Source: an optimization exercise on an open RTL-to-GDS flow (aim: small area and a short achievable clock period). Production flows keep margins and buffers that such runs may drop.
At most, simulation tests tie the RTL to the original design; equivalence was not proved.
Not every run is shown, and edits may drop behaviour that the tests do not exercise.
No functional check of the RTL was part of runs 2, 4 and 5.

## flow/design.v in outline (module list and top-level ports)
// module fir_fa: 10 lines
// module fir_ha: 9 lines
// module fir_hac: 9 lines
// module fir_lut: 12 lines
// module fir_parallel: 2409 lines
module fir_parallel (
  input [15:0] i_data,
  input [63:0] i_coeffs,
  input i_clock,
  output [37:0] o_data
);
  // ...
==> flow/run.sh <==
#!/bin/bash
# synth_recipe.tcl (not shown) runs the flow's synth.tcl, then flattens the netlist and writes it again
# the make line also repeats each setting of config.mk as NAME=value (left out here)
make -C /OpenROAD-flow-scripts/flow DESIGN_CONFIG=/design/flow/config.mk WORK_HOME=/design/flow/orfs CLKGATE_MAP_FILE= SYNTH_SCRIPT=/design/flow/synth_recipe.tcl finish
==> flow/config.mk <==
export PLATFORM = sky130hd
export DESIGN_NAME = fir_parallel
export DESIGN_NICKNAME = fir_parallel
export VERILOG_FILES = /design/flow/design.v
export SDC_FILE = /design/flow/constraint.sdc
export NUM_CORES = 4
export LEC_CHECK = 0
export CAP_MARGIN = 20
export CORE_MARGIN = 2
export CORE_UTILIZATION = 40
export SLEW_MARGIN = 20
export SYNTH_HIERARCHICAL = 1
export SYNTH_MINIMUM_KEEP_SIZE = 0
==> flow/constraint.sdc <==
create_clock -name core_clock -period 14.0 [get_ports {i_clock}]
set_input_delay 2.8000 -clock core_clock [delete_from_list [all_inputs] [get_ports {i_clock}]]
set_output_delay 2.8000 -clock core_clock [all_outputs]
set_load 0.01 [all_outputs]
### Supply voltage drop heat map, run 1

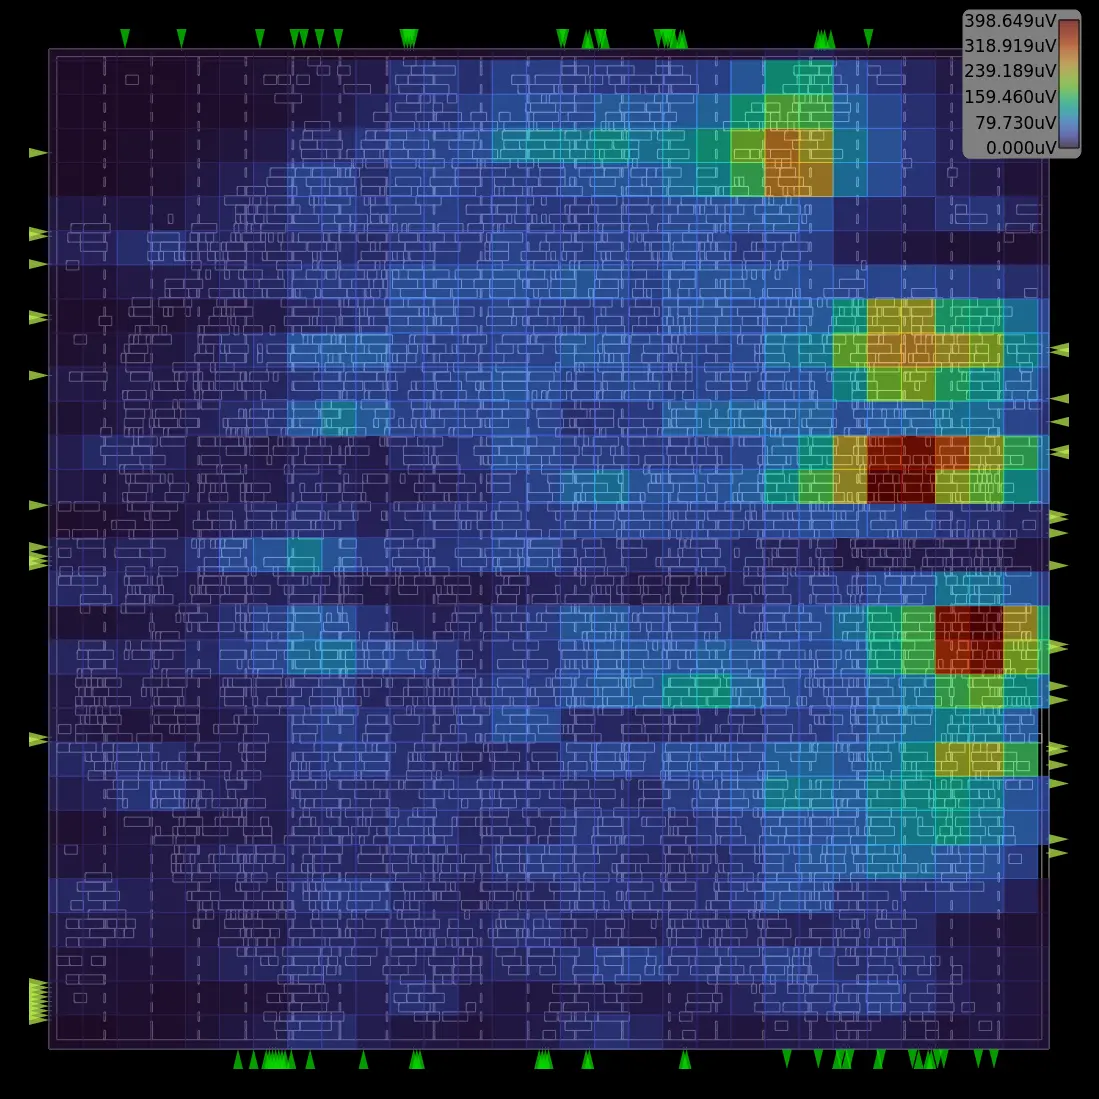

### Selected gate families, run 1

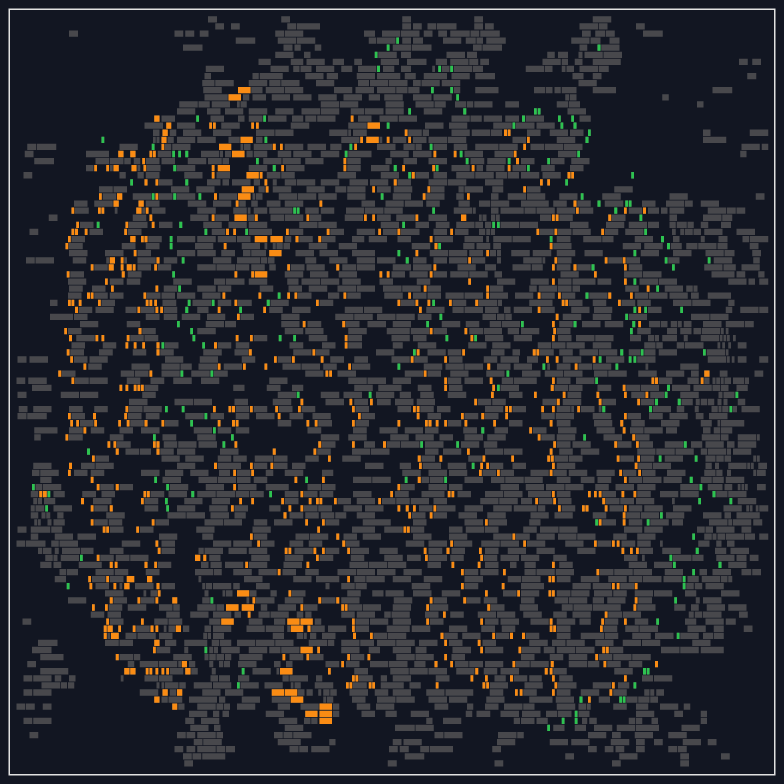
| family | colour | cells | most used |
|---|---|---|---|
| NOR gates | orange | 650 | nor2_1 |
| inverters | green | 205 | inv_1 |
Finished Layout Cells: 4136
most common cell after layout, fill and taps aside: nor2_1

### Nets reached from selected ports, run 1

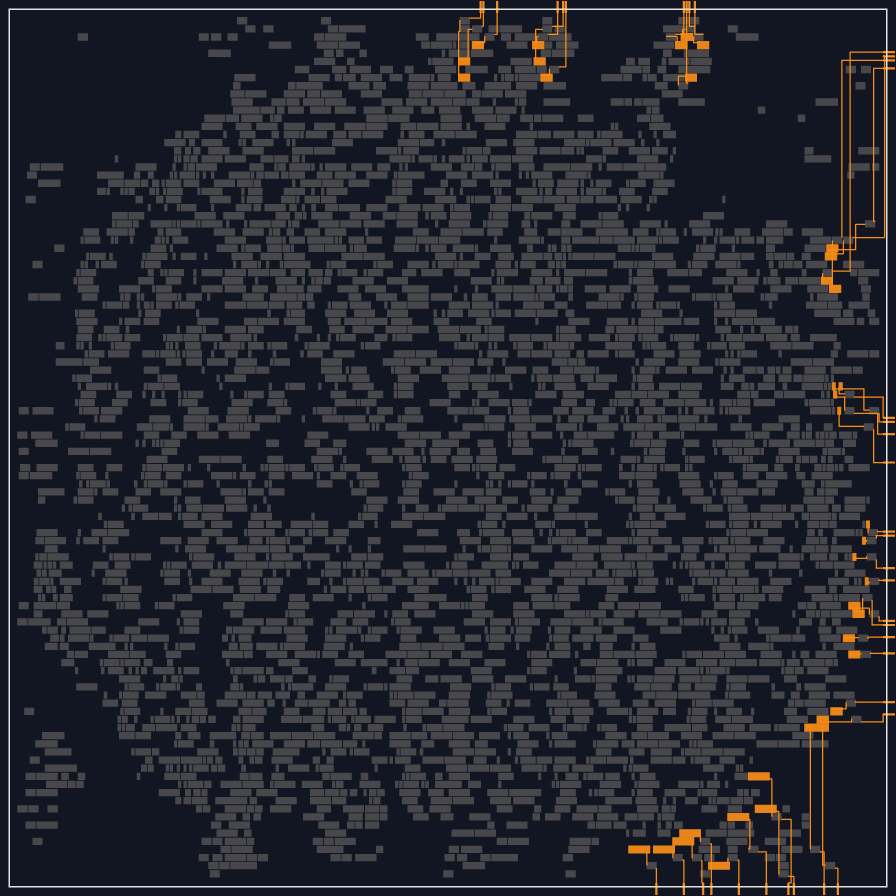
| port | colour | bits | direction | edge | end cells | buffers | wire |
|---|---|---|---|---|---|---|---|
| `o_data` | orange | 38 | output | 18 east, 10 south, 10 north | 38 | 38 | 1010 µm |
I/O pins: 119
I/O Buffers: 118

==> flow_summary.yaml, run 1 <==
logic_synthesis:
  synth-async-reset-ratio_pct: 0
  yosysTopAreaCell: "fa_1"
  ys_ff_latch: 362
  synthFlopType: "dfxtp_1"
  yosysSeqAreaShare_pct: 21.7
  synthAdderAreaFrac_pct: 37.1
  synth.yosys.warnings: 7
  synth.area.mux_share_pct: 0.875
setup_path:
  worstPathArrival_ns: 2.81
  crit_path_max_fanout: 6
  cp_slowest_cell: "clkdlybuf4s50_1"
  startpoint_type: "flip-flop"
  cpPeakStageDelay_ns: 0.48
  crit_family: "compound AO/OA/AOI/OAI gates"
  crit_required_ns: 11.20
  cp_common_cell: "a21o_1"
  r2r_slack_ns: 8.67
worst_hold_path:
  min_path_cells: 0
  hold_path.class: "reg -> reg"
die:
  die-area_mm2: 0.0860
  taps: 1080
  start_util_pct: 40.2
  die_w_um: 293
  die_y_um: 293
global_route:
  grt_first_pass_wirelength_um: 181000
  grt_usage_pct: 28.3
  gr-total-overflow: 0
  grt_pass1_vias: 27362
  grt_antenna_before_repair: 6
detailed_routing:
  wl_per_cell_um: 29.4
  wl_met2_um: 58300
  drt_iter0_drc: 2506
  drt_pass1_iterations: 6
  routed_wl_um: 122000
  drt-met1-wl_um: 47900
clock_tree:
  clk_pin_slew_worst_paths_ns: 0.07
  cts_hold_buffers: 0
sta:
  rsz0062_at_grt: "no"
  worst_slack_ns: 8.39
  maxSlewHeadroom_pct: 19.5
  fmax_mhz: 178
finish:
  layout.nets: 3774
  nMultiInputCombCells: 2171
  num-nonclk-inverters: 205
  syn_to_final_growth_pct: 16.2
  largestClassByArea: "multi-input gates"
  nNonClkBuffers: 229
  clk_share_pct: 4.48
  diodes: 0
placement:
  gp_congestion: 0.919
outcome:
  outcome: "timing/DRC/antenna clean"
job:
  cap_violations: 0
run 1: stage by stage:
step	util [%]	instance area, µm²
after detailed placement	44.6	37100
after floorplan	-	33500
after global placement	44.6	37100
after global routing	46.7	38900
final	46.7	38900
after CTS	46.7	38900
run 1: placed cells by master, fill, tap and decap left out, types with 5 or more instances in the layout:
cell,instances
a21o_1,21
a21oi_1,26
a221oi_2,576
a31oi_1,5
buf_4,111
bufinv_16,7
clkbuf_16,48
clkbuf_8,9
clkdlybuf4s50_1,118
clkinvlp_4,6
conb_1,8
dfxtp_1,340
dfxtp_2,22
fa_1,526
ha_1,150
inv_1,205
inv_6,6
mux2_2,26
nand2_1,67
nand3_1,10
nor2_1,582
nor2b_1,33
nor2b_4,32
o211ai_1,6
o21ai_0,16
xnor2_1,23
xor2_1,30
run 1: per-layer routing:
metal  vias to the layer above  global-route usage (%)
met3                       418                    5.40
met4                         6                    12.6
met5                         -                       0
met1                     13016                    35.2
li1                      10769                       -
met2                      1411                    47.7
## Run 2: files that changed since run 1, shown whole
==> flow/design.v <==
module fir_instance #(
  NB_IN = 8,
  NB_COEFFS = 8,
  N_COEFFS = 8,
  NB_OUT = NB_IN + NB_COEFFS + $clog2(N_COEFFS)
)
( 
  input [NB_IN*N_COEFFS -1 : 0] i_data,
  input [NB_COEFFS*N_COEFFS -1 : 0] i_coeffs,
  output signed [NB_OUT-1 : 0] o_data
);
  localparam NB_PROD = NB_IN + NB_COEFFS;
  reg signed [NB_OUT  -1 : 0] data_sum; 
  reg signed [NB_PROD -1 : 0] prod;
  reg signed [NB_IN -1 : 0] i_data_array [N_COEFFS -1 : 0];
  integer j;
  always@(*)
  begin
    data_sum = {NB_OUT {1'b0}};
    for(j=0; j<N_COEFFS; j=j+1)
    begin: data_accum
      i_data_array[j] = $signed(i_data[(j+1)*NB_IN-1 -: NB_IN]);
      prod = i_data_array[j]*$signed(i_coeffs[(j+1)*NB_COEFFS-1 -: NB_COEFFS]);
      data_sum = data_sum + prod;
    end
  end
  assign o_data = data_sum;
endmodule
module fir_parallel #(
  NB_IN = 8,
  NB_COEFFS = 8,
  N_COEFFS = 8,
  PARALLELISM = 2,
  NB_OUT = NB_IN + NB_COEFFS + $clog2(N_COEFFS)
)
( 
  input [NB_IN*PARALLELISM -1 : 0] i_data,
  input [NB_COEFFS*N_COEFFS -1 : 0] i_coeffs,
  input i_clock,
  output [NB_OUT*PARALLELISM -1 : 0] o_data
);
  reg signed [NB_IN -1 : 0] shift_reg [N_COEFFS-1 -1 : 0];
  reg signed [NB_IN -1 : 0] fir_input_full [N_COEFFS-1+PARALLELISM -1 : 0];
  reg signed [NB_IN -1 : 0] data_in_reg [PARALLELISM -1 : 0];
  wire signed [NB_OUT-1 : 0] data_out [PARALLELISM -1 : 0];
  reg signed [NB_OUT-1 : 0] data_out_reg [PARALLELISM -1 : 0];
  integer ii, kk;
  always @(*)
  begin: fir_input_gen
    for(kk = 0; kk < PARALLELISM; kk = kk+1)
    begin: fir_input_loop_p    
      fir_input_full[kk] = data_in_reg[kk];
    end
    for(ii = PARALLELISM; ii < N_COEFFS+PARALLELISM-1; ii = ii+1)
    begin: fir_input_loop
      fir_input_full[ii] = shift_reg[ii-PARALLELISM];
    end
  end
  integer i, ll, mm, pp;
  always @(posedge i_clock)
  begin
    for(pp = 0; pp < PARALLELISM; pp = pp+1)
    begin: Data_in_reg
      data_in_reg[pp] <= i_data[(pp+1)*NB_IN -1 -: NB_IN];
    end
    for(ll = 0; ll < PARALLELISM; ll = ll+1)
    begin: Shift_reg_input
      shift_reg[ll] <= data_in_reg[ll];
    end
    for(i=PARALLELISM; i<N_COEFFS-1; i=i+PARALLELISM)
    begin: shift_reg_for
      for(mm = 0; mm < PARALLELISM; mm = mm+1)
      begin: Shift_reg_input
        if(i+mm < N_COEFFS-1)
        begin
          shift_reg[i+mm] <= shift_reg[i-PARALLELISM+mm];
        end
      end
    end
    for(pp = 0; pp < PARALLELISM; pp = pp+1)
    begin: Data_out_reg
      data_out_reg[pp] <= data_out[pp];
    end
  end
  genvar l,s;
  generate
    wire [NB_IN*N_COEFFS -1 : 0] fir_input[PARALLELISM -1 : 0];
    for(l = 0; l < PARALLELISM; l = l+1)
    begin
      for(s = 0; s < N_COEFFS; s = s+1)
      begin
        assign fir_input[l][(s+1)*NB_IN -1 -: NB_IN] = fir_input_full[N_COEFFS+PARALLELISM-1 -s-l -1];
      end
      fir_instance u_fir(
        .i_data(fir_input[l]),
        .i_coeffs(i_coeffs),
        .o_data(data_out[l])
      );
      assign o_data[(l+1)*NB_OUT -1 -: NB_OUT] = data_out_reg[l]; 
    end
  endgenerate
endmodule
==> flow/config.mk <==
export PLATFORM = sky130hd
export DESIGN_NAME = fir_parallel
export DESIGN_NICKNAME = fir_parallel
export VERILOG_FILES = /design/flow/design.v
export SDC_FILE = /design/flow/constraint.sdc
export NUM_CORES = 4
export LEC_CHECK = 0
export CAP_MARGIN = 20
export CORE_MARGIN = 2
export CORE_UTILIZATION = 40
export SLEW_MARGIN = 20
### Nets reached from selected ports, run 2

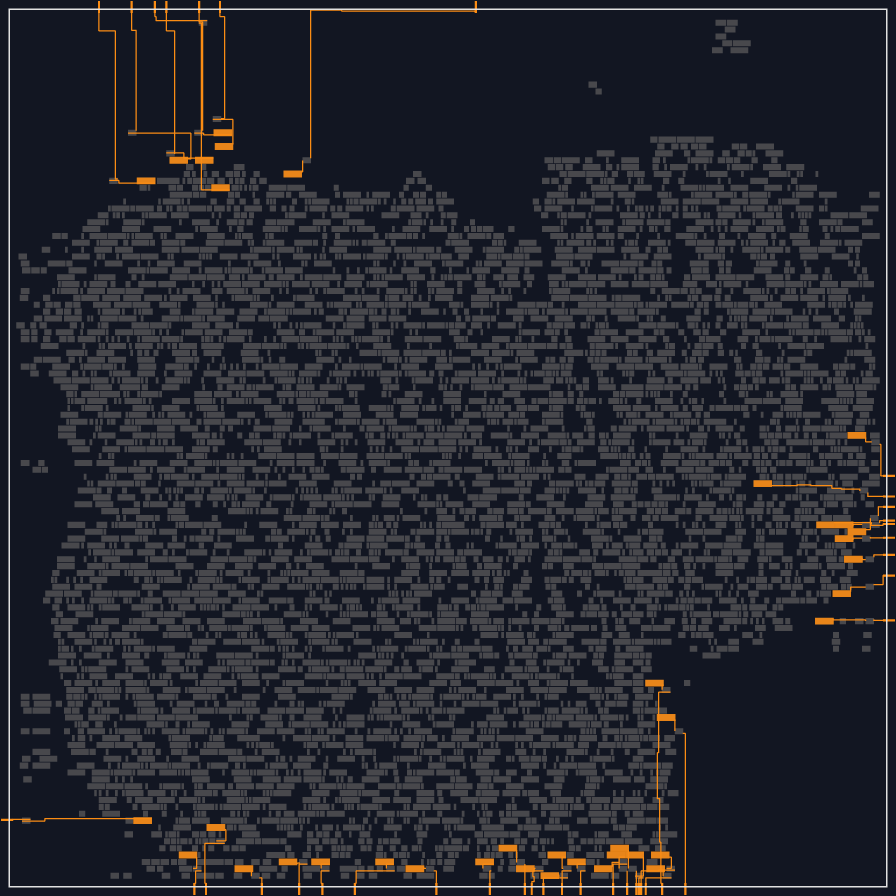
| port | colour | bits | direction | edge | end cells | buffers | wire |
|---|---|---|---|---|---|---|---|
| `o_data` | orange | 38 | output | 21 south, 9 east, 7 north, 1 west | 38 | 38 | 1280 µm |

### Placed standard cells, run 2

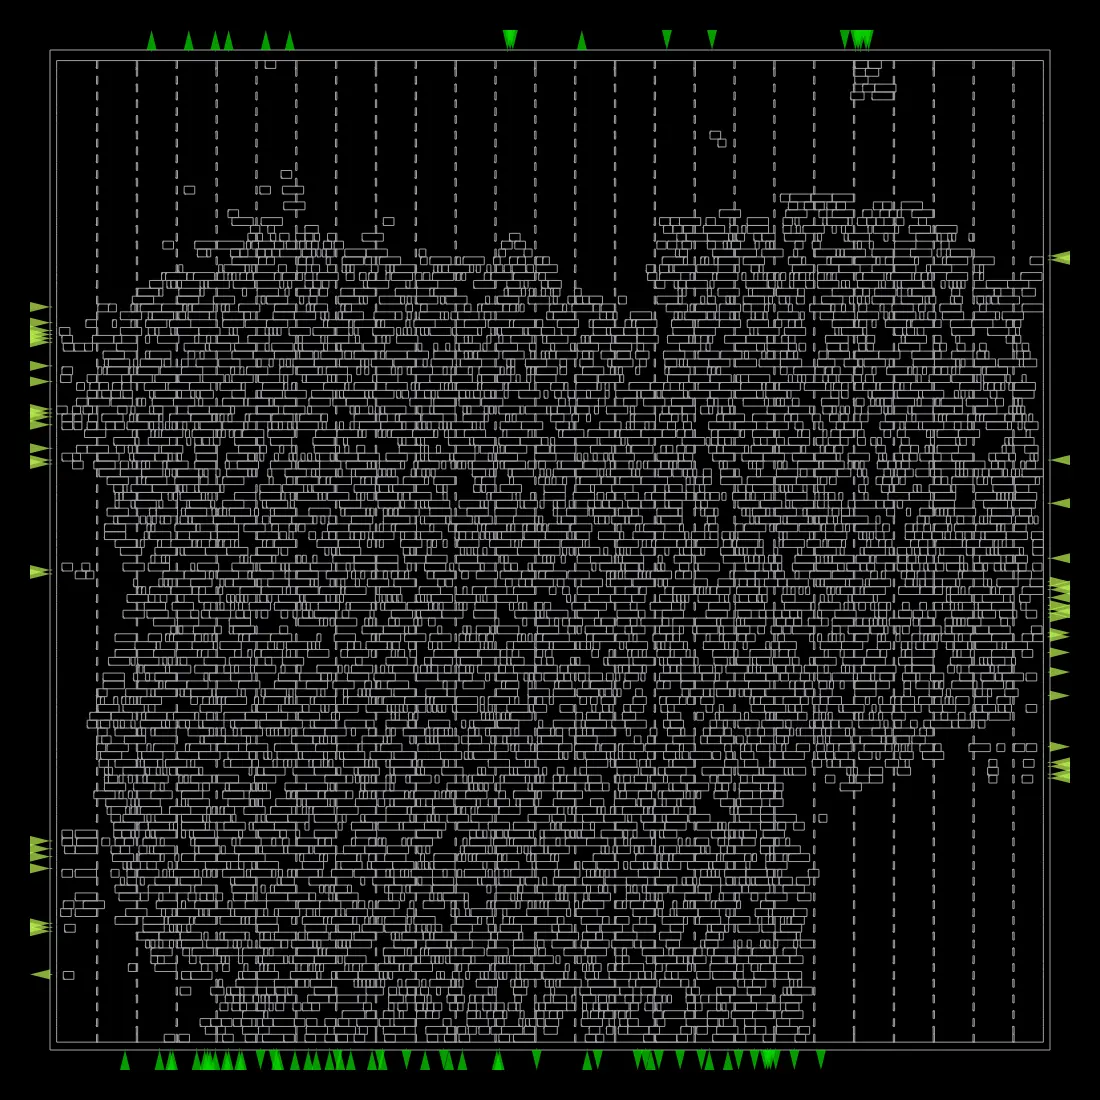
Placement Rows: 125
FFs & Latches: 110
Core Area: 0.116 mm²
Filler cells: 11068

==> run 2 against run 1 <==
  * Via count is 21% higher
  * Clock skew shrank 0.016 ns
  * Critical path depth rose by 34
  * Fmax shrank 59%
  * Highest routed layer unchanged
==> flow_summary.yaml, run 2 <==
outcome:
  outcome: "timing/DRC/antenna clean"
placement:
  placed_area_mm2: 0.0516
  gp_congestion: 0.878
  io_buffers: 118
setup_path:
  cpPeakStageDelay_ns: 0.58
  startpoint_type: "input pin"
  crit_path_max_fanout: 6
  r2r_slack_ns: 2.02
  crit_required_ns: 14.32
  worstPathArrival_ns: 13.95
  cp_common_cell: "fa_1"
  worst-r2r-cell-count: 37
die:
  start_util_pct: 40.4
  die_w_um: 346
  ios: 119
detailed_routing:
  drt_pass1_iterations: 7
  wl_per_cell_um: 19.6
  routed_wl_um: 129000
  drt-met1-wl_um: 53800
  routed.top_layer: "met5"
  wl_met3_um: 9620
  drt_iter0_drc: 1762
  via_per_inst: 4.74
  wl_met2_um: 61600
finish:
  instances_no_fill: 6561
  final_core_util_pct: 45.1
  layout.nets: 6810
  mostFrequentLayoutCells: "inv_1 (1459), fa_1 (1329), nand2_1 (455)"
  final_common_cell: "inv_1"
  syn_to_final_growth_pct: 11.8
logic_synthesis:
  synth.yosys.warnings: 11
  synth-async-reset-ratio_pct: 0
  synth_compound_area_share_pct: 1.64
  ys_ff_latch: 110
  synth_top_family_by_area: "adder cells"
  yosysTopAreaCellShare_pct: 57.0
  synth.area.mux_share_pct: 0
  yosysSeqAreaShare_pct: 4.70
  yosysTopAreaCell: "fa_1"
  synthAdderAreaFrac_pct: 66.8
  synthFlopType: "dfxtp_1"
job:
  cap_violations: 0
global_route:
  grt_usage_pct: 22.8
  grt_antenna_before_repair: 12
  met1_usage_pct: 30.8
  grt_pass1_vias: 35089
  grt_use_met3_pct: 5.05
  gr-total-overflow: 0
  met2_usage_pct: 37.1
  busiest_layer: "met2"
  grt_first_pass_wirelength_um: 205000
worst_hold_path:
  min_path_cells: 0
  hold_path.class: "reg -> reg"
sta:
  maxSlewHeadroom_pct: 20.0
  worst_slack_ns: 0.368
  fmax_mhz: 73.4
clock_tree:
  clk_pin_slew_worst_paths_ns: 0.10
## run 2: cell count changes in the layout (fill, tap and decap cells not counted), sizes merged, moves of 215 or more
| cell | before | now |
|---|---|---|
| ha | 150 | 365 |
| a221oi | 576 | 0 |
| nor2 | 582 | 53 |
| fa | 526 | 1336 |
| and2 | 0 | 454 |
| nand2 | 67 | 457 |
| inv | 213 | 1467 |
| dfxtp | 362 | 110 |
## run 2: final cells by class
type	instances	share of cell area [%]
diodes	4	0.0191
clock buffers	12	0.470
clock inverters	4	0.0573
inverters	1467	10.5
multi-input cells	3040	74.6
flip-flops and latches	110	4.20
well taps	1524	3.64
repair buffers	399	6.51
repair inverters	1	0.0143
## run 2: logic make-up after synthesis
logic type / count (synthesis)
XOR/XNOR: 108
flip-flops: 110
buffers and inverters: 1592
AND/OR/NAND/NOR: 1113
adder cells (fa/ha/maj): 1701
AO/OA/AOI/OAI: 118
## run 2: what timing repair did
action / CTS / global route
cloned: 0 / 2
setup endpoints to repair: 5 / 13
pin swaps: 0 / 57
setup buffers: 0 / 5
hold buffers: 0 / 0
resized for setup: 8 / 104
### Supply voltage drop heat map, run 2

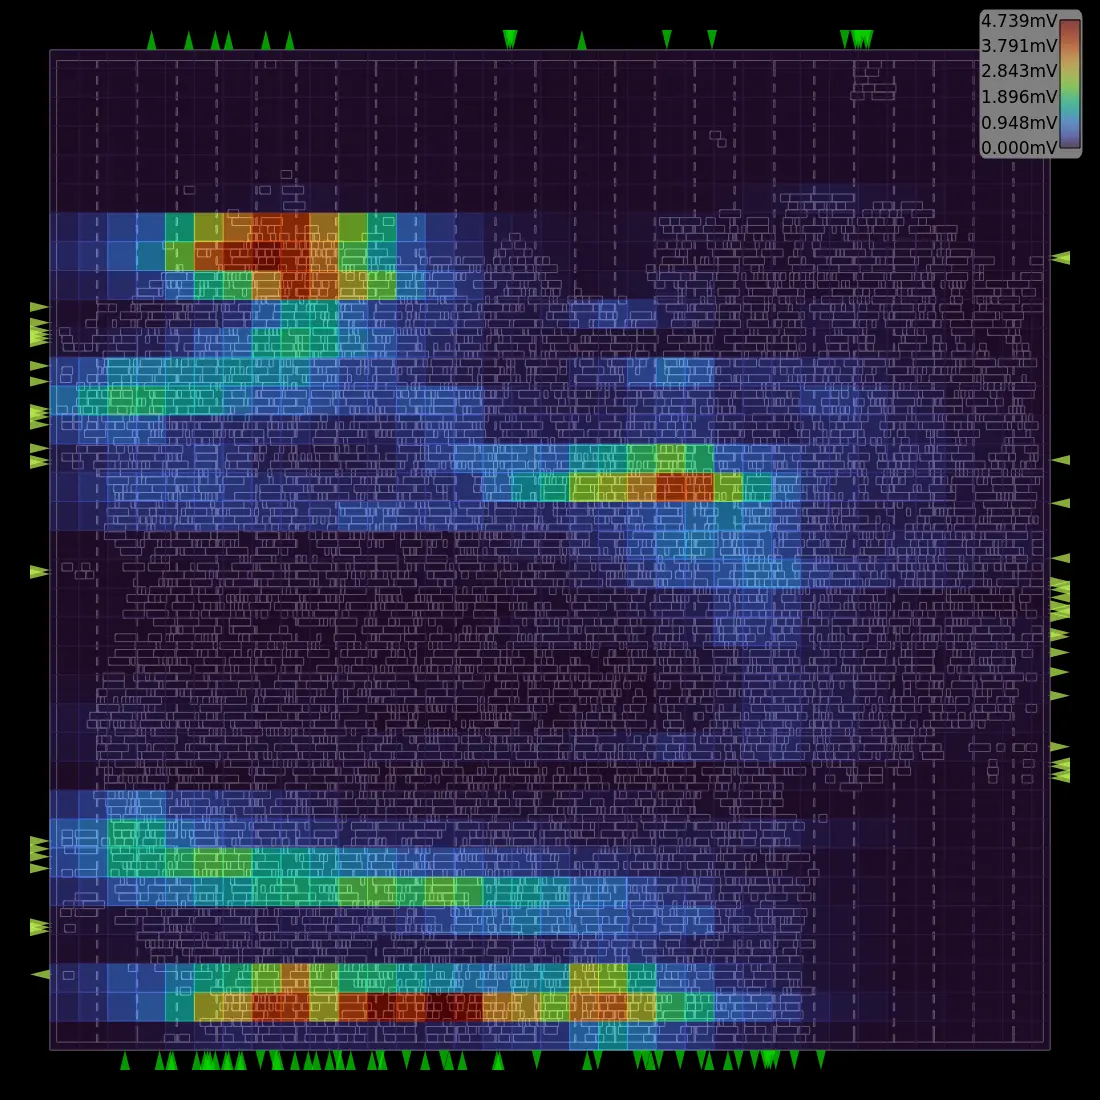

==> run 3: too many edits to list; what changed since run 2 <==
flow/design.v: 102 -> 2063 lines; modules unchanged: 0
  fir_fa: new, 10 lines
  fir_add19: new, 7 lines
  fir_pfx19: new, 46 lines
  fir_ha: new, 9 lines
  fir_hac: new, 9 lines
  fir_lutn: new, 13 lines
  fir_lutp: new, 13 lines
  fir_aoi22: new, 9 lines
  fir_parallel: edited, 74 -> 1947 lines
  removed: fir_instance
==> module fir_lutn as of run 3 <==
module fir_lutn (
  input s1,
  input s2,
  input s3,
  input a,
  input b,
  input ab,
  output y
);
  wire n1;
  fir_aoi22 u_n1 (.a1(s1), .a2(a), .b1(s2), .b2(b), .y(n1));
  assign y = n1 & ~(s3 & ab);
endmodule
==> module fir_pfx19 as of run 3 <==
module fir_pfx19 (
  input [18:0] p,
  input [18:0] g,
  output [18:0] s
);
  wire [18:0] g1, p1, g2, p2, g3, p3, g4, p4, g5;
  genvar i;
  generate
    for (i = 0; i < 19; i = i + 1) begin : lv
      if (i % 2 == 1) begin : a1
        assign g1[i] = g[i] | (p[i] & g[i - 1]);
        assign p1[i] = p[i] & p[i - 1];
      end else begin : b1
        assign g1[i] = g[i];
        assign p1[i] = p[i];
      end
      if (i % 4 >= 2) begin : a2
        assign g2[i] = g1[i] | (p1[i] & g1[i - i % 4 + 1]);
        assign p2[i] = p1[i] & p1[i - i % 4 + 1];
      end else begin : b2
        assign g2[i] = g1[i];
        assign p2[i] = p1[i];
      end
      if (i % 8 >= 4) begin : a3
        assign g3[i] = g2[i] | (p2[i] & g2[i - i % 8 + 3]);
        assign p3[i] = p2[i] & p2[i - i % 8 + 3];
      end else begin : b3
        assign g3[i] = g2[i];
        assign p3[i] = p2[i];
      end
      if (i % 16 >= 8) begin : a4
        assign g4[i] = g3[i] | (p3[i] & g3[i - i % 16 + 7]);
        assign p4[i] = p3[i] & p3[i - i % 16 + 7];
      end else begin : b4
        assign g4[i] = g3[i];
        assign p4[i] = p3[i];
      end
      if (i >= 16) begin : a5
        assign g5[i] = g4[i] | (p4[i] & g4[15]);
      end else begin : b5
        assign g5[i] = g4[i];
      end
    end
  endgenerate
  assign s = p ^ {g5[17:0], 1'b0};
endmodule
==> module fir_lutp as of run 3 <==
module fir_lutp (
  input s1,
  input s2,
  input s3,
  input a,
  input b,
  input ab,
  output y
);
  wire n1;
  fir_aoi22 u_n1 (.a1(s1), .a2(a), .b1(s2), .b2(b), .y(n1));
  assign y = ~n1 | (s3 & ab);
endmodule
==> module fir_ha as of run 3 <==
module fir_ha (
  input a,
  input b,
  output s,
  output co
);
  assign s = a ^ b;
  assign co = a & b;
endmodule
==> module fir_add19 as of run 3 <==
module fir_add19 (
  input [18:0] a,
  input [18:0] b,
  output [18:0] s
);
  assign s = a + b;
endmodule
==> module fir_fa as of run 3 <==
module fir_fa (
  input a,
  input b,
  input c,
  output s,
  output co
);
  assign s = a ^ b ^ c;
  assign co = (a & b) | (a & c) | (b & c);
endmodule
==> module fir_aoi22 as of run 3 <==
module fir_aoi22 (
  input a1,
  input a2,
  input b1,
  input b2,
  output y
);
  assign y = ~((a1 & a2) | (b1 & b2));
endmodule
==> module fir_hac as of run 3 <==
module fir_hac (
  input a,
  input b,
  output s,
  output co
);
  assign s = ~(a ^ b);
  assign co = a | b;
endmodule
==> flow/flow/run.sh (new file) <==
#!/bin/bash
# Layout flow: the standard ORFS flow (standard.sh, unchanged synthesis),
# with these changes after synthesis:
#  - after floorplan, every combinational cell gets the smallest drive
#    strength of its family (flow/downsize.tcl);
#  - timing repair aims at a setup slack of SETUP_MARGIN ns instead of 0, so the
#    resizer speeds up the paths that set the achieved period;
#  - the port buffers are plain buf_1 cells instead of the delay cell that
#    buffer_ports picks by default (repair may upsize them).
# Each step's full output goes to its own log file in this folder.
set -euo pipefail
SETUP_MARGIN=8.5
HERE=$(pwd)
bash standard.sh synth > log_1_synth.txt 2>&1
bash standard.sh \
  "POST_FLOORPLAN_TCL=${HERE}/flow/downsize.tcl" \
  "SETUP_SLACK_MARGIN=${SETUP_MARGIN}" \
  "BUFFER_PORTS_ARGS=-buffer_cell sky130_fd_sc_hd__buf_1" \
  finish > log_2_layout.txt 2>&1
==> flow/flow/downsize.tcl (new file) <==
# Run after floorplan: give every combinational cell the smallest-area drive
# strength of its family (synthesis sizes each small module for speed against a
# default load); the later timing repair upsizes the cells on critical paths.
set block [ord::get_db_block]
set db [ord::get_db]
set swapped 0
foreach inst [$block getInsts] {
  set cur [$inst getMaster]
  set name [$cur getName]
  if {![regexp {^sky130_fd_sc_hd__([a-z0-9]+)_(\d+)$} $name -> fam sz]} { continue }
  if {[string match "df*" $fam] || [string match "*clk*" $fam] || [string match "*dly*" $fam]
      || $fam eq "conb" || [string match "tap*" $fam] || [string match "fill*" $fam]
      || [string match "decap*" $fam]} { continue }
  set best ""
  set barea 0
  foreach s {1 0 2 4} {
    set m [$db findMaster "sky130_fd_sc_hd__${fam}_$s"]
    if {$m eq "NULL" || $m eq ""} { continue }
    set a [expr {[$m getWidth] * [$m getHeight]}]
    if {$best eq "" || $a < $barea} {
      set best $m
      set barea $a
    }
  }
  if {$best ne "" && [$best getName] ne $name} {
    if {[$inst swapMaster $best]} { incr swapped }
  }
}
puts "downsize: swapped $swapped instances to their smallest drive strength"
==> flow/standard.sh (new file) <==
#!/bin/bash
# synth_recipe.tcl (not shown) runs the flow's synth.tcl, then flattens the netlist and writes it again
# the make line also repeats each setting of config.mk as NAME=value (left out here)
make -C /OpenROAD-flow-scripts/flow DESIGN_CONFIG=/design/flow/config.mk WORK_HOME=/design/flow/orfs CLKGATE_MAP_FILE= SYNTH_SCRIPT=/design/flow/synth_recipe.tcl "${@:-finish}"
--- a/flow/config.mk
+++ b/flow/config.mk
@@ -9,3 +9,8 @@
 export CORE_MARGIN = 2
 export CORE_UTILIZATION = 40
+export CTS_BUF_LIST = sky130_fd_sc_hd__clkbuf_16
+export CTS_CLUSTER_DIAMETER = 100
+export CTS_CLUSTER_SIZE = 30
 export SLEW_MARGIN = 20
+export SYNTH_HIERARCHICAL = 1
+export SYNTH_MINIMUM_KEEP_SIZE = 0
removed: flow/run.sh
### Supply voltage drop heat map, run 3

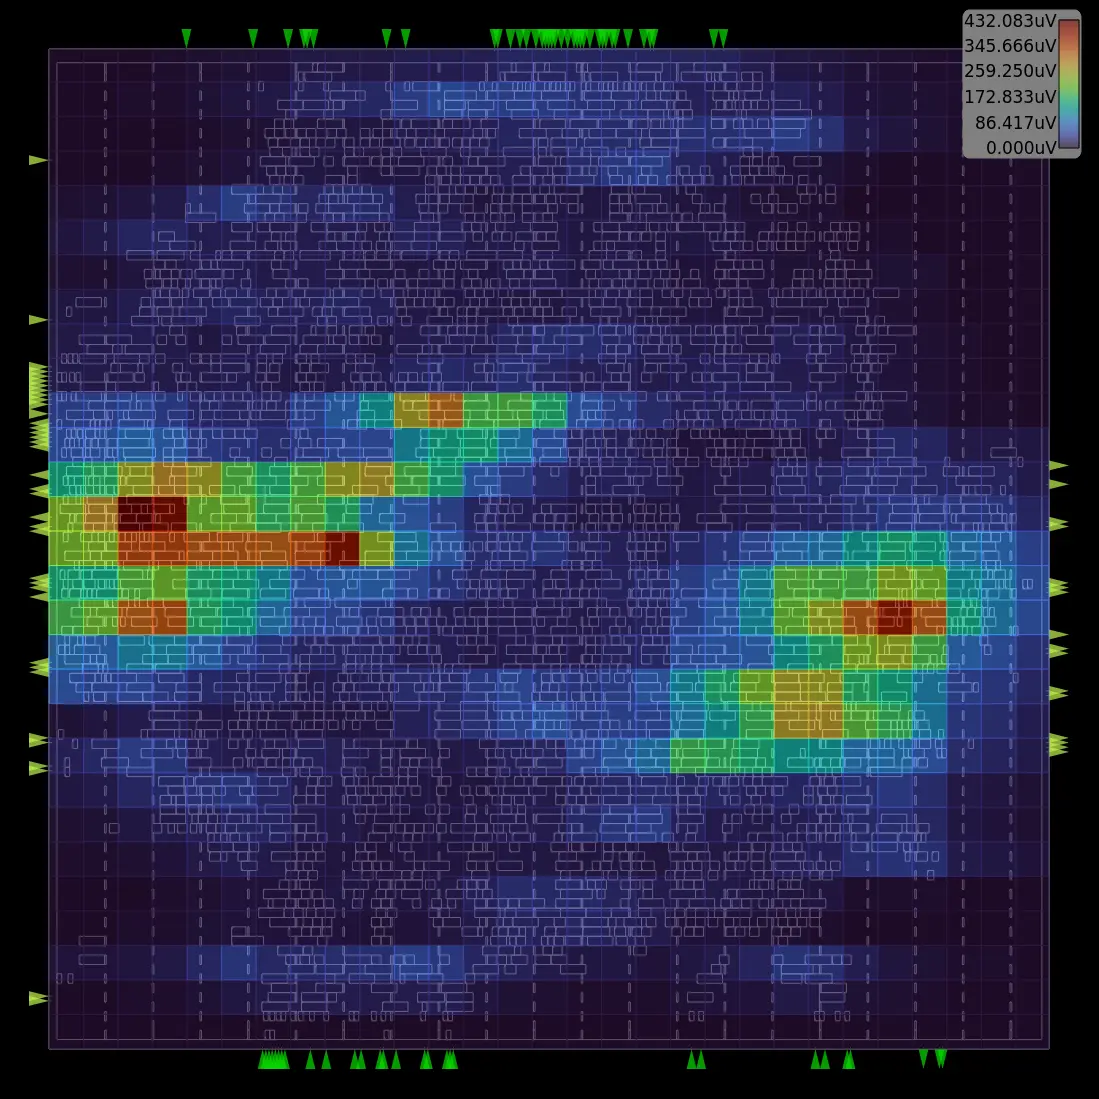

==> run 3 against run 2 <==
  * Still clean on timing, DRC and antenna
  * Clock skew rose by 0.014 ns
  * Die area fell by 30%
  * Synthesized cell count fell by 48%
  * Clock-buffer cell count rose by 7
  * Critical endpoint is now rp0[11]
  * Largest cell class unchanged
==> flow_summary.yaml, run 3 <==
logic_synthesis:
  synth_area_mm2: 0.0326
  synth_compound_area_share_pct: 43.8
  synth.top_cells.by_count: "a22oi_2 (576), fa_1 (524), a21boi_2 (456)"
  synthAdderAreaFrac_pct: 34.9
  yosysSeqAreaShare_pct: 14.4
  synthFlopType: "dfxtp_1"
  synth.area.mux_share_pct: 0
  ys_ff_latch: 234
  synth-async-reset-ratio_pct: 0
  yosysTopAreaCellShare_pct: 32.2
  synth.yosys.warnings: 7
  yosysTopAreaCell: "fa_1"
  synth_top_family_by_area: "compound AO/OA/AOI/OAI gates"
  syn_area_per_cell_um2: 13.2
detailed_routing:
  drt_iter0_drc: 3278
  wl_met2_um: 54400
  wl_per_cell_um: 31.9
  routed.top_layer: "met4"
  routed_wl_um: 121000
  drt-met1-wl_um: 45900
  via_per_inst: 6.46
  wl_met3_um: 10300
  drt_pass1_iterations: 6
  vias: 24562
clock_tree:
  cts_buffer_depth: 3
  cts_setup_buffers: 1
  clk_latency_ns: 0.58
  cts_hold_buffers: 0
  cts_tree: "built"
  cts_inserted_buffers: 19
  clk_pin_slew_worst_paths_ns: 0.11
  cts_resized: 186
  clock-sinks: 234
finish:
  syn_to_final_growth_pct: -0.698
  final_common_cell: "a22oi_1"
  final_core_util_pct: 40.2
  final_cell_area_mm2: 0.0324
  fillers: 7829
  diodes: 0
  mostFrequentLayoutCells: "a22oi_1 (576), fa_1 (524), a21boi_1 (453)"
  instances_no_fill: 3802
  layout.nets: 3407
outcome:
  outcome: "timing/DRC/antenna clean"
global_route:
  gr-total-overflow: 0
  grt_pass1_vias: 24891
  grt_first_pass_wirelength_um: 173000
  grt_usage_pct: 28.3
  grt_antenna_before_repair: 0
placement:
  gp_congestion: 0.965
  io_buffers: 118
  dp_slack_ns: 8.14
  placed_area_mm2: 0.0300
sta:
  finalCritPeriodShare_pct: 38.7
  min_period_ns: 5.41
  rsz0062_at_grt: "yes"
  fmax_mhz: 185
  worst_slack_ns: 8.59
  hold_violations: 0
  hold_ws_ns: 0.412
  maxSlewHeadroom_pct: 34.6
die:
  ios: 119
  die_y_um: 290
  fp.coreArea_mm2: 0.0807
  die-area_mm2: 0.0839
  start_util_pct: 40.4
  die_w_um: 290
  num_rows: 104
worst_hold_path:
  hold_path.class: "reg -> reg"
  min_path_cells: 0
setup_path:
  cp_common_cell: "fa_1"
  crit_family: "adder cells"
  worstPathArrival_ns: 5.86
  crit_path_max_fanout: 9
  cpPeakStageDelay_ns: 0.55
  crit_required_ns: 14.45
  r2r_slack_ns: 8.59
  cp_slowest_cell: "fa_1"
  worst-r2r-cell-count: 13
  crit_buf_inv: 1
  path_depth: 13
  startpoint_type: "flip-flop"
job:
  cap_violations: 0
### Selected gate families, run 3

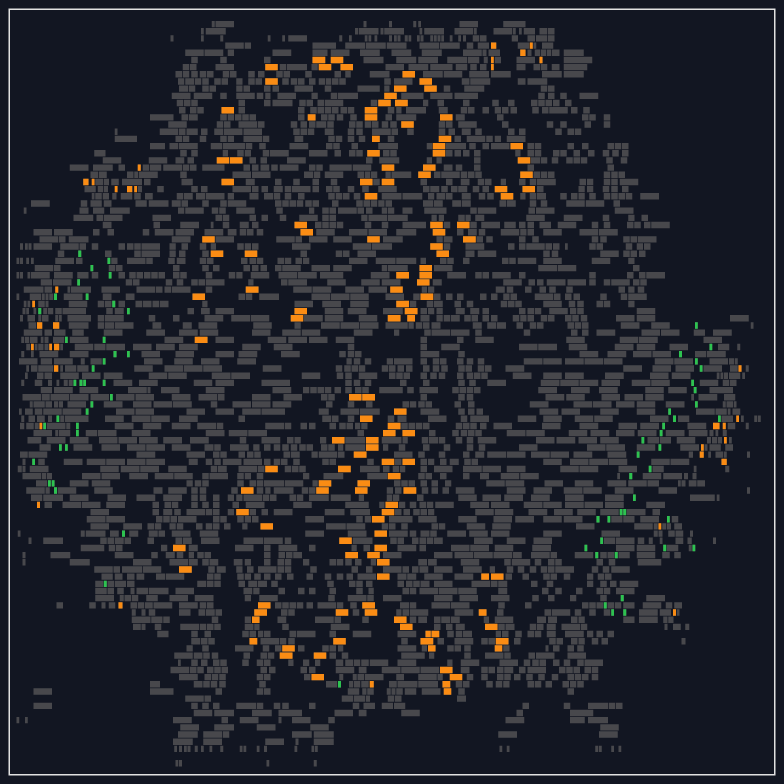
| family | colour | cells | most used |
|---|---|---|---|
| NOR gates | orange | 164 | nor2b_4 |
| inverters | green | 70 | inv_1 |

==> run 3: area by class of cell <==
cell class,instances,area [µm²],area share [%]
clock inverter,14,183,0.564
sequential,234,4840,14.9
timing repair buffer,221,1230,3.79
inverter,70,263,0.811
multi-input combinational,2184,24100,74.3
tap,1060,1330,4.09
clock buffer,19,475,1.47
==> run 3: layer usage <==
layer	up-vias	global-route usage, %
li1	9865	-
met1	12516	36.2
met2	1746	44.5
met3	435	4.20
met4	0	19.3
met5	-	0
==> run 3: worst reg2reg max path: cells and delay by family, from the launching register on <==
kind,cells,cell delay [ns]
adders and majority gates,9,4.07
DFF,1,0.51
and+or+nand+nor,1,0.34
AOI/OAI and AO/OA,2,0.32
buffers and inverters,1,0.04
==> run 3: cells by family after synthesis <==
group / count (synthesis)
xor gates and xnor gates: 48
DFF: 234
other: 2
adders and majority gates: 596
AOI/OAI and AO/OA: 1254
buffers and inverters: 72
and+or+nand+nor: 258
### Cell sizes after repair, run 3

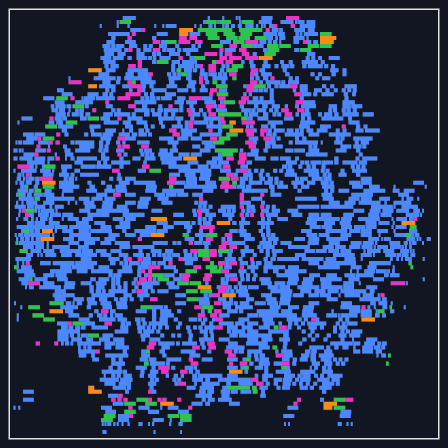

--- run 4: outline of the changes from run 3 ---
flow/design.v: 2063 -> 2249 lines; modules unchanged: 8
  fir_parallel: edited, 1947 -> 2133 lines
--- a/flow/flow/run.sh
+++ b/flow/flow/run.sh
@@ -10,5 +10,5 @@
 # Each step's full output goes to its own log file in this folder.
 set -euo pipefail
-SETUP_MARGIN=8.5
+SETUP_MARGIN=9.2
 HERE=$(pwd)
 bash standard.sh synth > log_1_synth.txt 2>&1
### Cell sizes after repair, run 4

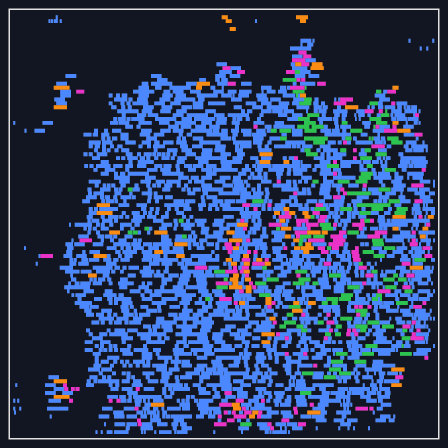
| size | colour | cells |
|---|---|---|
| _3 and _4 cells | magenta | 199 |
| _0 and _1 cells | blue | 2452 |
| _2 cells | green | 147 |
| _6 and larger | orange | 88 |
fin area: 0.0349 mm²
synth-to-layout area growth: 1.33%
Worst Slack Setup Final: 8.99 ns
Non-CTS buffers: 290

==> run 4 against run 3 <==
  * Still clean
  * First-iteration DRC count fell by 4.6%
  * Clock skew rose by 0.0098 ns
  * Worst setup slack improved by 0.40 ns
  * Sequential share of layout area rose by 2.9 points
  * Clock-buffer cell count rose by 1
  * Synthesized cell count rose by 3.7%
  * Via count rose by 0.33%
  * Register-to-register slack improved by 0.40 ns
  * Non-clock buffer count rose by 69
  * Routed wire length fell by 5.7%
  * Design area rose by 7.7%
  * Critical path type unchanged
==> flow_summary.yaml, run 4 <==
outcome:
  outcome: "timing/DRC/antenna clean"
finish:
  clk_share_pct: 2.18
  nClkBuffers: 20
  num-nonclk-inverters: 72
  seq_share_pct: 17.8
  layout.nets: 3591
  instances_no_fill: 4032
  diodes: 2
  multi_input_area_share_pct: 69.3
global_route:
  grt_pass1_vias: 25189
  grt_first_pass_wirelength_um: 170000
  gr-total-overflow: 0
  grt_usage_pct: 25.2
placement:
  io_buffers: 118
  dp_slack_ns: 8.51
  gp_congestion: 0.909
logic_synthesis:
  synth.yosys.warnings: 7
  synth-async-reset-ratio_pct: 0
  synthAdderAreaFrac_pct: 34.6
  yosysTopAreaCell: "fa_1"
  synth.area.mux_share_pct: 0.843
  yosysTopAreaCellShare_pct: 30.7
  synth_area_mm2: 0.0344
die:
  ios: 119
  die_y_um: 297
detailed_routing:
  drt-met1-wl_um: 46200
  wl_per_cell_um: 28.3
  routed.top_layer: "met5"
sta:
  rsz0062_at_grt: "yes"
  finalCritPeriodShare_pct: 35.8
  fmax_mhz: 200
clock_tree:
  cts_buffer_depth: 3
  clk_latency_ns: 0.61
setup_path:
  crit_required_ns: 14.51
  worstPathArrival_ns: 5.52
worst_hold_path:
  hold_path.class: "reg -> reg"
### Placed standard cells, run 4

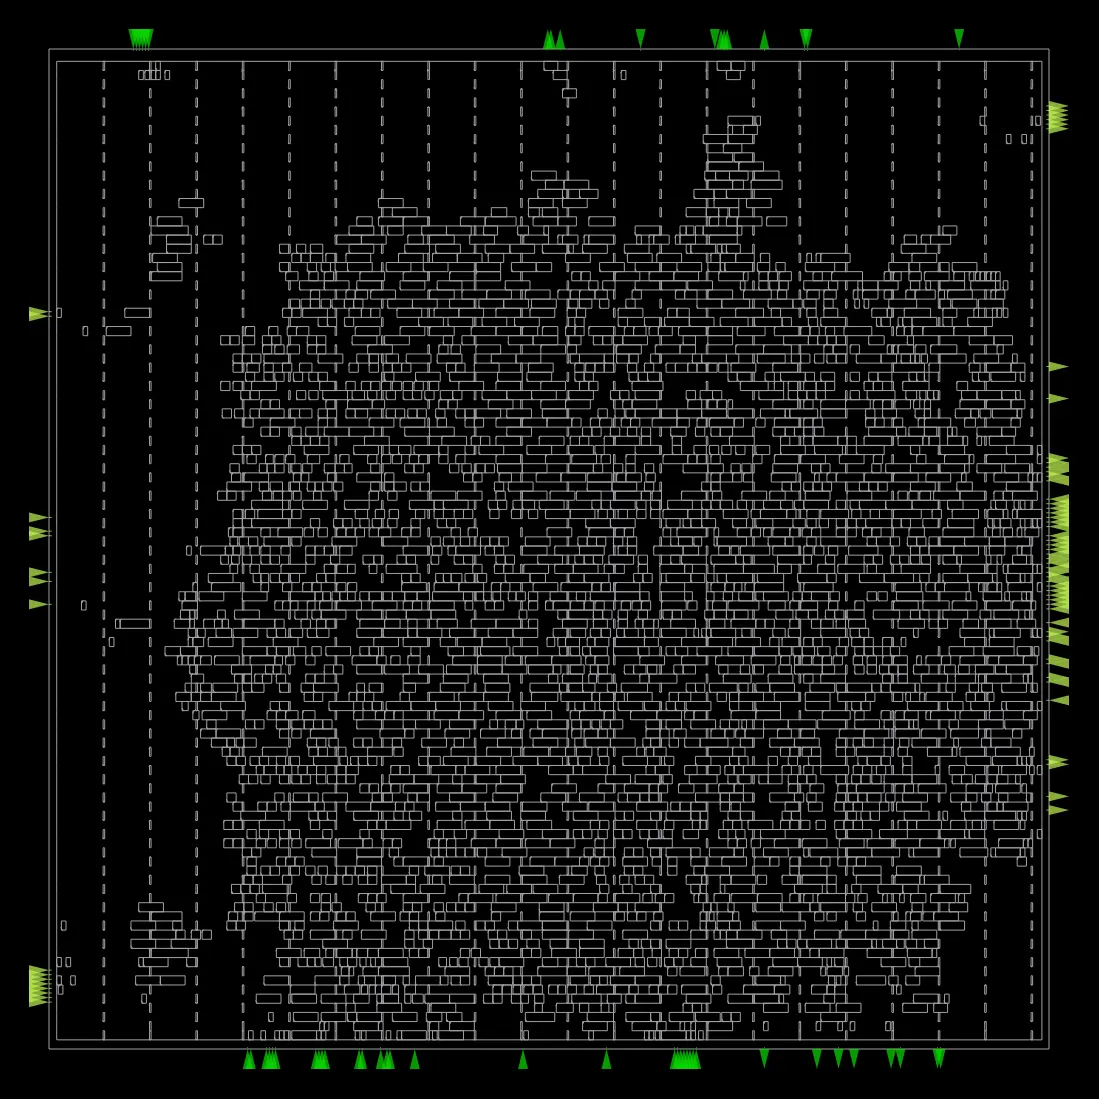
Core Area: 0.0853 mm²
Filler cells: 8177
FFs & Latches: 304
final core utilization: 40.9%
Placement Rows: 107

run 4: what timing repair did:
action                                  CTS  global route
buffers inserted                         70            29
endpoints found under the setup margin   45            42
gates cloned                              1             0
pin swaps                                56            36
gates resized for setup                 216           103
hold buffers                              0             0
run 4: critical path: stages, from the launching register on:
cell      delay, ns
dfxtp_4        0.42
and2_1         0.16
buf_4          0.22
a21bo_1        0.25
fa_2           0.59
fa_2           0.47
fa_2           0.40
fa_2           0.37
fa_1           0.57
inv_2          0.06
ha_4           0.16
fa_2           0.55
ha_2           0.20
nand3b_1       0.08
mux2_4         0.28
xnor2_1        0.12
### Nets reached from selected ports, run 4

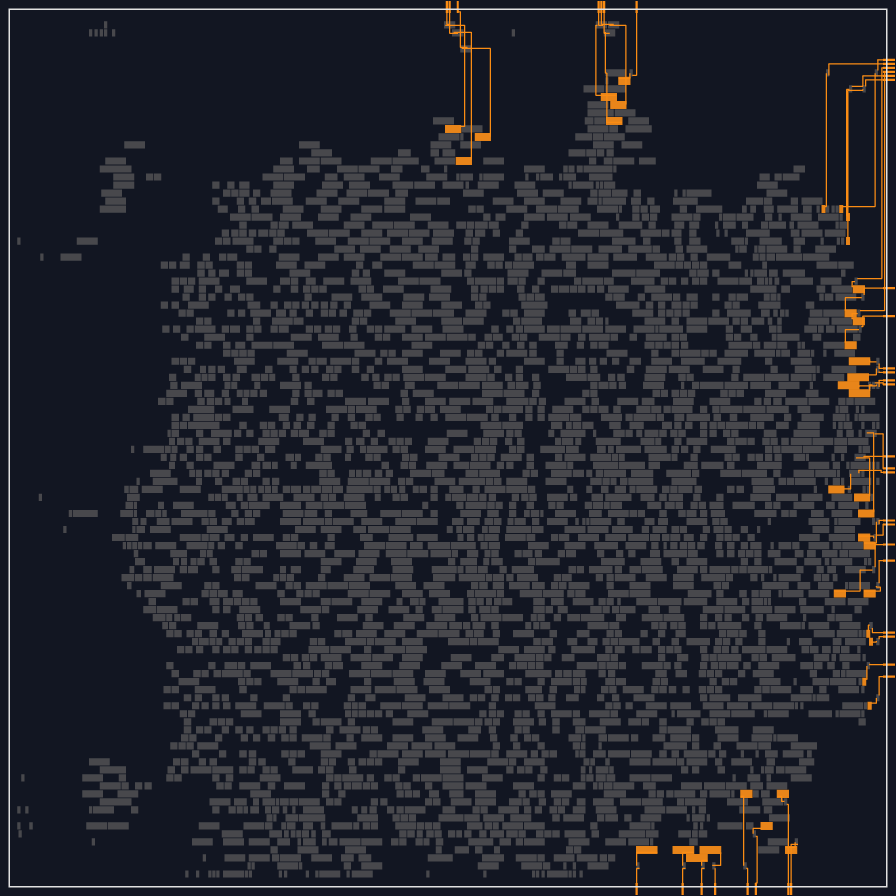

==> run 5: too many edits to list; what changed since run 4 <==
flow/design.v: 2249 -> 2225 lines; modules unchanged: 8
  fir_parallel: edited, 2133 -> 2109 lines
### Nets reached from selected ports, run 5

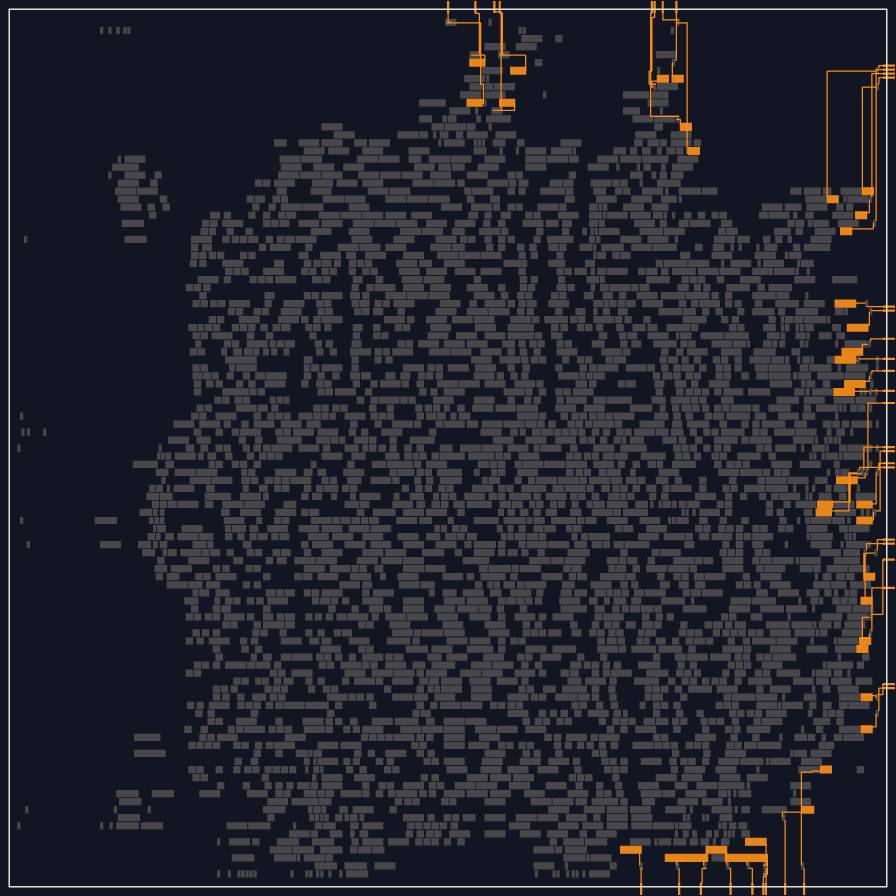
| port | colour | bits | direction | edge | end cells | buffers | wire |
|---|---|---|---|---|---|---|---|
| `o_data` | orange | 38 | output | 21 east, 9 south, 8 north | 38 | 38 | 1010 µm |

==> run 5 against run 4 <==
  * Critical endpoint is now q1_2_s1[4]
  * Largest cell class unchanged
  * Non-clock buffer count increased by 12
  * Still clean
  * Routed wire length decreased by 2.0%
  * Critical path depth increased by 1
==> flow_summary.yaml, run 5 <==
setup_path:
  cp_slowest_cell: "fa_1"
  worstPathArrival_ns: 5.39
  worst-r2r-cell-count: 16
  cp_common_cell: "fa_1"
  r2r_slack_ns: 9.10
  crit_family: "adder cells"
  crit_buf_inv: 2
  cpPeakStageDelay_ns: 0.53
  crit_chain: "nor2b_2 -> buf_6 -> a22oi_1 -> a21bo_1 -> fa_1 -> fa_1 -> fa_2 -> fa_1 -> fa_1 -> inv_2 -> ha_4 -> fa_1 -> ha_2 -> nand3b_1 -> mux2_4 -> xnor2_1"
  crit_required_ns: 14.49
  path_depth: 16
  startpoint_type: "flip-flop"
clock_tree:
  cts_inserted_buffers: 20
  cts_hold_buffers: 0
  cts_tree: "built"
  cts_buffer_depth: 3
  clk_latency_ns: 0.60
finish:
  bufAreaShareNonClock_pct: 5.82
  multi_input_area_share_pct: 69.8
  final_common_cell: "a22oi_1"
  syn_to_final_growth_pct: 1.17
  multiInputGateArea_mm2: 0.0242
  layout.nets: 3591
  num-nonclk-inverters: 91
  fillers: 8191
  clk_share_pct: 2.16
  final_cell_area_mm2: 0.0347
  nClkBuffers: 21
  instances_no_fill: 4033
  diodes: 1
  nMultiInputCombCells: 2171
  mostFrequentLayoutCells: "a22oi_1 (572), fa_1 (482), a21boi_1 (435)"
  seq_cell_count: 288
die:
  start_util_pct: 40.3
  die_y_um: 297
  fp.coreArea_mm2: 0.0850
  ios: 119
  die-area_mm2: 0.0880
  die_w_um: 297
job:
  cap_violations: 0
detailed_routing:
  vias: 24549
  routed_wl_um: 112000
  wl_per_cell_um: 27.8
  drt_pass1_iterations: 10
  drt_iter0_drc: 3022
placement:
  dp_slack_ns: 8.63
  io_buffers: 118
  placed_area_mm2: 0.0320
sta:
  maxSlewHeadroom_pct: 32.8
  hold_violations: 0
  finalCritPeriodShare_pct: 35.0
  hold_ws_ns: 0.370
  fmax_mhz: 204
  worst_slack_ns: 9.10
  min_period_ns: 4.90
logic_synthesis:
  synth.top_cells.by_count: "a22oi_2 (576), fa_1 (528), a21boi_2 (456)"
  synth_area_mm2: 0.0343
  synthFlopType: "dfxtp_1"
  yosysTopAreaCellShare_pct: 30.9
  synth-async-reset-ratio_pct: 0
  syn_area_per_cell_um2: 13.5
  ys_ff_latch: 288
  yosysSeqAreaShare_pct: 16.8
  yosysTopAreaCell: "fa_1"
global_route:
  grt_usage_pct: 25.4
  grt_pass1_vias: 25117
  grt_first_pass_wirelength_um: 167000
  gr-total-overflow: 0
  grt_antenna_before_repair: 3
worst_hold_path:
  min_path_cells: 0
outcome:
  outcome: "timing/DRC/antenna clean"
### Placed standard cells, run 5

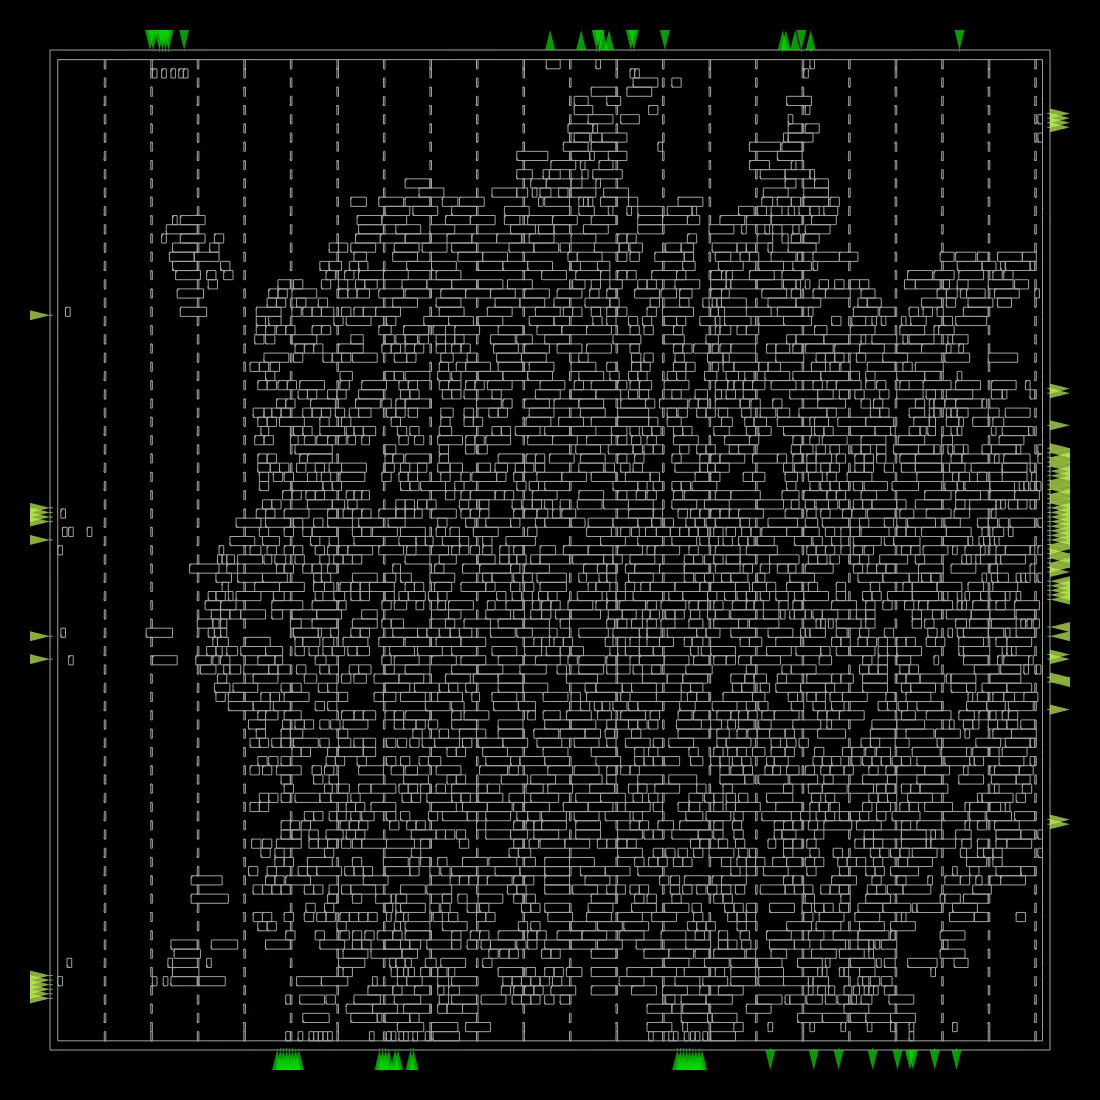
Seq area share: 17.1%
final core utilization: 40.8%

run 5: cell types whose count changed in the layout (fill, tap and decap cells not counted), moves of 16 or more:
cell     before  now
buf_4       126  145
nand2_1      32    9
nor2b_1      72   31
nor2b_4      18   34
inv_1        64   89
dfxtp_2      34   57
dfxtp_1     245  208
nor2b_2       8   33
run 5: layer usage:
metal	share of wire (%)	global-route usage [%]	vias to the layer above
met5	0.021	0	-
met4	2.7	6.84	4
met3	11	6.82	255
met2	46	40.7	1539
met1	40	33.7	12500
li1	-	-	10251
run 5: logic make-up after synthesis:
family          share of synthesized area [%]
compound gates                           41.5
xor+xnor                                 1.68
fa+ha+maj                                34.8
buf+inv                                 0.997
flops                                    16.8
mux                                     0.964
other cells                            0.0109
simple gates                             3.23
run 5: repair_timing:
action / CTS / global route
setup endpoints to repair: 49 / 38
pin swaps: 18 / 33
cloned: 0 / 1
buffers inserted: 80 / 30
gates resized for setup: 165 / 174
==> run 6: changes to the inputs <==
--- a/flow/design.v
+++ b/flow/design.v
@@ -1165,32 +1165,39 @@
   fir_ha u_ts553 (.a(p1_1_a[17]), .b(tc550), .s(ts553), .co(tc554));
   wire [18:0] t1_a = {~tc554, ~tc552, ~tc548, ~tc540, ~tc530, ~tc518, ~tc504, ~tc488, ~tc470, ~tc452, ~tc432, ~tc414, ~tc400, ~ts399, ~tc378, ~ts375, ~ts367, ~ts365, ~t1_0_g0_b0_q[0]};
   wire [18:0] t1_b = {1'b0, ~ts553, ~ts551, ~ts547, ~ts539, ~ts529, ~ts517, ~ts503, ~ts487, ~ts469, ~ts451, ~ts431, ~ts413, 1'b0, ~ts387, ~ts377, ~ts369, 1'b0, ~p1_1_a[0]};
-  reg [7:0] q1_0_s0, q1_0_s1;
+  reg [4:0] q1_0_s0, q1_0_s1;
   always @(posedge i_clock) begin
-    q1_0_s0 <= {1'b0, t1_a[6:0]} + {1'b0, t1_b[6:0]};
+    q1_0_s0 <= {1'b0, t1_a[3:0]} + {1'b0, t1_b[3:0]};
   end
   reg [4:0] q1_1_s0, q1_1_s1;
   always @(posedge i_clock) begin
-    q1_1_s0 <= {1'b0, t1_a[10:7]} + {1'b0, t1_b[10:7]};
-    q1_1_s1 <= {1'b0, t1_a[10:7]} + {1'b0, t1_b[10:7]} + 5'd1;
+    q1_1_s0 <= {1'b0, t1_a[7:4]} + {1'b0, t1_b[7:4]};
+    q1_1_s1 <= {1'b0, t1_a[7:4]} + {1'b0, t1_b[7:4]} + 5'd1;
   end
   reg [4:0] q1_2_s0, q1_2_s1;
   always @(posedge i_clock) begin
-    q1_2_s0 <= {1'b0, t1_a[14:11]} + {1'b0, t1_b[14:11]};
-    q1_2_s1 <= {1'b0, t1_a[14:11]} + {1'b0, t1_b[14:11]} + 5'd1;
+    q1_2_s0 <= {1'b0, t1_a[11:8]} + {1'b0, t1_b[11:8]};
+    q1_2_s1 <= {1'b0, t1_a[11:8]} + {1'b0, t1_b[11:8]} + 5'd1;
   end
   reg [4:0] q1_3_s0, q1_3_s1;
   always @(posedge i_clock) begin
-    q1_3_s0 <= {1'b0, t1_a[18:15]} + {1'b0, t1_b[18:15]};
-    q1_3_s1 <= {1'b0, t1_a[18:15]} + {1'b0, t1_b[18:15]} + 5'd1;
+    q1_3_s0 <= {1'b0, t1_a[15:12]} + {1'b0, t1_b[15:12]};
+    q1_3_s1 <= {1'b0, t1_a[15:12]} + {1'b0, t1_b[15:12]} + 5'd1;
   end
-  wire c1_1 = q1_0_s0[7];
+  reg [3:0] q1_4_s0, q1_4_s1;
+  always @(posedge i_clock) begin
+    q1_4_s0 <= {1'b0, t1_a[18:16]} + {1'b0, t1_b[18:16]};
+    q1_4_s1 <= {1'b0, t1_a[18:16]} + {1'b0, t1_b[18:16]} + 4'd1;
+  end
+  wire c1_1 = q1_0_s0[4];
   wire c1_2 = q1_1_s0[4] | (q1_1_s1[4] & c1_1);
   wire c1_3 = q1_2_s0[4] | (q1_2_s1[4] & c1_2);
-  assign o_data[25:19] = q1_0_s0[6:0];
-  assign o_data[29:26] = c1_1 ? q1_1_s1[3:0] : q1_1_s0[3:0];
-  assign o_data[33:30] = c1_2 ? q1_2_s1[3:0] : q1_2_s0[3:0];
-  assign o_data[37:34] = c1_3 ? q1_3_s1[3:0] : q1_3_s0[3:0];
+  wire c1_4 = q1_3_s0[4] | (q1_3_s1[4] & c1_3);
+  assign o_data[22:19] = q1_0_s0[3:0];
+  assign o_data[26:23] = c1_1 ? q1_1_s1[3:0] : q1_1_s0[3:0];
+  assign o_data[30:27] = c1_2 ? q1_2_s1[3:0] : q1_2_s0[3:0];
+  assign o_data[34:31] = c1_3 ? q1_3_s1[3:0] : q1_3_s0[3:0];
+  assign o_data[37:35] = c1_4 ? q1_4_s1[2:0] : q1_4_s0[2:0];
   wire dt0_0_s1_s2_0_1 = s1[0] & ~s2[0];
   wire dt0_0_s1_s2_0_2 = ~s1[0] & s2[0];
   wire dt0_0_s1_s2_0_3 = s1[0] & s2[0];
@@ -2196,30 +2203,37 @@
   fir_ha u_ts1107 (.a(p0_1_a[17]), .b(tc1104), .s(ts1107), .co(tc1108));
   wire [18:0] t0_a = {~tc1108, ~tc1106, ~tc1102, ~tc1094, ~tc1084, ~tc1072, ~tc1058, ~tc1042, ~tc1024, ~tc1006, ~tc986, ~tc968, ~tc954, ~ts953, ~tc932, ~ts929, ~ts921, ~ts919, ~t0_0_g0_b0_q[0]};
   wire [18:0] t0_b = {1'b0, ~ts1107, ~ts1105, ~ts1101, ~ts1093, ~ts1083, ~ts1071, ~ts1057, ~ts1041, ~ts1023, ~ts1005, ~ts985, ~ts967, 1'b0, ~ts941, ~ts931, ~ts923, 1'b0, ~p0_1_a[0]};
-  reg [7:0] q0_0_s0, q0_0_s1;
+  reg [4:0] q0_0_s0, q0_0_s1;
   always @(posedge i_clock) begin
-    q0_0_s0 <= {1'b0, t0_a[6:0]} + {1'b0, t0_b[6:0]};
+    q0_0_s0 <= {1'b0, t0_a[3:0]} + {1'b0, t0_b[3:0]};
   end
   reg [4:0] q0_1_s0, q0_1_s1;
   always @(posedge i_clock) begin
-    q0_1_s0 <= {1'b0, t0_a[10:7]} + {1'b0, t0_b[10:7]};
-    q0_1_s1 <= {1'b0, t0_a[10:7]} + {1'b0, t0_b[10:7]} + 5'd1;
+    q0_1_s0 <= {1'b0, t0_a[7:4]} + {1'b0, t0_b[7:4]};
+    q0_1_s1 <= {1'b0, t0_a[7:4]} + {1'b0, t0_b[7:4]} + 5'd1;
   end
   reg [4:0] q0_2_s0, q0_2_s1;
   always @(posedge i_clock) begin
-    q0_2_s0 <= {1'b0, t0_a[14:11]} + {1'b0, t0_b[14:11]};
-    q0_2_s1 <= {1'b0, t0_a[14:11]} + {1'b0, t0_b[14:11]} + 5'd1;
+    q0_2_s0 <= {1'b0, t0_a[11:8]} + {1'b0, t0_b[11:8]};
+    q0_2_s1 <= {1'b0, t0_a[11:8]} + {1'b0, t0_b[11:8]} + 5'd1;
   end
   reg [4:0] q0_3_s0, q0_3_s1;
   always @(posedge i_clock) begin
-    q0_3_s0 <= {1'b0, t0_a[18:15]} + {1'b0, t0_b[18:15]};
-    q0_3_s1 <= {1'b0, t0_a[18:15]} + {1'b0, t0_b[18:15]} + 5'd1;
+    q0_3_s0 <= {1'b0, t0_a[15:12]} + {1'b0, t0_b[15:12]};
+    q0_3_s1 <= {1'b0, t0_a[15:12]} + {1'b0, t0_b[15:12]} + 5'd1;
+  end
+  reg [3:0] q0_4_s0, q0_4_s1;
+  always @(posedge i_clock) begin
+    q0_4_s0 <= {1'b0, t0_a[18:16]} + {1'b0, t0_b[18:16]};
+    q0_4_s1 <= {1'b0, t0_a[18:16]} + {1'b0, t0_b[18:16]} + 4'd1;
   end
-  wire c0_1 = q0_0_s0[7];
+  wire c0_1 = q0_0_s0[4];
   wire c0_2 = q0_1_s0[4] | (q0_1_s1[4] & c0_1);
   wire c0_3 = q0_2_s0[4] | (q0_2_s1[4] & c0_2);
-  assign o_data[6:0] = q0_0_s0[6:0];
-  assign o_data[10:7] = c0_1 ? q0_1_s1[3:0] : q0_1_s0[3:0];
-  assign o_data[14:11] = c0_2 ? q0_2_s1[3:0] : q0_2_s0[3:0];
-  assign o_data[18:15] = c0_3 ? q0_3_s1[3:0] : q0_3_s0[3:0];
+  wire c0_4 = q0_3_s0[4] | (q0_3_s1[4] & c0_3);
+  assign o_data[3:0] = q0_0_s0[3:0];
+  assign o_data[7:4] = c0_1 ? q0_1_s1[3:0] : q0_1_s0[3:0];
+  assign o_data[11:8] = c0_2 ? q0_2_s1[3:0] : q0_2_s0[3:0];
+  assign o_data[15:12] = c0_3 ? q0_3_s1[3:0] : q0_3_s0[3:0];
+  assign o_data[18:16] = c0_4 ? q0_4_s1[2:0] : q0_4_s0[2:0];
 endmodule
==> run 6 against run 5 <==
  * Sequential cell count up 10
  * Non-clock buffer count down 27
  * First-iteration DRC count up 8.2%
  * Critical endpoint is now o_data[16]
  * Highest routed layer unchanged
==> flow_summary.yaml, run 6 <==
global_route:
  grt_antenna_before_repair: 4
  grt_pass1_vias: 24683
  gr-total-overflow: 0
  grt_usage_pct: 24.6
  grt_first_pass_wirelength_um: 166000
setup_path:
  worstPathArrival_ns: 2.07
  crit_path_max_fanout: 3
  worst-r2r-cell-count: 10
  cpPeakStageDelay_ns: 0.36
  crit_chain: "a21o_4 -> a21oi_4 -> inv_2 -> a21oi_4 -> mux2_4 -> buf_6"
  cp_common_cell: "a21oi_4"
  crit_required_ns: 11.20
  startpoint_type: "flip-flop"
logic_synthesis:
  yosysTopAreaCellShare_pct: 30.8
  synth-async-reset-ratio_pct: 0
  ys_ff_latch: 298
  synthFlopType: "dfxtp_1"
  synth.yosys.warnings: 7
  yosysSeqAreaShare_pct: 17.4
  syn_area_per_cell_um2: 13.4
  synth.area.mux_share_pct: 0.721
  synth-simple-area-share_pct: 3.60
  synth_area_mm2: 0.0343
  synth.top_cells.by_count: "a22oi_2 (576), fa_1 (528), a21boi_2 (456)"
  yosysTopAreaCell: "fa_1"
  synth-xor-area-share_pct: 1.58
placement:
  dp_slack_ns: 8.62
  placed_area_mm2: 0.0321
finish:
  diodes: 0
  mostFrequentLayoutCells: "a22oi_1 (578), fa_1 (511), a21boi_1 (454)"
  multiInputGateArea_mm2: 0.0240
  final-seq-area_mm2: 0.00611
  final_cell_area_mm2: 0.0344
  final_common_cell: "a22oi_1"
  instances_no_fill: 4024
  syn_to_final_growth_pct: 0.149
  layout.nets: 3584
die:
  ios: 119
  start_util_pct: 40.3
  die_w_um: 297
  die-area_mm2: 0.0882
job:
  cap_violations: 0
sta:
  rsz0062_at_grt: "yes"
  maxSlewHeadroom_pct: 31.4
  min_period_ns: 4.87
  worst_slack_ns: 9.13
clock_tree:
  cts_tree: "built"
  cts_hold_buffers: 0
  clk_latency_ns: 0.61
  clock-sinks: 298
  clk_pin_slew_worst_paths_ns: 0.10
detailed_routing:
  wl_per_cell_um: 27.9
  drt_iter0_drc: 3269
  drt_pass1_iterations: 6
  via_per_inst: 6.08
outcome:
  outcome: "timing/DRC/antenna clean"
worst_hold_path:
  min_path_cells: 0
  hold_path.class: "reg -> reg"
run 6: cell types whose count changed after synthesis, sizes merged, moves of 4 or more:
cell,previous run,this run
nand3,10,15
mux2,28,22
xnor2,32,36
a21oi,32,27
nor2b,98,103
o21ai,17,10
nor2,13,8
nand2,9,30
nand2b,0,4
a31oi,3,7
dfxtp,288,298
run 6: final cells by class:
type | count | share of cell area [%]
Multi-Input combinational cell | 2176 | 69.7
Sequential cell | 298 | 17.8
Timing Repair Buffer | 275 | 5.21
Tap cell | 1144 | 4.16
Clock buffer | 21 | 1.53
Inverter | 93 | 1.01
Clock inverter | 17 | 0.651
run 6: critical path, delay by kind of cell, from the launching register on:
family | cells | cell delay, ns
AOI/OAI and AO/OA | 3 | 0.59
DFF | 1 | 0.36
muxes | 1 | 0.33
buffers and inverters | 2 | 0.18
run 6: repair_timing:
action	CTS	global route
pin swaps	6	8
cloned	0	7
setup endpoints to repair	69	52
setup buffers	11	76
gates resized for setup	128	178
run 6: metal layers:
layer  part of all wire [%]  GRT usage (%)  up-vias
li1                       -              -    10224
met1                     41           33.2    12359
met2                     45           39.2     1642
met3                     11           6.03      253
met4                    3.1           6.75        6
met5                  0.054              0        -
### Placed standard cells, run 6

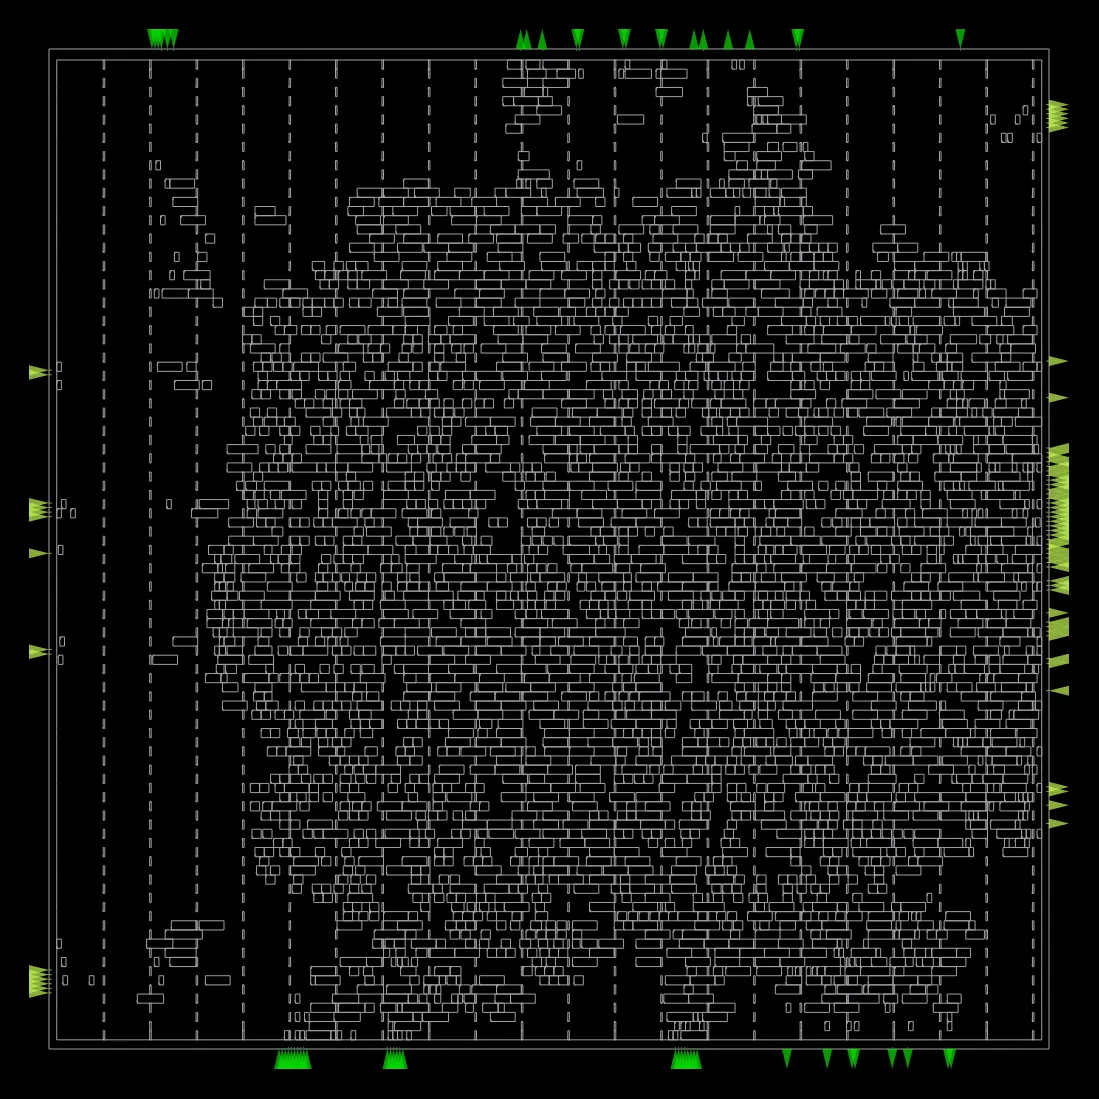
final core utilization: 40.4%
Filler cells: 8257
Seq area share: 17.8%
Core Area: 0.0851 mm²

### Metal 3, run 6

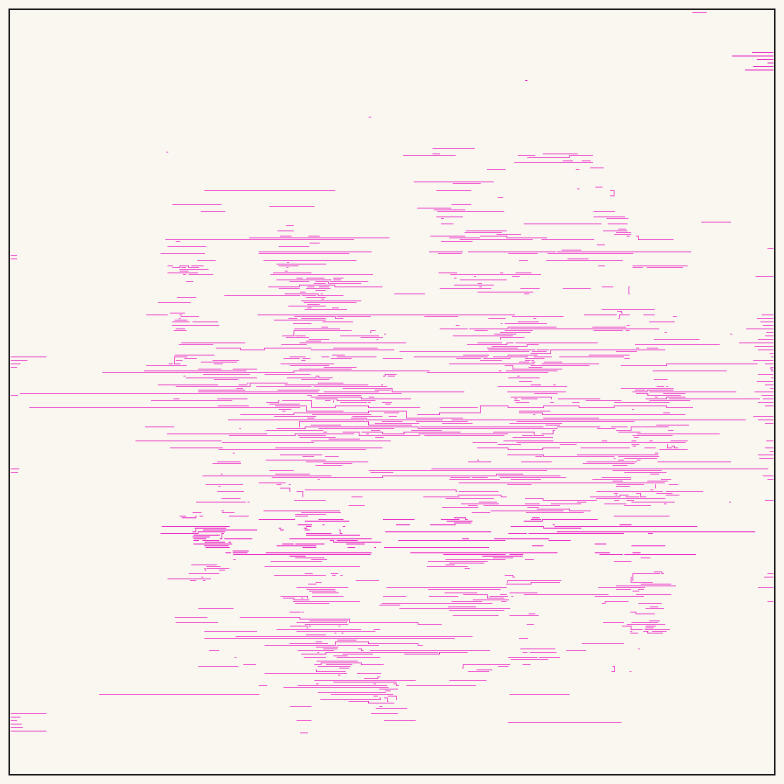
wire length on this layer: 12500 µm
nets with wire on the layer: 527
main direction: horizontal
met3 usage: 6.03%
Post-Route WL: 112000 µm
via total after detailed routing: 24484

==> run 7: changes to the inputs <==
--- a/flow/design.v
+++ b/flow/design.v
@@ -1,3 +1,73 @@
+module fir_csel7 (
+  input [6:0] qa,
+  input [6:0] qb,
+  output [7:0] s0,
+  output [7:0] s1
+);
+  wire [6:0] p = qa ^ qb;
+  wire [6:0] g = ~(qa | qb);
+  wire c0_0 = 1'b0;
+  wire c1_0 = c0_0 | (1'b1);
+  wire c0_1 = (g[0]);
+  wire c1_1 = c0_1 | (p[0]);
+  wire c0_2 = (g[0] & p[1]) | (g[1]);
+  wire c1_2 = c0_2 | (p[0] & p[1]);
+  wire c0_3 = (g[0] & p[1] & p[2]) | (g[1] & p[2]) | (g[2]);
+  wire c1_3 = c0_3 | (p[0] & p[1] & p[2]);
+  wire c0_4 = (g[0] & p[1] & p[2] & p[3]) | (g[1] & p[2] & p[3]) | (g[2] & p[3]) | (g[3]);
+  wire c1_4 = c0_4 | (p[0] & p[1] & p[2] & p[3]);
+  wire c0_5 = (g[0] & p[1] & p[2] & p[3] & p[4]) | (g[1] & p[2] & p[3] & p[4]) | (g[2] & p[3] & p[4]) | (g[3] & p[4]) | (g[4]);
+  wire c1_5 = c0_5 | (p[0] & p[1] & p[2] & p[3] & p[4]);
+  wire c0_6 = (g[0] & p[1] & p[2] & p[3] & p[4] & p[5]) | (g[1] & p[2] & p[3] & p[4] & p[5]) | (g[2] & p[3] & p[4] & p[5]) | (g[3] & p[4] & p[5]) | (g[4] & p[5]) | (g[5]);
+  wire c1_6 = c0_6 | (p[0] & p[1] & p[2] & p[3] & p[4] & p[5]);
+  wire c0_7 = (g[0] & p[1] & p[2] & p[3] & p[4] & p[5] & p[6]) | (g[1] & p[2] & p[3] & p[4] & p[5] & p[6]) | (g[2] & p[3] & p[4] & p[5] & p[6]) | (g[3] & p[4] & p[5] & p[6]) | (g[4] & p[5] & p[6]) | (g[5] & p[6]) | (g[6]);
+  wire c1_7 = c0_7 | (p[0] & p[1] & p[2] & p[3] & p[4] & p[5] & p[6]);
+  assign s0[0] = p[0] ^ c0_0;
+  assign s1[0] = p[0] ^ c1_0;
+  assign s0[1] = p[1] ^ c0_1;
+  assign s1[1] = p[1] ^ c1_1;
+  assign s0[2] = p[2] ^ c0_2;
+  assign s1[2] = p[2] ^ c1_2;
+  assign s0[3] = p[3] ^ c0_3;
+  assign s1[3] = p[3] ^ c1_3;
+  assign s0[4] = p[4] ^ c0_4;
+  assign s1[4] = p[4] ^ c1_4;
+  assign s0[5] = p[5] ^ c0_5;
+  assign s1[5] = p[5] ^ c1_5;
+  assign s0[6] = p[6] ^ c0_6;
+  assign s1[6] = p[6] ^ c1_6;
+  assign s0[7] = c0_7;
+  assign s1[7] = c1_7;
+endmodule
+module fir_csel4 (
+  input [3:0] qa,
+  input [3:0] qb,
+  output [4:0] s0,
+  output [4:0] s1
+);
+  wire [3:0] p = qa ^ qb;
+  wire [3:0] g = ~(qa | qb);
+  wire c0_0 = 1'b0;
+  wire c1_0 = c0_0 | (1'b1);
+  wire c0_1 = (g[0]);
+  wire c1_1 = c0_1 | (p[0]);
+  wire c0_2 = (g[0] & p[1]) | (g[1]);
+  wire c1_2 = c0_2 | (p[0] & p[1]);
+  wire c0_3 = (g[0] & p[1] & p[2]) | (g[1] & p[2]) | (g[2]);
+  wire c1_3 = c0_3 | (p[0] & p[1] & p[2]);
+  wire c0_4 = (g[0] & p[1] & p[2] & p[3]) | (g[1] & p[2] & p[3]) | (g[2] & p[3]) | (g[3]);
+  wire c1_4 = c0_4 | (p[0] & p[1] & p[2] & p[3]);
+  assign s0[0] = p[0] ^ c0_0;
+  assign s1[0] = p[0] ^ c1_0;
+  assign s0[1] = p[1] ^ c0_1;
+  assign s1[1] = p[1] ^ c1_1;
+  assign s0[2] = p[2] ^ c0_2;
+  assign s1[2] = p[2] ^ c1_2;
+  assign s0[3] = p[3] ^ c0_3;
+  assign s1[3] = p[3] ^ c1_3;
+  assign s0[4] = c0_4;
+  assign s1[4] = c1_4;
+endmodule
 module fir_fa (
   input a,
   input b,
@@ -1163,41 +1233,42 @@
   fir_fa u_ts551 (.a(ts549), .b(tc544), .c(tc546), .s(ts551), .co(tc552));
   wire ts553, tc554;
   fir_ha u_ts553 (.a(p1_1_a[17]), .b(tc550), .s(ts553), .co(tc554));
-  wire [18:0] t1_a = {~tc554, ~tc552, ~tc548, ~tc540, ~tc530, ~tc518, ~tc504, ~tc488, ~tc470, ~tc452, ~tc432, ~tc414, ~tc400, ~ts399, ~tc378, ~ts375, ~ts367, ~ts365, ~t1_0_g0_b0_q[0]};
-  wire [18:0] t1_b = {1'b0, ~ts553, ~ts551, ~ts547, ~ts539, ~ts529, ~ts517, ~ts503, ~ts487, ~ts469, ~ts451, ~ts431, ~ts413, 1'b0, ~ts387, ~ts377, ~ts369, 1'b0, ~p1_1_a[0]};
-  reg [4:0] q1_0_s0, q1_0_s1;
+  wire [18:0] t1_qa = {tc554, tc552, tc548, tc540, tc530, tc518, tc504, tc488, tc470, tc452, tc432, tc414, tc400, ts399, tc378, ts375, ts367, ts365, t1_0_g0_b0_q[0]};
+  wire [18:0] t1_qb = {1'b1, ts553, ts551, ts547, ts539, ts529, ts517, ts503, ts487, ts469, ts451, ts431, ts413, 1'b1, ts387, ts377, ts369, 1'b1, p1_1_a[0]};
+  wire [7:0] b1_0_s0, b1_0_s1;
+  fir_csel7 u_csel1_0 (.qa(t1_qa[6:0]), .qb(t1_qb[6:0]), .s0(b1_0_s0), .s1(b1_0_s1));
+  reg [7:0] q1_0_s0, q1_0_s1;
   always @(posedge i_clock) begin
-    q1_0_s0 <= {1'b0, t1_a[3:0]} + {1'b0, t1_b[3:0]};
+    q1_0_s0 <= b1_0_s0;
   end
+  wire [4:0] b1_1_s0, b1_1_s1;
+  fir_csel4 u_csel1_1 (.qa(t1_qa[10:7]), .qb(t1_qb[10:7]), .s0(b1_1_s0), .s1(b1_1_s1));
   reg [4:0] q1_1_s0, q1_1_s1;
   always @(posedge i_clock) begin
-    q1_1_s0 <= {1'b0, t1_a[7:4]} + {1'b0, t1_b[7:4]};
-    q1_1_s1 <= {1'b0, t1_a[7:4]} + {1'b0, t1_b[7:4]} + 5'd1;
+    q1_1_s0 <= b1_1_s0;
+    q1_1_s1 <= b1_1_s1;
   end
+  wire [4:0] b1_2_s0, b1_2_s1;
+  fir_csel4 u_csel1_2 (.qa(t1_qa[14:11]), .qb(t1_qb[14:11]), .s0(b1_2_s0), .s1(b1_2_s1));
   reg [4:0] q1_2_s0, q1_2_s1;
   always @(posedge i_clock) begin
-    q1_2_s0 <= {1'b0, t1_a[11:8]} + {1'b0, t1_b[11:8]};
-    q1_2_s1 <= {1'b0, t1_a[11:8]} + {1'b0, t1_b[11:8]} + 5'd1;
+    q1_2_s0 <= b1_2_s0;
+    q1_2_s1 <= b1_2_s1;
   end
+  wire [4:0] b1_3_s0, b1_3_s1;
+  fir_csel4 u_csel1_3 (.qa(t1_qa[18:15]), .qb(t1_qb[18:15]), .s0(b1_3_s0), .s1(b1_3_s1));
   reg [4:0] q1_3_s0, q1_3_s1;
   always @(posedge i_clock) begin
-    q1_3_s0 <= {1'b0, t1_a[15:12]} + {1'b0, t1_b[15:12]};
-    q1_3_s1 <= {1'b0, t1_a[15:12]} + {1'b0, t1_b[15:12]} + 5'd1;
+    q1_3_s0 <= b1_3_s0;
+    q1_3_s1 <= b1_3_s1;
   end
-  reg [3:0] q1_4_s0, q1_4_s1;
-  always @(posedge i_clock) begin
-    q1_4_s0 <= {1'b0, t1_a[18:16]} + {1'b0, t1_b[18:16]};
-    q1_4_s1 <= {1'b0, t1_a[18:16]} + {1'b0, t1_b[18:16]} + 4'd1;
-  end
-  wire c1_1 = q1_0_s0[4];
+  wire c1_1 = q1_0_s0[7];
   wire c1_2 = q1_1_s0[4] | (q1_1_s1[4] & c1_1);
   wire c1_3 = q1_2_s0[4] | (q1_2_s1[4] & c1_2);
-  wire c1_4 = q1_3_s0[4] | (q1_3_s1[4] & c1_3);
-  assign o_data[22:19] = q1_0_s0[3:0];
-  assign o_data[26:23] = c1_1 ? q1_1_s1[3:0] : q1_1_s0[3:0];
-  assign o_data[30:27] = c1_2 ? q1_2_s1[3:0] : q1_2_s0[3:0];
-  assign o_data[34:31] = c1_3 ? q1_3_s1[3:0] : q1_3_s0[3:0];
-  assign o_data[37:35] = c1_4 ? q1_4_s1[2:0] : q1_4_s0[2:0];
+  assign o_data[25:19] = q1_0_s0[6:0];
+  assign o_data[29:26] = c1_1 ? q1_1_s1[3:0] : q1_1_s0[3:0];
+  assign o_data[33:30] = c1_2 ? q1_2_s1[3:0] : q1_2_s0[3:0];
+  assign o_data[37:34] = c1_3 ? q1_3_s1[3:0] : q1_3_s0[3:0];
   wire dt0_0_s1_s2_0_1 = s1[0] & ~s2[0];
   wire dt0_0_s1_s2_0_2 = ~s1[0] & s2[0];
   wire dt0_0_s1_s2_0_3 = s1[0] & s2[0];
@@ -2201,39 +2272,40 @@
   fir_fa u_ts1105 (.a(ts1103), .b(tc1098), .c(tc1100), .s(ts1105), .co(tc1106));
   wire ts1107, tc1108;
   fir_ha u_ts1107 (.a(p0_1_a[17]), .b(tc1104), .s(ts1107), .co(tc1108));
-  wire [18:0] t0_a = {~tc1108, ~tc1106, ~tc1102, ~tc1094, ~tc1084, ~tc1072, ~tc1058, ~tc1042, ~tc1024, ~tc1006, ~tc986, ~tc968, ~tc954, ~ts953, ~tc932, ~ts929, ~ts921, ~ts919, ~t0_0_g0_b0_q[0]};
-  wire [18:0] t0_b = {1'b0, ~ts1107, ~ts1105, ~ts1101, ~ts1093, ~ts1083, ~ts1071, ~ts1057, ~ts1041, ~ts1023, ~ts1005, ~ts985, ~ts967, 1'b0, ~ts941, ~ts931, ~ts923, 1'b0, ~p0_1_a[0]};
-  reg [4:0] q0_0_s0, q0_0_s1;
+  wire [18:0] t0_qa = {tc1108, tc1106, tc1102, tc1094, tc1084, tc1072, tc1058, tc1042, tc1024, tc1006, tc986, tc968, tc954, ts953, tc932, ts929, ts921, ts919, t0_0_g0_b0_q[0]};
+  wire [18:0] t0_qb = {1'b1, ts1107, ts1105, ts1101, ts1093, ts1083, ts1071, ts1057, ts1041, ts1023, ts1005, ts985, ts967, 1'b1, ts941, ts931, ts923, 1'b1, p0_1_a[0]};
+  wire [7:0] b0_0_s0, b0_0_s1;
+  fir_csel7 u_csel0_0 (.qa(t0_qa[6:0]), .qb(t0_qb[6:0]), .s0(b0_0_s0), .s1(b0_0_s1));
+  reg [7:0] q0_0_s0, q0_0_s1;
   always @(posedge i_clock) begin
-    q0_0_s0 <= {1'b0, t0_a[3:0]} + {1'b0, t0_b[3:0]};
+    q0_0_s0 <= b0_0_s0;
   end
+  wire [4:0] b0_1_s0, b0_1_s1;
+  fir_csel4 u_csel0_1 (.qa(t0_qa[10:7]), .qb(t0_qb[10:7]), .s0(b0_1_s0), .s1(b0_1_s1));
   reg [4:0] q0_1_s0, q0_1_s1;
   always @(posedge i_clock) begin
-    q0_1_s0 <= {1'b0, t0_a[7:4]} + {1'b0, t0_b[7:4]};
-    q0_1_s1 <= {1'b0, t0_a[7:4]} + {1'b0, t0_b[7:4]} + 5'd1;
+    q0_1_s0 <= b0_1_s0;
+    q0_1_s1 <= b0_1_s1;
   end
+  wire [4:0] b0_2_s0, b0_2_s1;
+  fir_csel4 u_csel0_2 (.qa(t0_qa[14:11]), .qb(t0_qb[14:11]), .s0(b0_2_s0), .s1(b0_2_s1));
   reg [4:0] q0_2_s0, q0_2_s1;
   always @(posedge i_clock) begin
-    q0_2_s0 <= {1'b0, t0_a[11:8]} + {1'b0, t0_b[11:8]};
-    q0_2_s1 <= {1'b0, t0_a[11:8]} + {1'b0, t0_b[11:8]} + 5'd1;
+    q0_2_s0 <= b0_2_s0;
+    q0_2_s1 <= b0_2_s1;
   end
+  wire [4:0] b0_3_s0, b0_3_s1;
+  fir_csel4 u_csel0_3 (.qa(t0_qa[18:15]), .qb(t0_qb[18:15]), .s0(b0_3_s0), .s1(b0_3_s1));
   reg [4:0] q0_3_s0, q0_3_s1;
   always @(posedge i_clock) begin
-    q0_3_s0 <= {1'b0, t0_a[15:12]} + {1'b0, t0_b[15:12]};
-    q0_3_s1 <= {1'b0, t0_a[15:12]} + {1'b0, t0_b[15:12]} + 5'd1;
-  end
-  reg [3:0] q0_4_s0, q0_4_s1;
-  always @(posedge i_clock) begin
-    q0_4_s0 <= {1'b0, t0_a[18:16]} + {1'b0, t0_b[18:16]};
-    q0_4_s1 <= {1'b0, t0_a[18:16]} + {1'b0, t0_b[18:16]} + 4'd1;
+    q0_3_s0 <= b0_3_s0;
+    q0_3_s1 <= b0_3_s1;
   end
-  wire c0_1 = q0_0_s0[4];
+  wire c0_1 = q0_0_s0[7];
   wire c0_2 = q0_1_s0[4] | (q0_1_s1[4] & c0_1);
   wire c0_3 = q0_2_s0[4] | (q0_2_s1[4] & c0_2);
-  wire c0_4 = q0_3_s0[4] | (q0_3_s1[4] & c0_3);
-  assign o_data[3:0] = q0_0_s0[3:0];
-  assign o_data[7:4] = c0_1 ? q0_1_s1[3:0] : q0_1_s0[3:0];
-  assign o_data[11:8] = c0_2 ? q0_2_s1[3:0] : q0_2_s0[3:0];
-  assign o_data[15:12] = c0_3 ? q0_3_s1[3:0] : q0_3_s0[3:0];
-  assign o_data[18:16] = c0_4 ? q0_4_s1[2:0] : q0_4_s0[2:0];
+  assign o_data[6:0] = q0_0_s0[6:0];
+  assign o_data[10:7] = c0_1 ? q0_1_s1[3:0] : q0_1_s0[3:0];
+  assign o_data[14:11] = c0_2 ? q0_2_s1[3:0] : q0_2_s0[3:0];
+  assign o_data[18:15] = c0_3 ? q0_3_s1[3:0] : q0_3_s0[3:0];
 endmodule
--- a/flow/flow/run.sh
+++ b/flow/flow/run.sh
@@ -9,7 +9,7 @@
 #    buffer_ports picks by default (repair may upsize them).
 # Each step's full output goes to its own log file in this folder.
 set -euo pipefail
-SETUP_MARGIN=9.2
+SETUP_MARGIN=9.4
 HERE=$(pwd)
 bash standard.sh synth > log_1_synth.txt 2>&1
 bash standard.sh \
==> run 7 against run 6 <==
  * Routed wire length up 2.2%
  * Largest cell class unchanged
  * Non-clock buffer count increased by 44
  * Core utilization up 0.93 points
  * Cell count is 2.4% higher
  * Worst hold slack improved by 0.011 ns
  * First-iteration DRC count down 3.2%
  * Still clean on timing, DRC and antenna
  * Area after synthesis up 1.1%
  * Design area rose by 3.7%
  * Die area up 1.1%
  * Global-route usage rose by 0.29 points
  * Clock skew increased by 0.0098 ns
==> flow_summary.yaml, run 7 <==
outcome:
  outcome: "timing/DRC/antenna clean"
clock_tree:
  cts_inserted_buffers: 21
  cts_root_buffer: "clkbuf_16"
  cts_setup_buffers: 88
  cts_resized: 277
  clk_latency_ns: 0.61
  cts_hold_buffers: 0
  clk_pin_slew_worst_paths_ns: 0.10
  cts_tree: "built"
  clock-sinks: 288
  cts_buffer_depth: 3
finish:
  syn_to_final_growth_pct: 2.78
  drive_above_1_share_pct: 19.7
  final-seq-area_mm2: 0.00599
  final_common_cell: "a22oi_1"
  multiInputGateArea_mm2: 0.0248
  mostFrequentLayoutCells: "a22oi_1 (570), fa_1 (471), a21boi_1 (424)"
  fillers: 8225
  layout.nets: 3680
setup_path:
  crit_path_max_fanout: 4
  startpoint_type: "flip-flop"
  r2r_slack_ns: 9.44
  worstPathArrival_ns: 1.91
  crit_type: "reg -> out"
  cp_common_cell: "a21oi_4"
  crit_required_ns: 11.20
  worst-r2r-cell-count: 16
  cp_slowest_cell: "dfxtp_4"
  crit_family: "compound AO/OA/AOI/OAI gates"
  path_depth: 5
  crit_buf_inv: 2
  cpPeakStageDelay_ns: 0.37
  crit_chain: "a21oi_4 -> inv_2 -> a21oi_4 -> mux2_4 -> buf_6"
detailed_routing:
  vias: 25015
  wl_per_cell_um: 27.8
  drt_pass1_iterations: 7
  via_per_inst: 6.07
  routed_wl_um: 115000
  drt_iter0_drc: 3165
global_route:
  met1_usage_pct: 33.9
  grt_start_max_net_pins: 34
  grt_pass1_vias: 25531
  gr-total-overflow: 0
  grt_antenna_before_repair: 4
  grt_use_met3_pct: 6.89
  grt_first_pass_wirelength_um: 168000
  grt_usage_pct: 24.8
  busiest_layer: "met2"
  met2_usage_pct: 38.1
sta:
  maxSlewHeadroom_pct: 30.1
  tns_ns: 0
  worst_slack_ns: 9.29
  fmax_mhz: 212
  min_period_ns: 4.71
  finalCritPeriodShare_pct: 33.6
  worst_pin_slew_ns: 1.05
  hold_violations: 0
  rsz0062_at_grt: "yes"
  finalMaxSlewViolations: 0
  skew_ns: 0.0437
worst_hold_path:
  hold_path.class: "reg -> reg"
  min_path_cells: 0
die:
  die_w_um: 299
  num_rows: 108
  die-area_mm2: 0.0892
  die_y_um: 299
  start_util_pct: 40.2
  ios: 119
job:
  cap_violations: 0
placement:
  io_buffers: 118
  gp_congestion: 0.940
  dp_slack_ns: 8.92
  dpl.hpwl_um: 80400
logic_synthesis:
  synth.yosys.warnings: 7
  synth_area_mm2: 0.0347
  syn_area_per_cell_um2: 13.3
==> run 7: changes by cell type in the layout (fill, tap and decap cells not counted), moves of 16 or more <==
cell,delta
dfxtp_1,-47
fa_2,+42
fa_1,-40
buf_4,+31
a21boi_1,-30
a21boi_2,+29
nor2b_4,+25
dfxtp_2,+24
nor2b_1,-24
buf_6,+16
==> run 7: layer usage <==
layer	vias up	share of wire, %	wire, µm
met5	-	0.024	27
met4	4	3.5	4070
met3	277	12	13300
met2	1676	44	50300
met1	12609	41	47100
li1	10449	-	-
==> run 7: metrics by stage <==
step | hold slack (ns) | std cells | area (µm²)
floorplan | 0.358 | 2621 | 35200
global placement | 0.353 | 3933 | 32300
detailed placement | 0.360 | 3933 | 32300
CTS | 0.384 | 4059 | 34600
global route | 0.386 | 4119 | 35700
finish | 0.388 | 4122 | 35700
==> run 7: cell type report <==
cell class                      count  share of cell area [%]
Multi-Input combinational cell   2212                    69.5
Sequential cell                   288                    16.8
Timing Repair Buffer              319                    6.35
Tap cell                         1155                    4.05
Clock buffer                       21                    1.47
Inverter                          107                    1.13
Clock inverter                     17                   0.726
Antenna cell                        3                  0.0210
### Placed standard cells, run 7

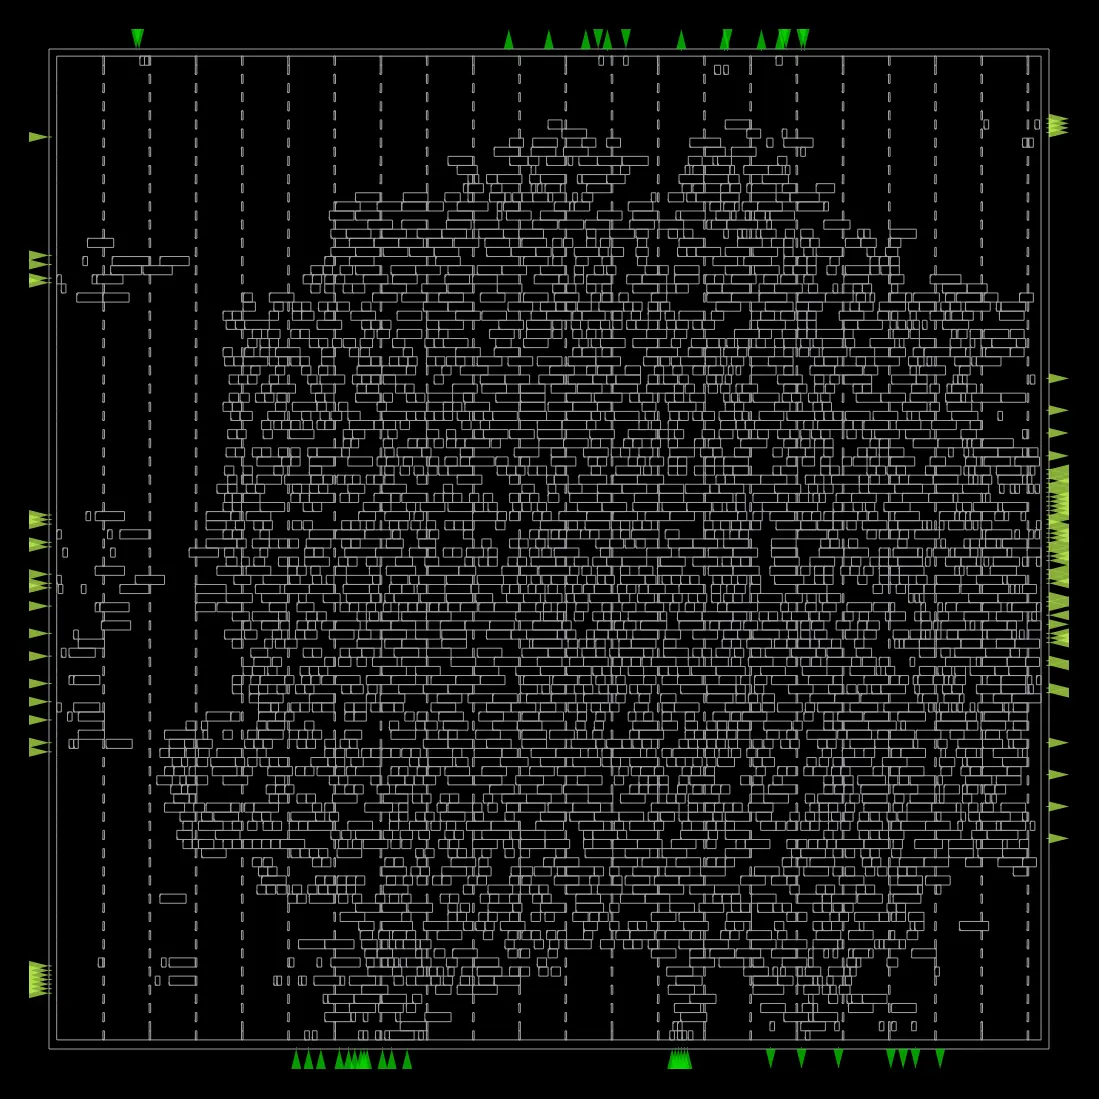
final core utilization: 41.3%
n_taps: 1155
Finished Layout Cells: 4122
Seq area share: 16.8%
Core Area: 0.0863 mm²

### Supply voltage drop heat map, run 7

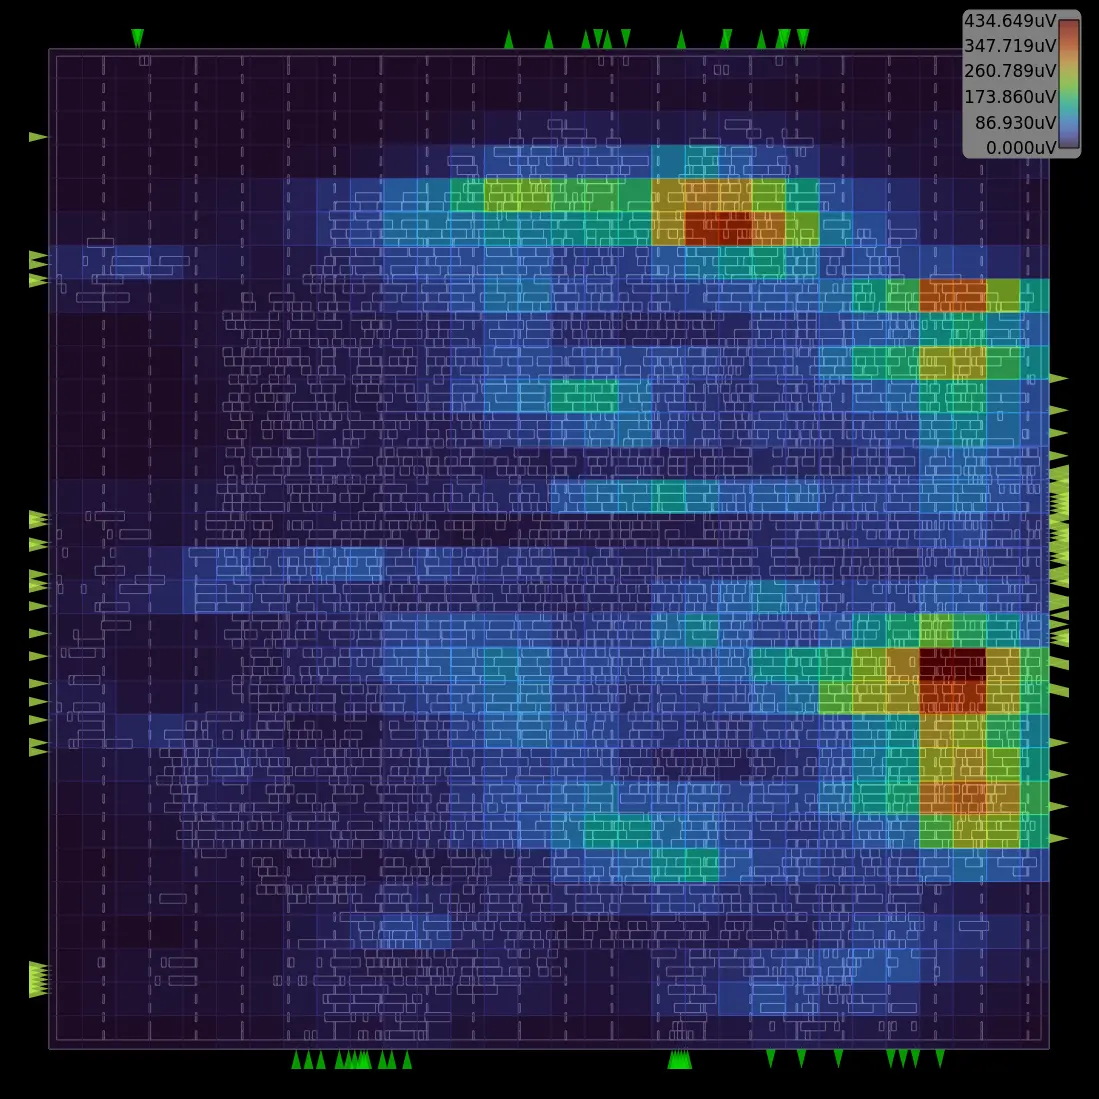

==> run 8: changes to the inputs <==
--- a/flow/flow/run.sh
+++ b/flow/flow/run.sh
@@ -9,7 +9,7 @@
 #    buffer_ports picks by default (repair may upsize them).
 # Each step's full output goes to its own log file in this folder.
 set -euo pipefail
-SETUP_MARGIN=9.4
+SETUP_MARGIN=9.2
 HERE=$(pwd)
 bash standard.sh synth > log_1_synth.txt 2>&1
 bash standard.sh \
### Nets reached from selected ports, run 8

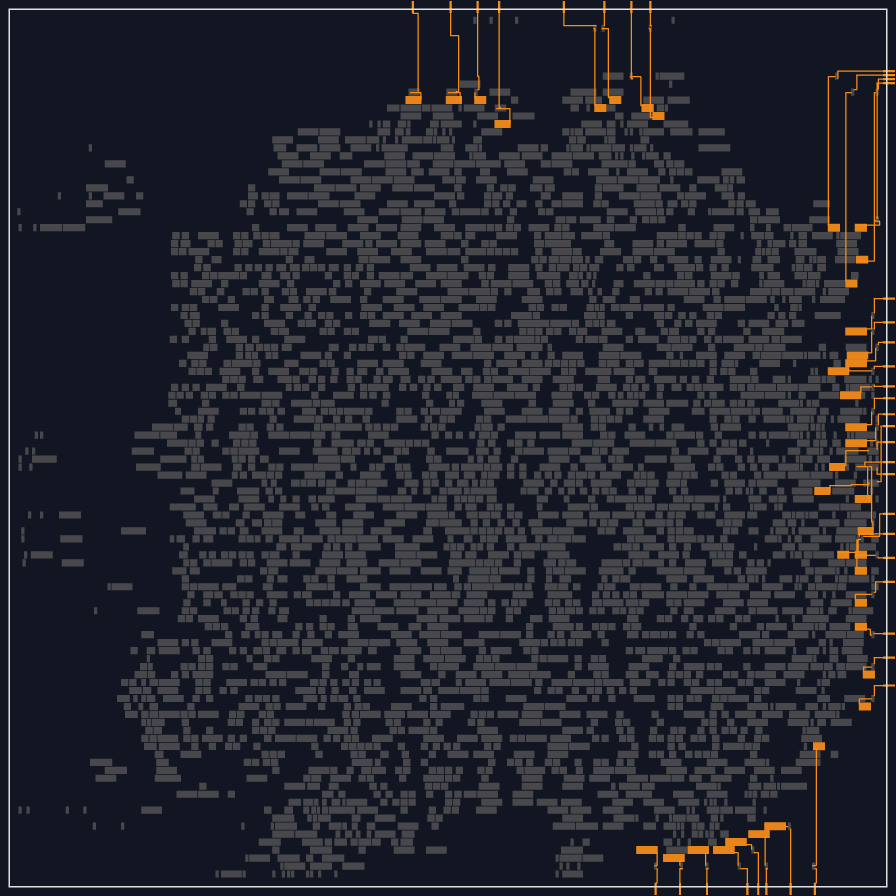
| port | colour | bits | direction | edge | end cells | buffers | wire |
|---|---|---|---|---|---|---|---|
| `o_data` | orange | 38 | output | 22 east, 8 north, 8 south | 38 | 38 | 1030 µm |

==> run 8 against run 7 <==
  * Still clean
  * Cell count shrank 1.7%
  * Die area stayed put
  * Area after synthesis unchanged
  * Clock-buffer cell count up 1
  * Design area shrank 3.6%
  * Core utilization down 1.5 points
  * Global-route usage down 0.57 points
  * Via count down 2.4%
  * Register-to-register slack lost 0.16 ns
  * Critical path type unchanged
  * Largest cell class unchanged
==> flow_summary.yaml, run 8 <==
clock_tree:
  cts_inserted_buffers: 22
  cts_hold_buffers: 0
  clk_pin_slew_worst_paths_ns: 0.10
  htree_levels: 1
  clk_latency_ns: 0.61
  cts_root_buffer: "clkbuf_16"
  cts_tree: "built"
  cts_buffer_depth: 3
  clock-sinks: 288
global_route:
  grt_pass1_vias: 25045
  grt_antenna_before_repair: 3
  grt_first_pass_wirelength_um: 165000
  met1_usage_pct: 33.0
  grt_start_max_net_pins: 34
  grt_use_met3_pct: 6.29
  met2_usage_pct: 37.8
  gr-total-overflow: 0
  grt_usage_pct: 24.3
  busiest_layer: "met2"
detailed_routing:
  via_per_inst: 6.03
  drc: 0
  routed.top_layer: "met4"
  drt_iter0_drc: 3114
  vias: 24422
  drt_pass1_iterations: 7
  wl_met2_um: 49000
  ant_nets: 0
  drt-met1-wl_um: 46700
  wl_met3_um: 11900
  routed_wl_um: 111000
  wl_per_cell_um: 27.5
die:
  fp.coreArea_mm2: 0.0863
  die-area_mm2: 0.0892
  die_w_um: 299
  num_rows: 108
  start_util_pct: 40.2
  ios: 119
  die_y_um: 299
setup_path:
  crit_type: "reg -> out"
  worstPathArrival_ns: 1.98
  crit_path_end_kind: "primary output"
  crit_required_ns: 11.20
  worst-r2r-cell-count: 9
  crit_path_max_fanout: 5
  startpoint_type: "flip-flop"
  r2r_slack_ns: 9.28
job:
  cap_violations: 0
logic_synthesis:
  synth_area_mm2: 0.0347
  synth.yosys.warnings: 7
  synthCells: 2602
  syn_area_per_cell_um2: 13.3
finish:
  final-seq-area_mm2: 0.00592
  multiInputGateArea_mm2: 0.0243
  layout.nets: 3611
  fillers: 8344
  final_common_cell: "a22oi_1"
  syn_to_final_growth_pct: -0.951
  mostFrequentLayoutCells: "a22oi_1 (576), fa_1 (525), a21boi_1 (456)"
  drive_above_1_share_pct: 12.2
sta:
  maxSlewHeadroom_pct: 31.3
  fmax_mhz: 209
  rsz0062_at_grt: "yes"
  skew_ns: 0.0378
  tns_ns: 0
  hold_violations: 0
  min_period_ns: 4.78
  worst_pin_slew_ns: 1.03
  hold_ws_ns: 0.374
  finalMaxSlewViolations: 0
  finalCritPeriodShare_pct: 34.1
  setup_viol: 0
worst_hold_path:
  hold_path.class: "reg -> reg"
  min_path_cells: 0
outcome:
  outcome: "timing/DRC/antenna clean"
placement:
  placed_area_mm2: 0.0324
  io_buffers: 118
  dpl.hpwl_um: 79900
  gp_congestion: 0.929
### Cell sizes after repair, run 8

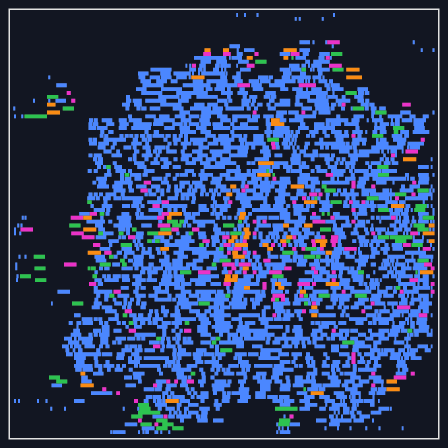
| size | colour | cells |
|---|---|---|
| _0 and _1 cells | blue | 2543 |
| _2 cells | green | 124 |
| _6 and larger | orange | 70 |
| _3 and _4 cells | magenta | 159 |
Non-CTS buffers: 249
fin area: 0.0344 mm²

==> run 8: timing repair <==
action | in CTS | in global routing
pin swaps | 4 | 6
cloned | 0 | 5
setup buffers | 2 | 63
endpoints found under the hold margin | 0 | 0
setup endpoints to repair | 42 | 48
resized for setup | 107 | 165
==> run 8: cell type report <==
class,count,share of cell area [%]
multi-input cells,2212,70.5
flip-flops and latches,288,17.2
repair buffers,249,4.58
well taps,1155,4.20
clock buffers,22,1.60
inverters,107,1.17
clock inverters,18,0.691
diodes,1,0.00728
==> run 8: metrics by stage <==
step	setup WS [ns]	std cells	util (%)
after global placement	8.99	3941	37.5
after floorplan	9.09	2621	-
after detailed placement	8.99	3941	37.5
after global routing	9.13	4051	39.8
after CTS	9.20	3983	38.7
final	9.22	4052	39.8
==> run 8: critical path, stage by stage (launching register included) <==
cell and delay [ns]:
dfxtp_4 0.38, a21oi_4 0.22, inv_2 0.07, a21oi_4 0.26, mux2_4 0.34, buf_6 0.12
==> run 9: changes to the inputs <==
--- a/flow/config.mk
+++ b/flow/config.mk
@@ -5,12 +5,12 @@
 export SDC_FILE = /design/flow/constraint.sdc
 export NUM_CORES = 4
 export LEC_CHECK = 0
-export CAP_MARGIN = 20
+export CAP_MARGIN = 10
 export CORE_MARGIN = 2
 export CORE_UTILIZATION = 40
 export CTS_BUF_LIST = sky130_fd_sc_hd__clkbuf_16
 export CTS_CLUSTER_DIAMETER = 100
 export CTS_CLUSTER_SIZE = 30
-export SLEW_MARGIN = 20
+export SLEW_MARGIN = 10
 export SYNTH_HIERARCHICAL = 1
 export SYNTH_MINIMUM_KEEP_SIZE = 0
### Placed standard cells, run 9

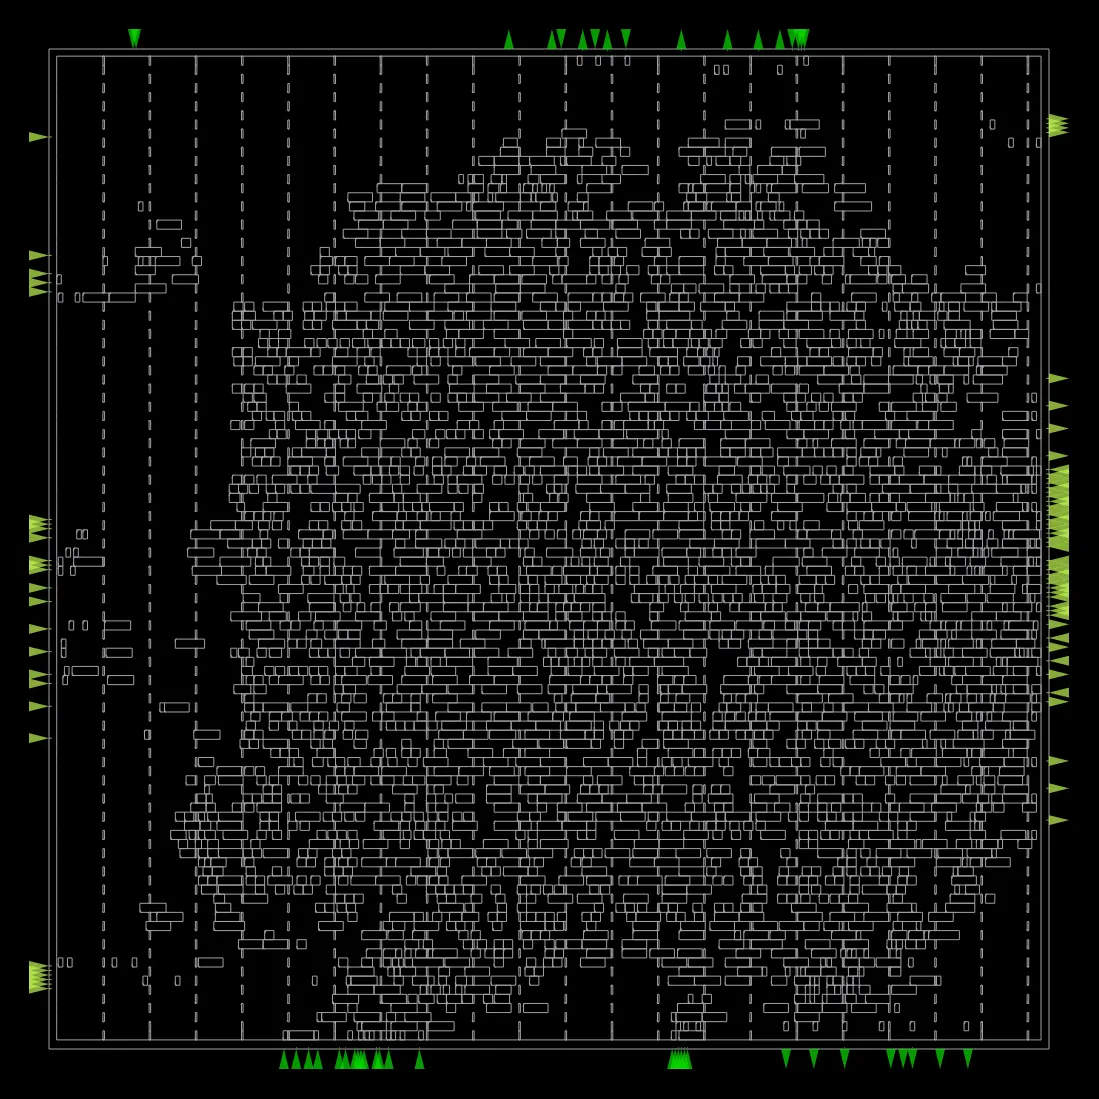
FFs & Latches: 288
final core utilization: 39.8%
Seq area share: 17.2%
Finished Layout Cells: 4052
Placement Rows: 108

==> run 9 against run 8 <==
  * Fmax stayed put
  * Largest cell class unchanged
  * Via count unchanged
  * Critical path depth stayed put
  * First-iteration DRC count unchanged
  * Clock-buffer cell count is the same
  * Sequential cell count stayed put
  * Core utilization stayed put
  * Die area is the same
  * Routed wire length unchanged
  * Register-to-register slack about the same
==> flow_summary.yaml, run 9 <==
outcome:
  outcome: "timing/DRC/antenna clean"
die:
  fp.coreArea_mm2: 0.0863
  die-area_mm2: 0.0892
  die_y_um: 299
  start_util_pct: 40.2
  ios: 119
  die_w_um: 299
sta:
  tns_ns: 0
  maxSlewHeadroom_pct: 31.3
  setup_viol: 0
  worst_pin_slew_ns: 1.03
  min_period_ns: 4.78
  rsz0062_at_grt: "yes"
  worst_slack_ns: 9.22
  fmax_mhz: 209
  hold_ws_ns: 0.374
  hold_violations: 0
  finalCritPeriodShare_pct: 34.1
  skew_ns: 0.0378
  finalMaxSlewViolations: 0
finish:
  final_common_cell: "a22oi_1"
  layout.nets: 3611
  syn_to_final_growth_pct: -0.951
  drive_above_1_share_pct: 12.2
  mostFrequentLayoutCells: "a22oi_1 (576), fa_1 (525), a21boi_1 (456)"
  final_cell_area_mm2: 0.0344
worst_hold_path:
  hold_path.class: "reg -> reg"
  min_path_cells: 0
logic_synthesis:
  synthCells: 2602
  synth.yosys.warnings: 7
  syn_area_per_cell_um2: 13.3
  synth_area_mm2: 0.0347
clock_tree:
  clk_pin_slew_worst_paths_ns: 0.10
  cts_root_buffer: "clkbuf_16"
  clock-sinks: 288
  htree_levels: 1
  cts_inserted_buffers: 22
  cts_hold_buffers: 0
  cts_tree: "built"
  cts_buffer_depth: 3
  clk_latency_ns: 0.61
setup_path:
  crit_path_end_kind: "primary output"
  worst-r2r-cell-count: 9
  crit_type: "reg -> out"
  startpoint_type: "flip-flop"
  worstPathArrival_ns: 1.98
  crit_path_max_fanout: 5
  r2r_slack_ns: 9.28
  crit_required_ns: 11.20
placement:
  dp.cells: 3941
  dpl.hpwl_um: 79900
  dp_slack_ns: 8.99
  gp_congestion: 0.929
  io_buffers: 118
  placed_area_mm2: 0.0324
detailed_routing:
  routed_wl_um: 111000
  via_per_inst: 6.03
  drc: 0
  ant_nets: 0
  vias: 24422
  drt_pass1_iterations: 7
  drt_iter0_drc: 3114
  wl_per_cell_um: 27.5
job:
  cap_violations: 0
global_route:
  gr-total-overflow: 0
  grt_first_pass_wirelength_um: 165000
  grt_usage_pct: 24.3
  grt_pass1_vias: 25045
  grt_antenna_before_repair: 3
  grt_start_max_net_pins: 34
### Selected gate families, run 9

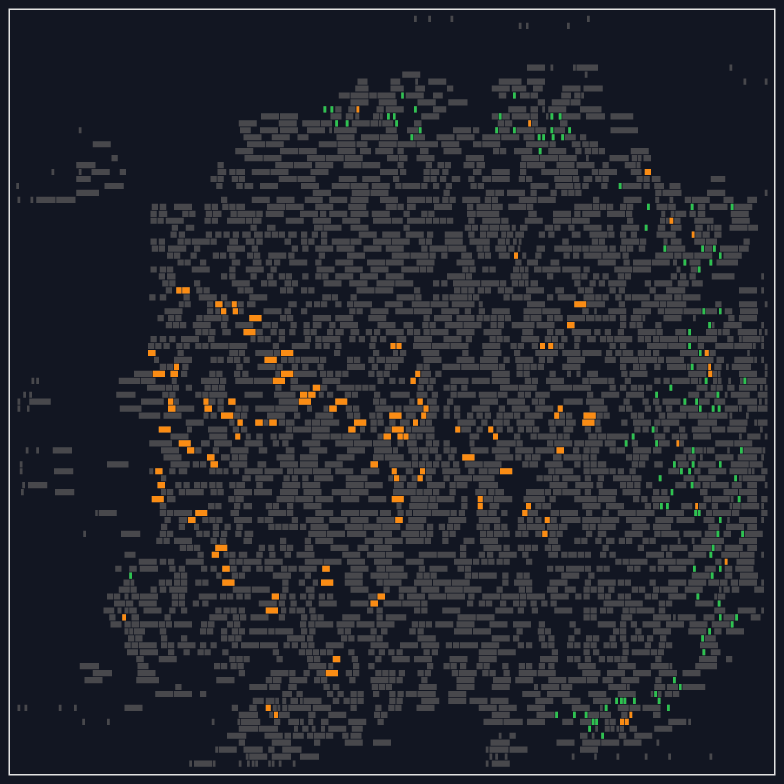
| family | colour | cells | most used |
|---|---|---|---|
| NOR gates | orange | 114 | nor2b_1 |
| inverters | green | 107 | inv_1 |

==> run 9: repair_timing <==
| item | in CTS | in global routing |
|---|---|---|
| resized for setup | 107 | 165 |
| gates cloned | 0 | 5 |
| endpoints found under the setup margin | 42 | 48 |
| pin swaps | 4 | 6 |
| setup buffers | 2 | 63 |
==> run 9: per-layer routing <==
| metal | wire length [µm] | global-route usage [%] |
|---|---|---|
| met2 | 49000 | 37.8 |
| met3 | 11900 | 6.29 |
| met5 | 0 | 0 |
| met4 | 3740 | 7.65 |
| met1 | 46700 | 33.0 |
==> run 9: cell type report <==
cell class,count,area (µm²)
well taps,1155,1450
clock buffers,22,551
clock inverters,18,238
diodes,1,2.50
flip-flops and latches,288,5920
multi-input cells,2212,24300
fillers,8344,52000
inverters,107,402
repair buffers,249,1580
==> run 9: critical path: stages (launching register included) <==
cell,delay (ns)
dfxtp_4,0.38
a21oi_4,0.22
inv_2,0.07
a21oi_4,0.26
mux2_4,0.34
buf_6,0.12

re-timing with driven ports:
In the flow no input, the clock included, has a driving cell. The finished layouts below were timed again as built, in two steps. Step 1 assumes that a clkbuf_16 drives the clock port and a buf_2 every other input. Step 2 moves the port delays by t, midway between the first and last clock arrival at a register: inputs arrive t later, outputs are due t later. That takes back most of the time a late clock gives input paths. Three values: ideal, step 1, step 2; two values: the first two.
run | t (ns) | setup slack, ns | hold WS [ns] | worst setup path at the end
run 1 | 0.674 | 8.389 / 8.325 / 8.670 | 0.415 / 0.415 / 0.415 | register to register
run 2 | 0.490 | 0.368 / 0.406 / -0.084 | 0.559 / 0.559 / 0.559 | input to register
run 3 | 0.633 | 8.589 / 8.537 / 8.589 | 0.412 / 0.412 / 0.412 | register to register
run 4 | 0.657 | 8.990 / 8.990 / 8.990 | 0.364 / 0.364 / 0.364 | register to register
run 5 | 0.649 | 9.098 / 9.098 / 9.098 | 0.370 / 0.370 / 0.370 | register to register
run 6 | 0.663 | 9.133 / 9.063 / 9.197 | 0.377 / 0.377 / 0.377 | register to register
run 7 | 0.650 | 9.290 / 9.227 / 9.440 | 0.388 / 0.388 / 0.388 | register to register
run 8 | 0.657 | 9.221 / 9.152 / 9.279 | 0.374 / 0.374 / 0.374 | register to register
run 9 | 0.657 | 9.221 / 9.152 / 9.279 | 0.374 / 0.374 / 0.374 | register to register
Met with ideal ports but missed after step 2: setup timing in run 2. For run 2, which loses most, drivers alone change the setup slack by +0.038 ns; drivers and shift together by -0.452 ns.
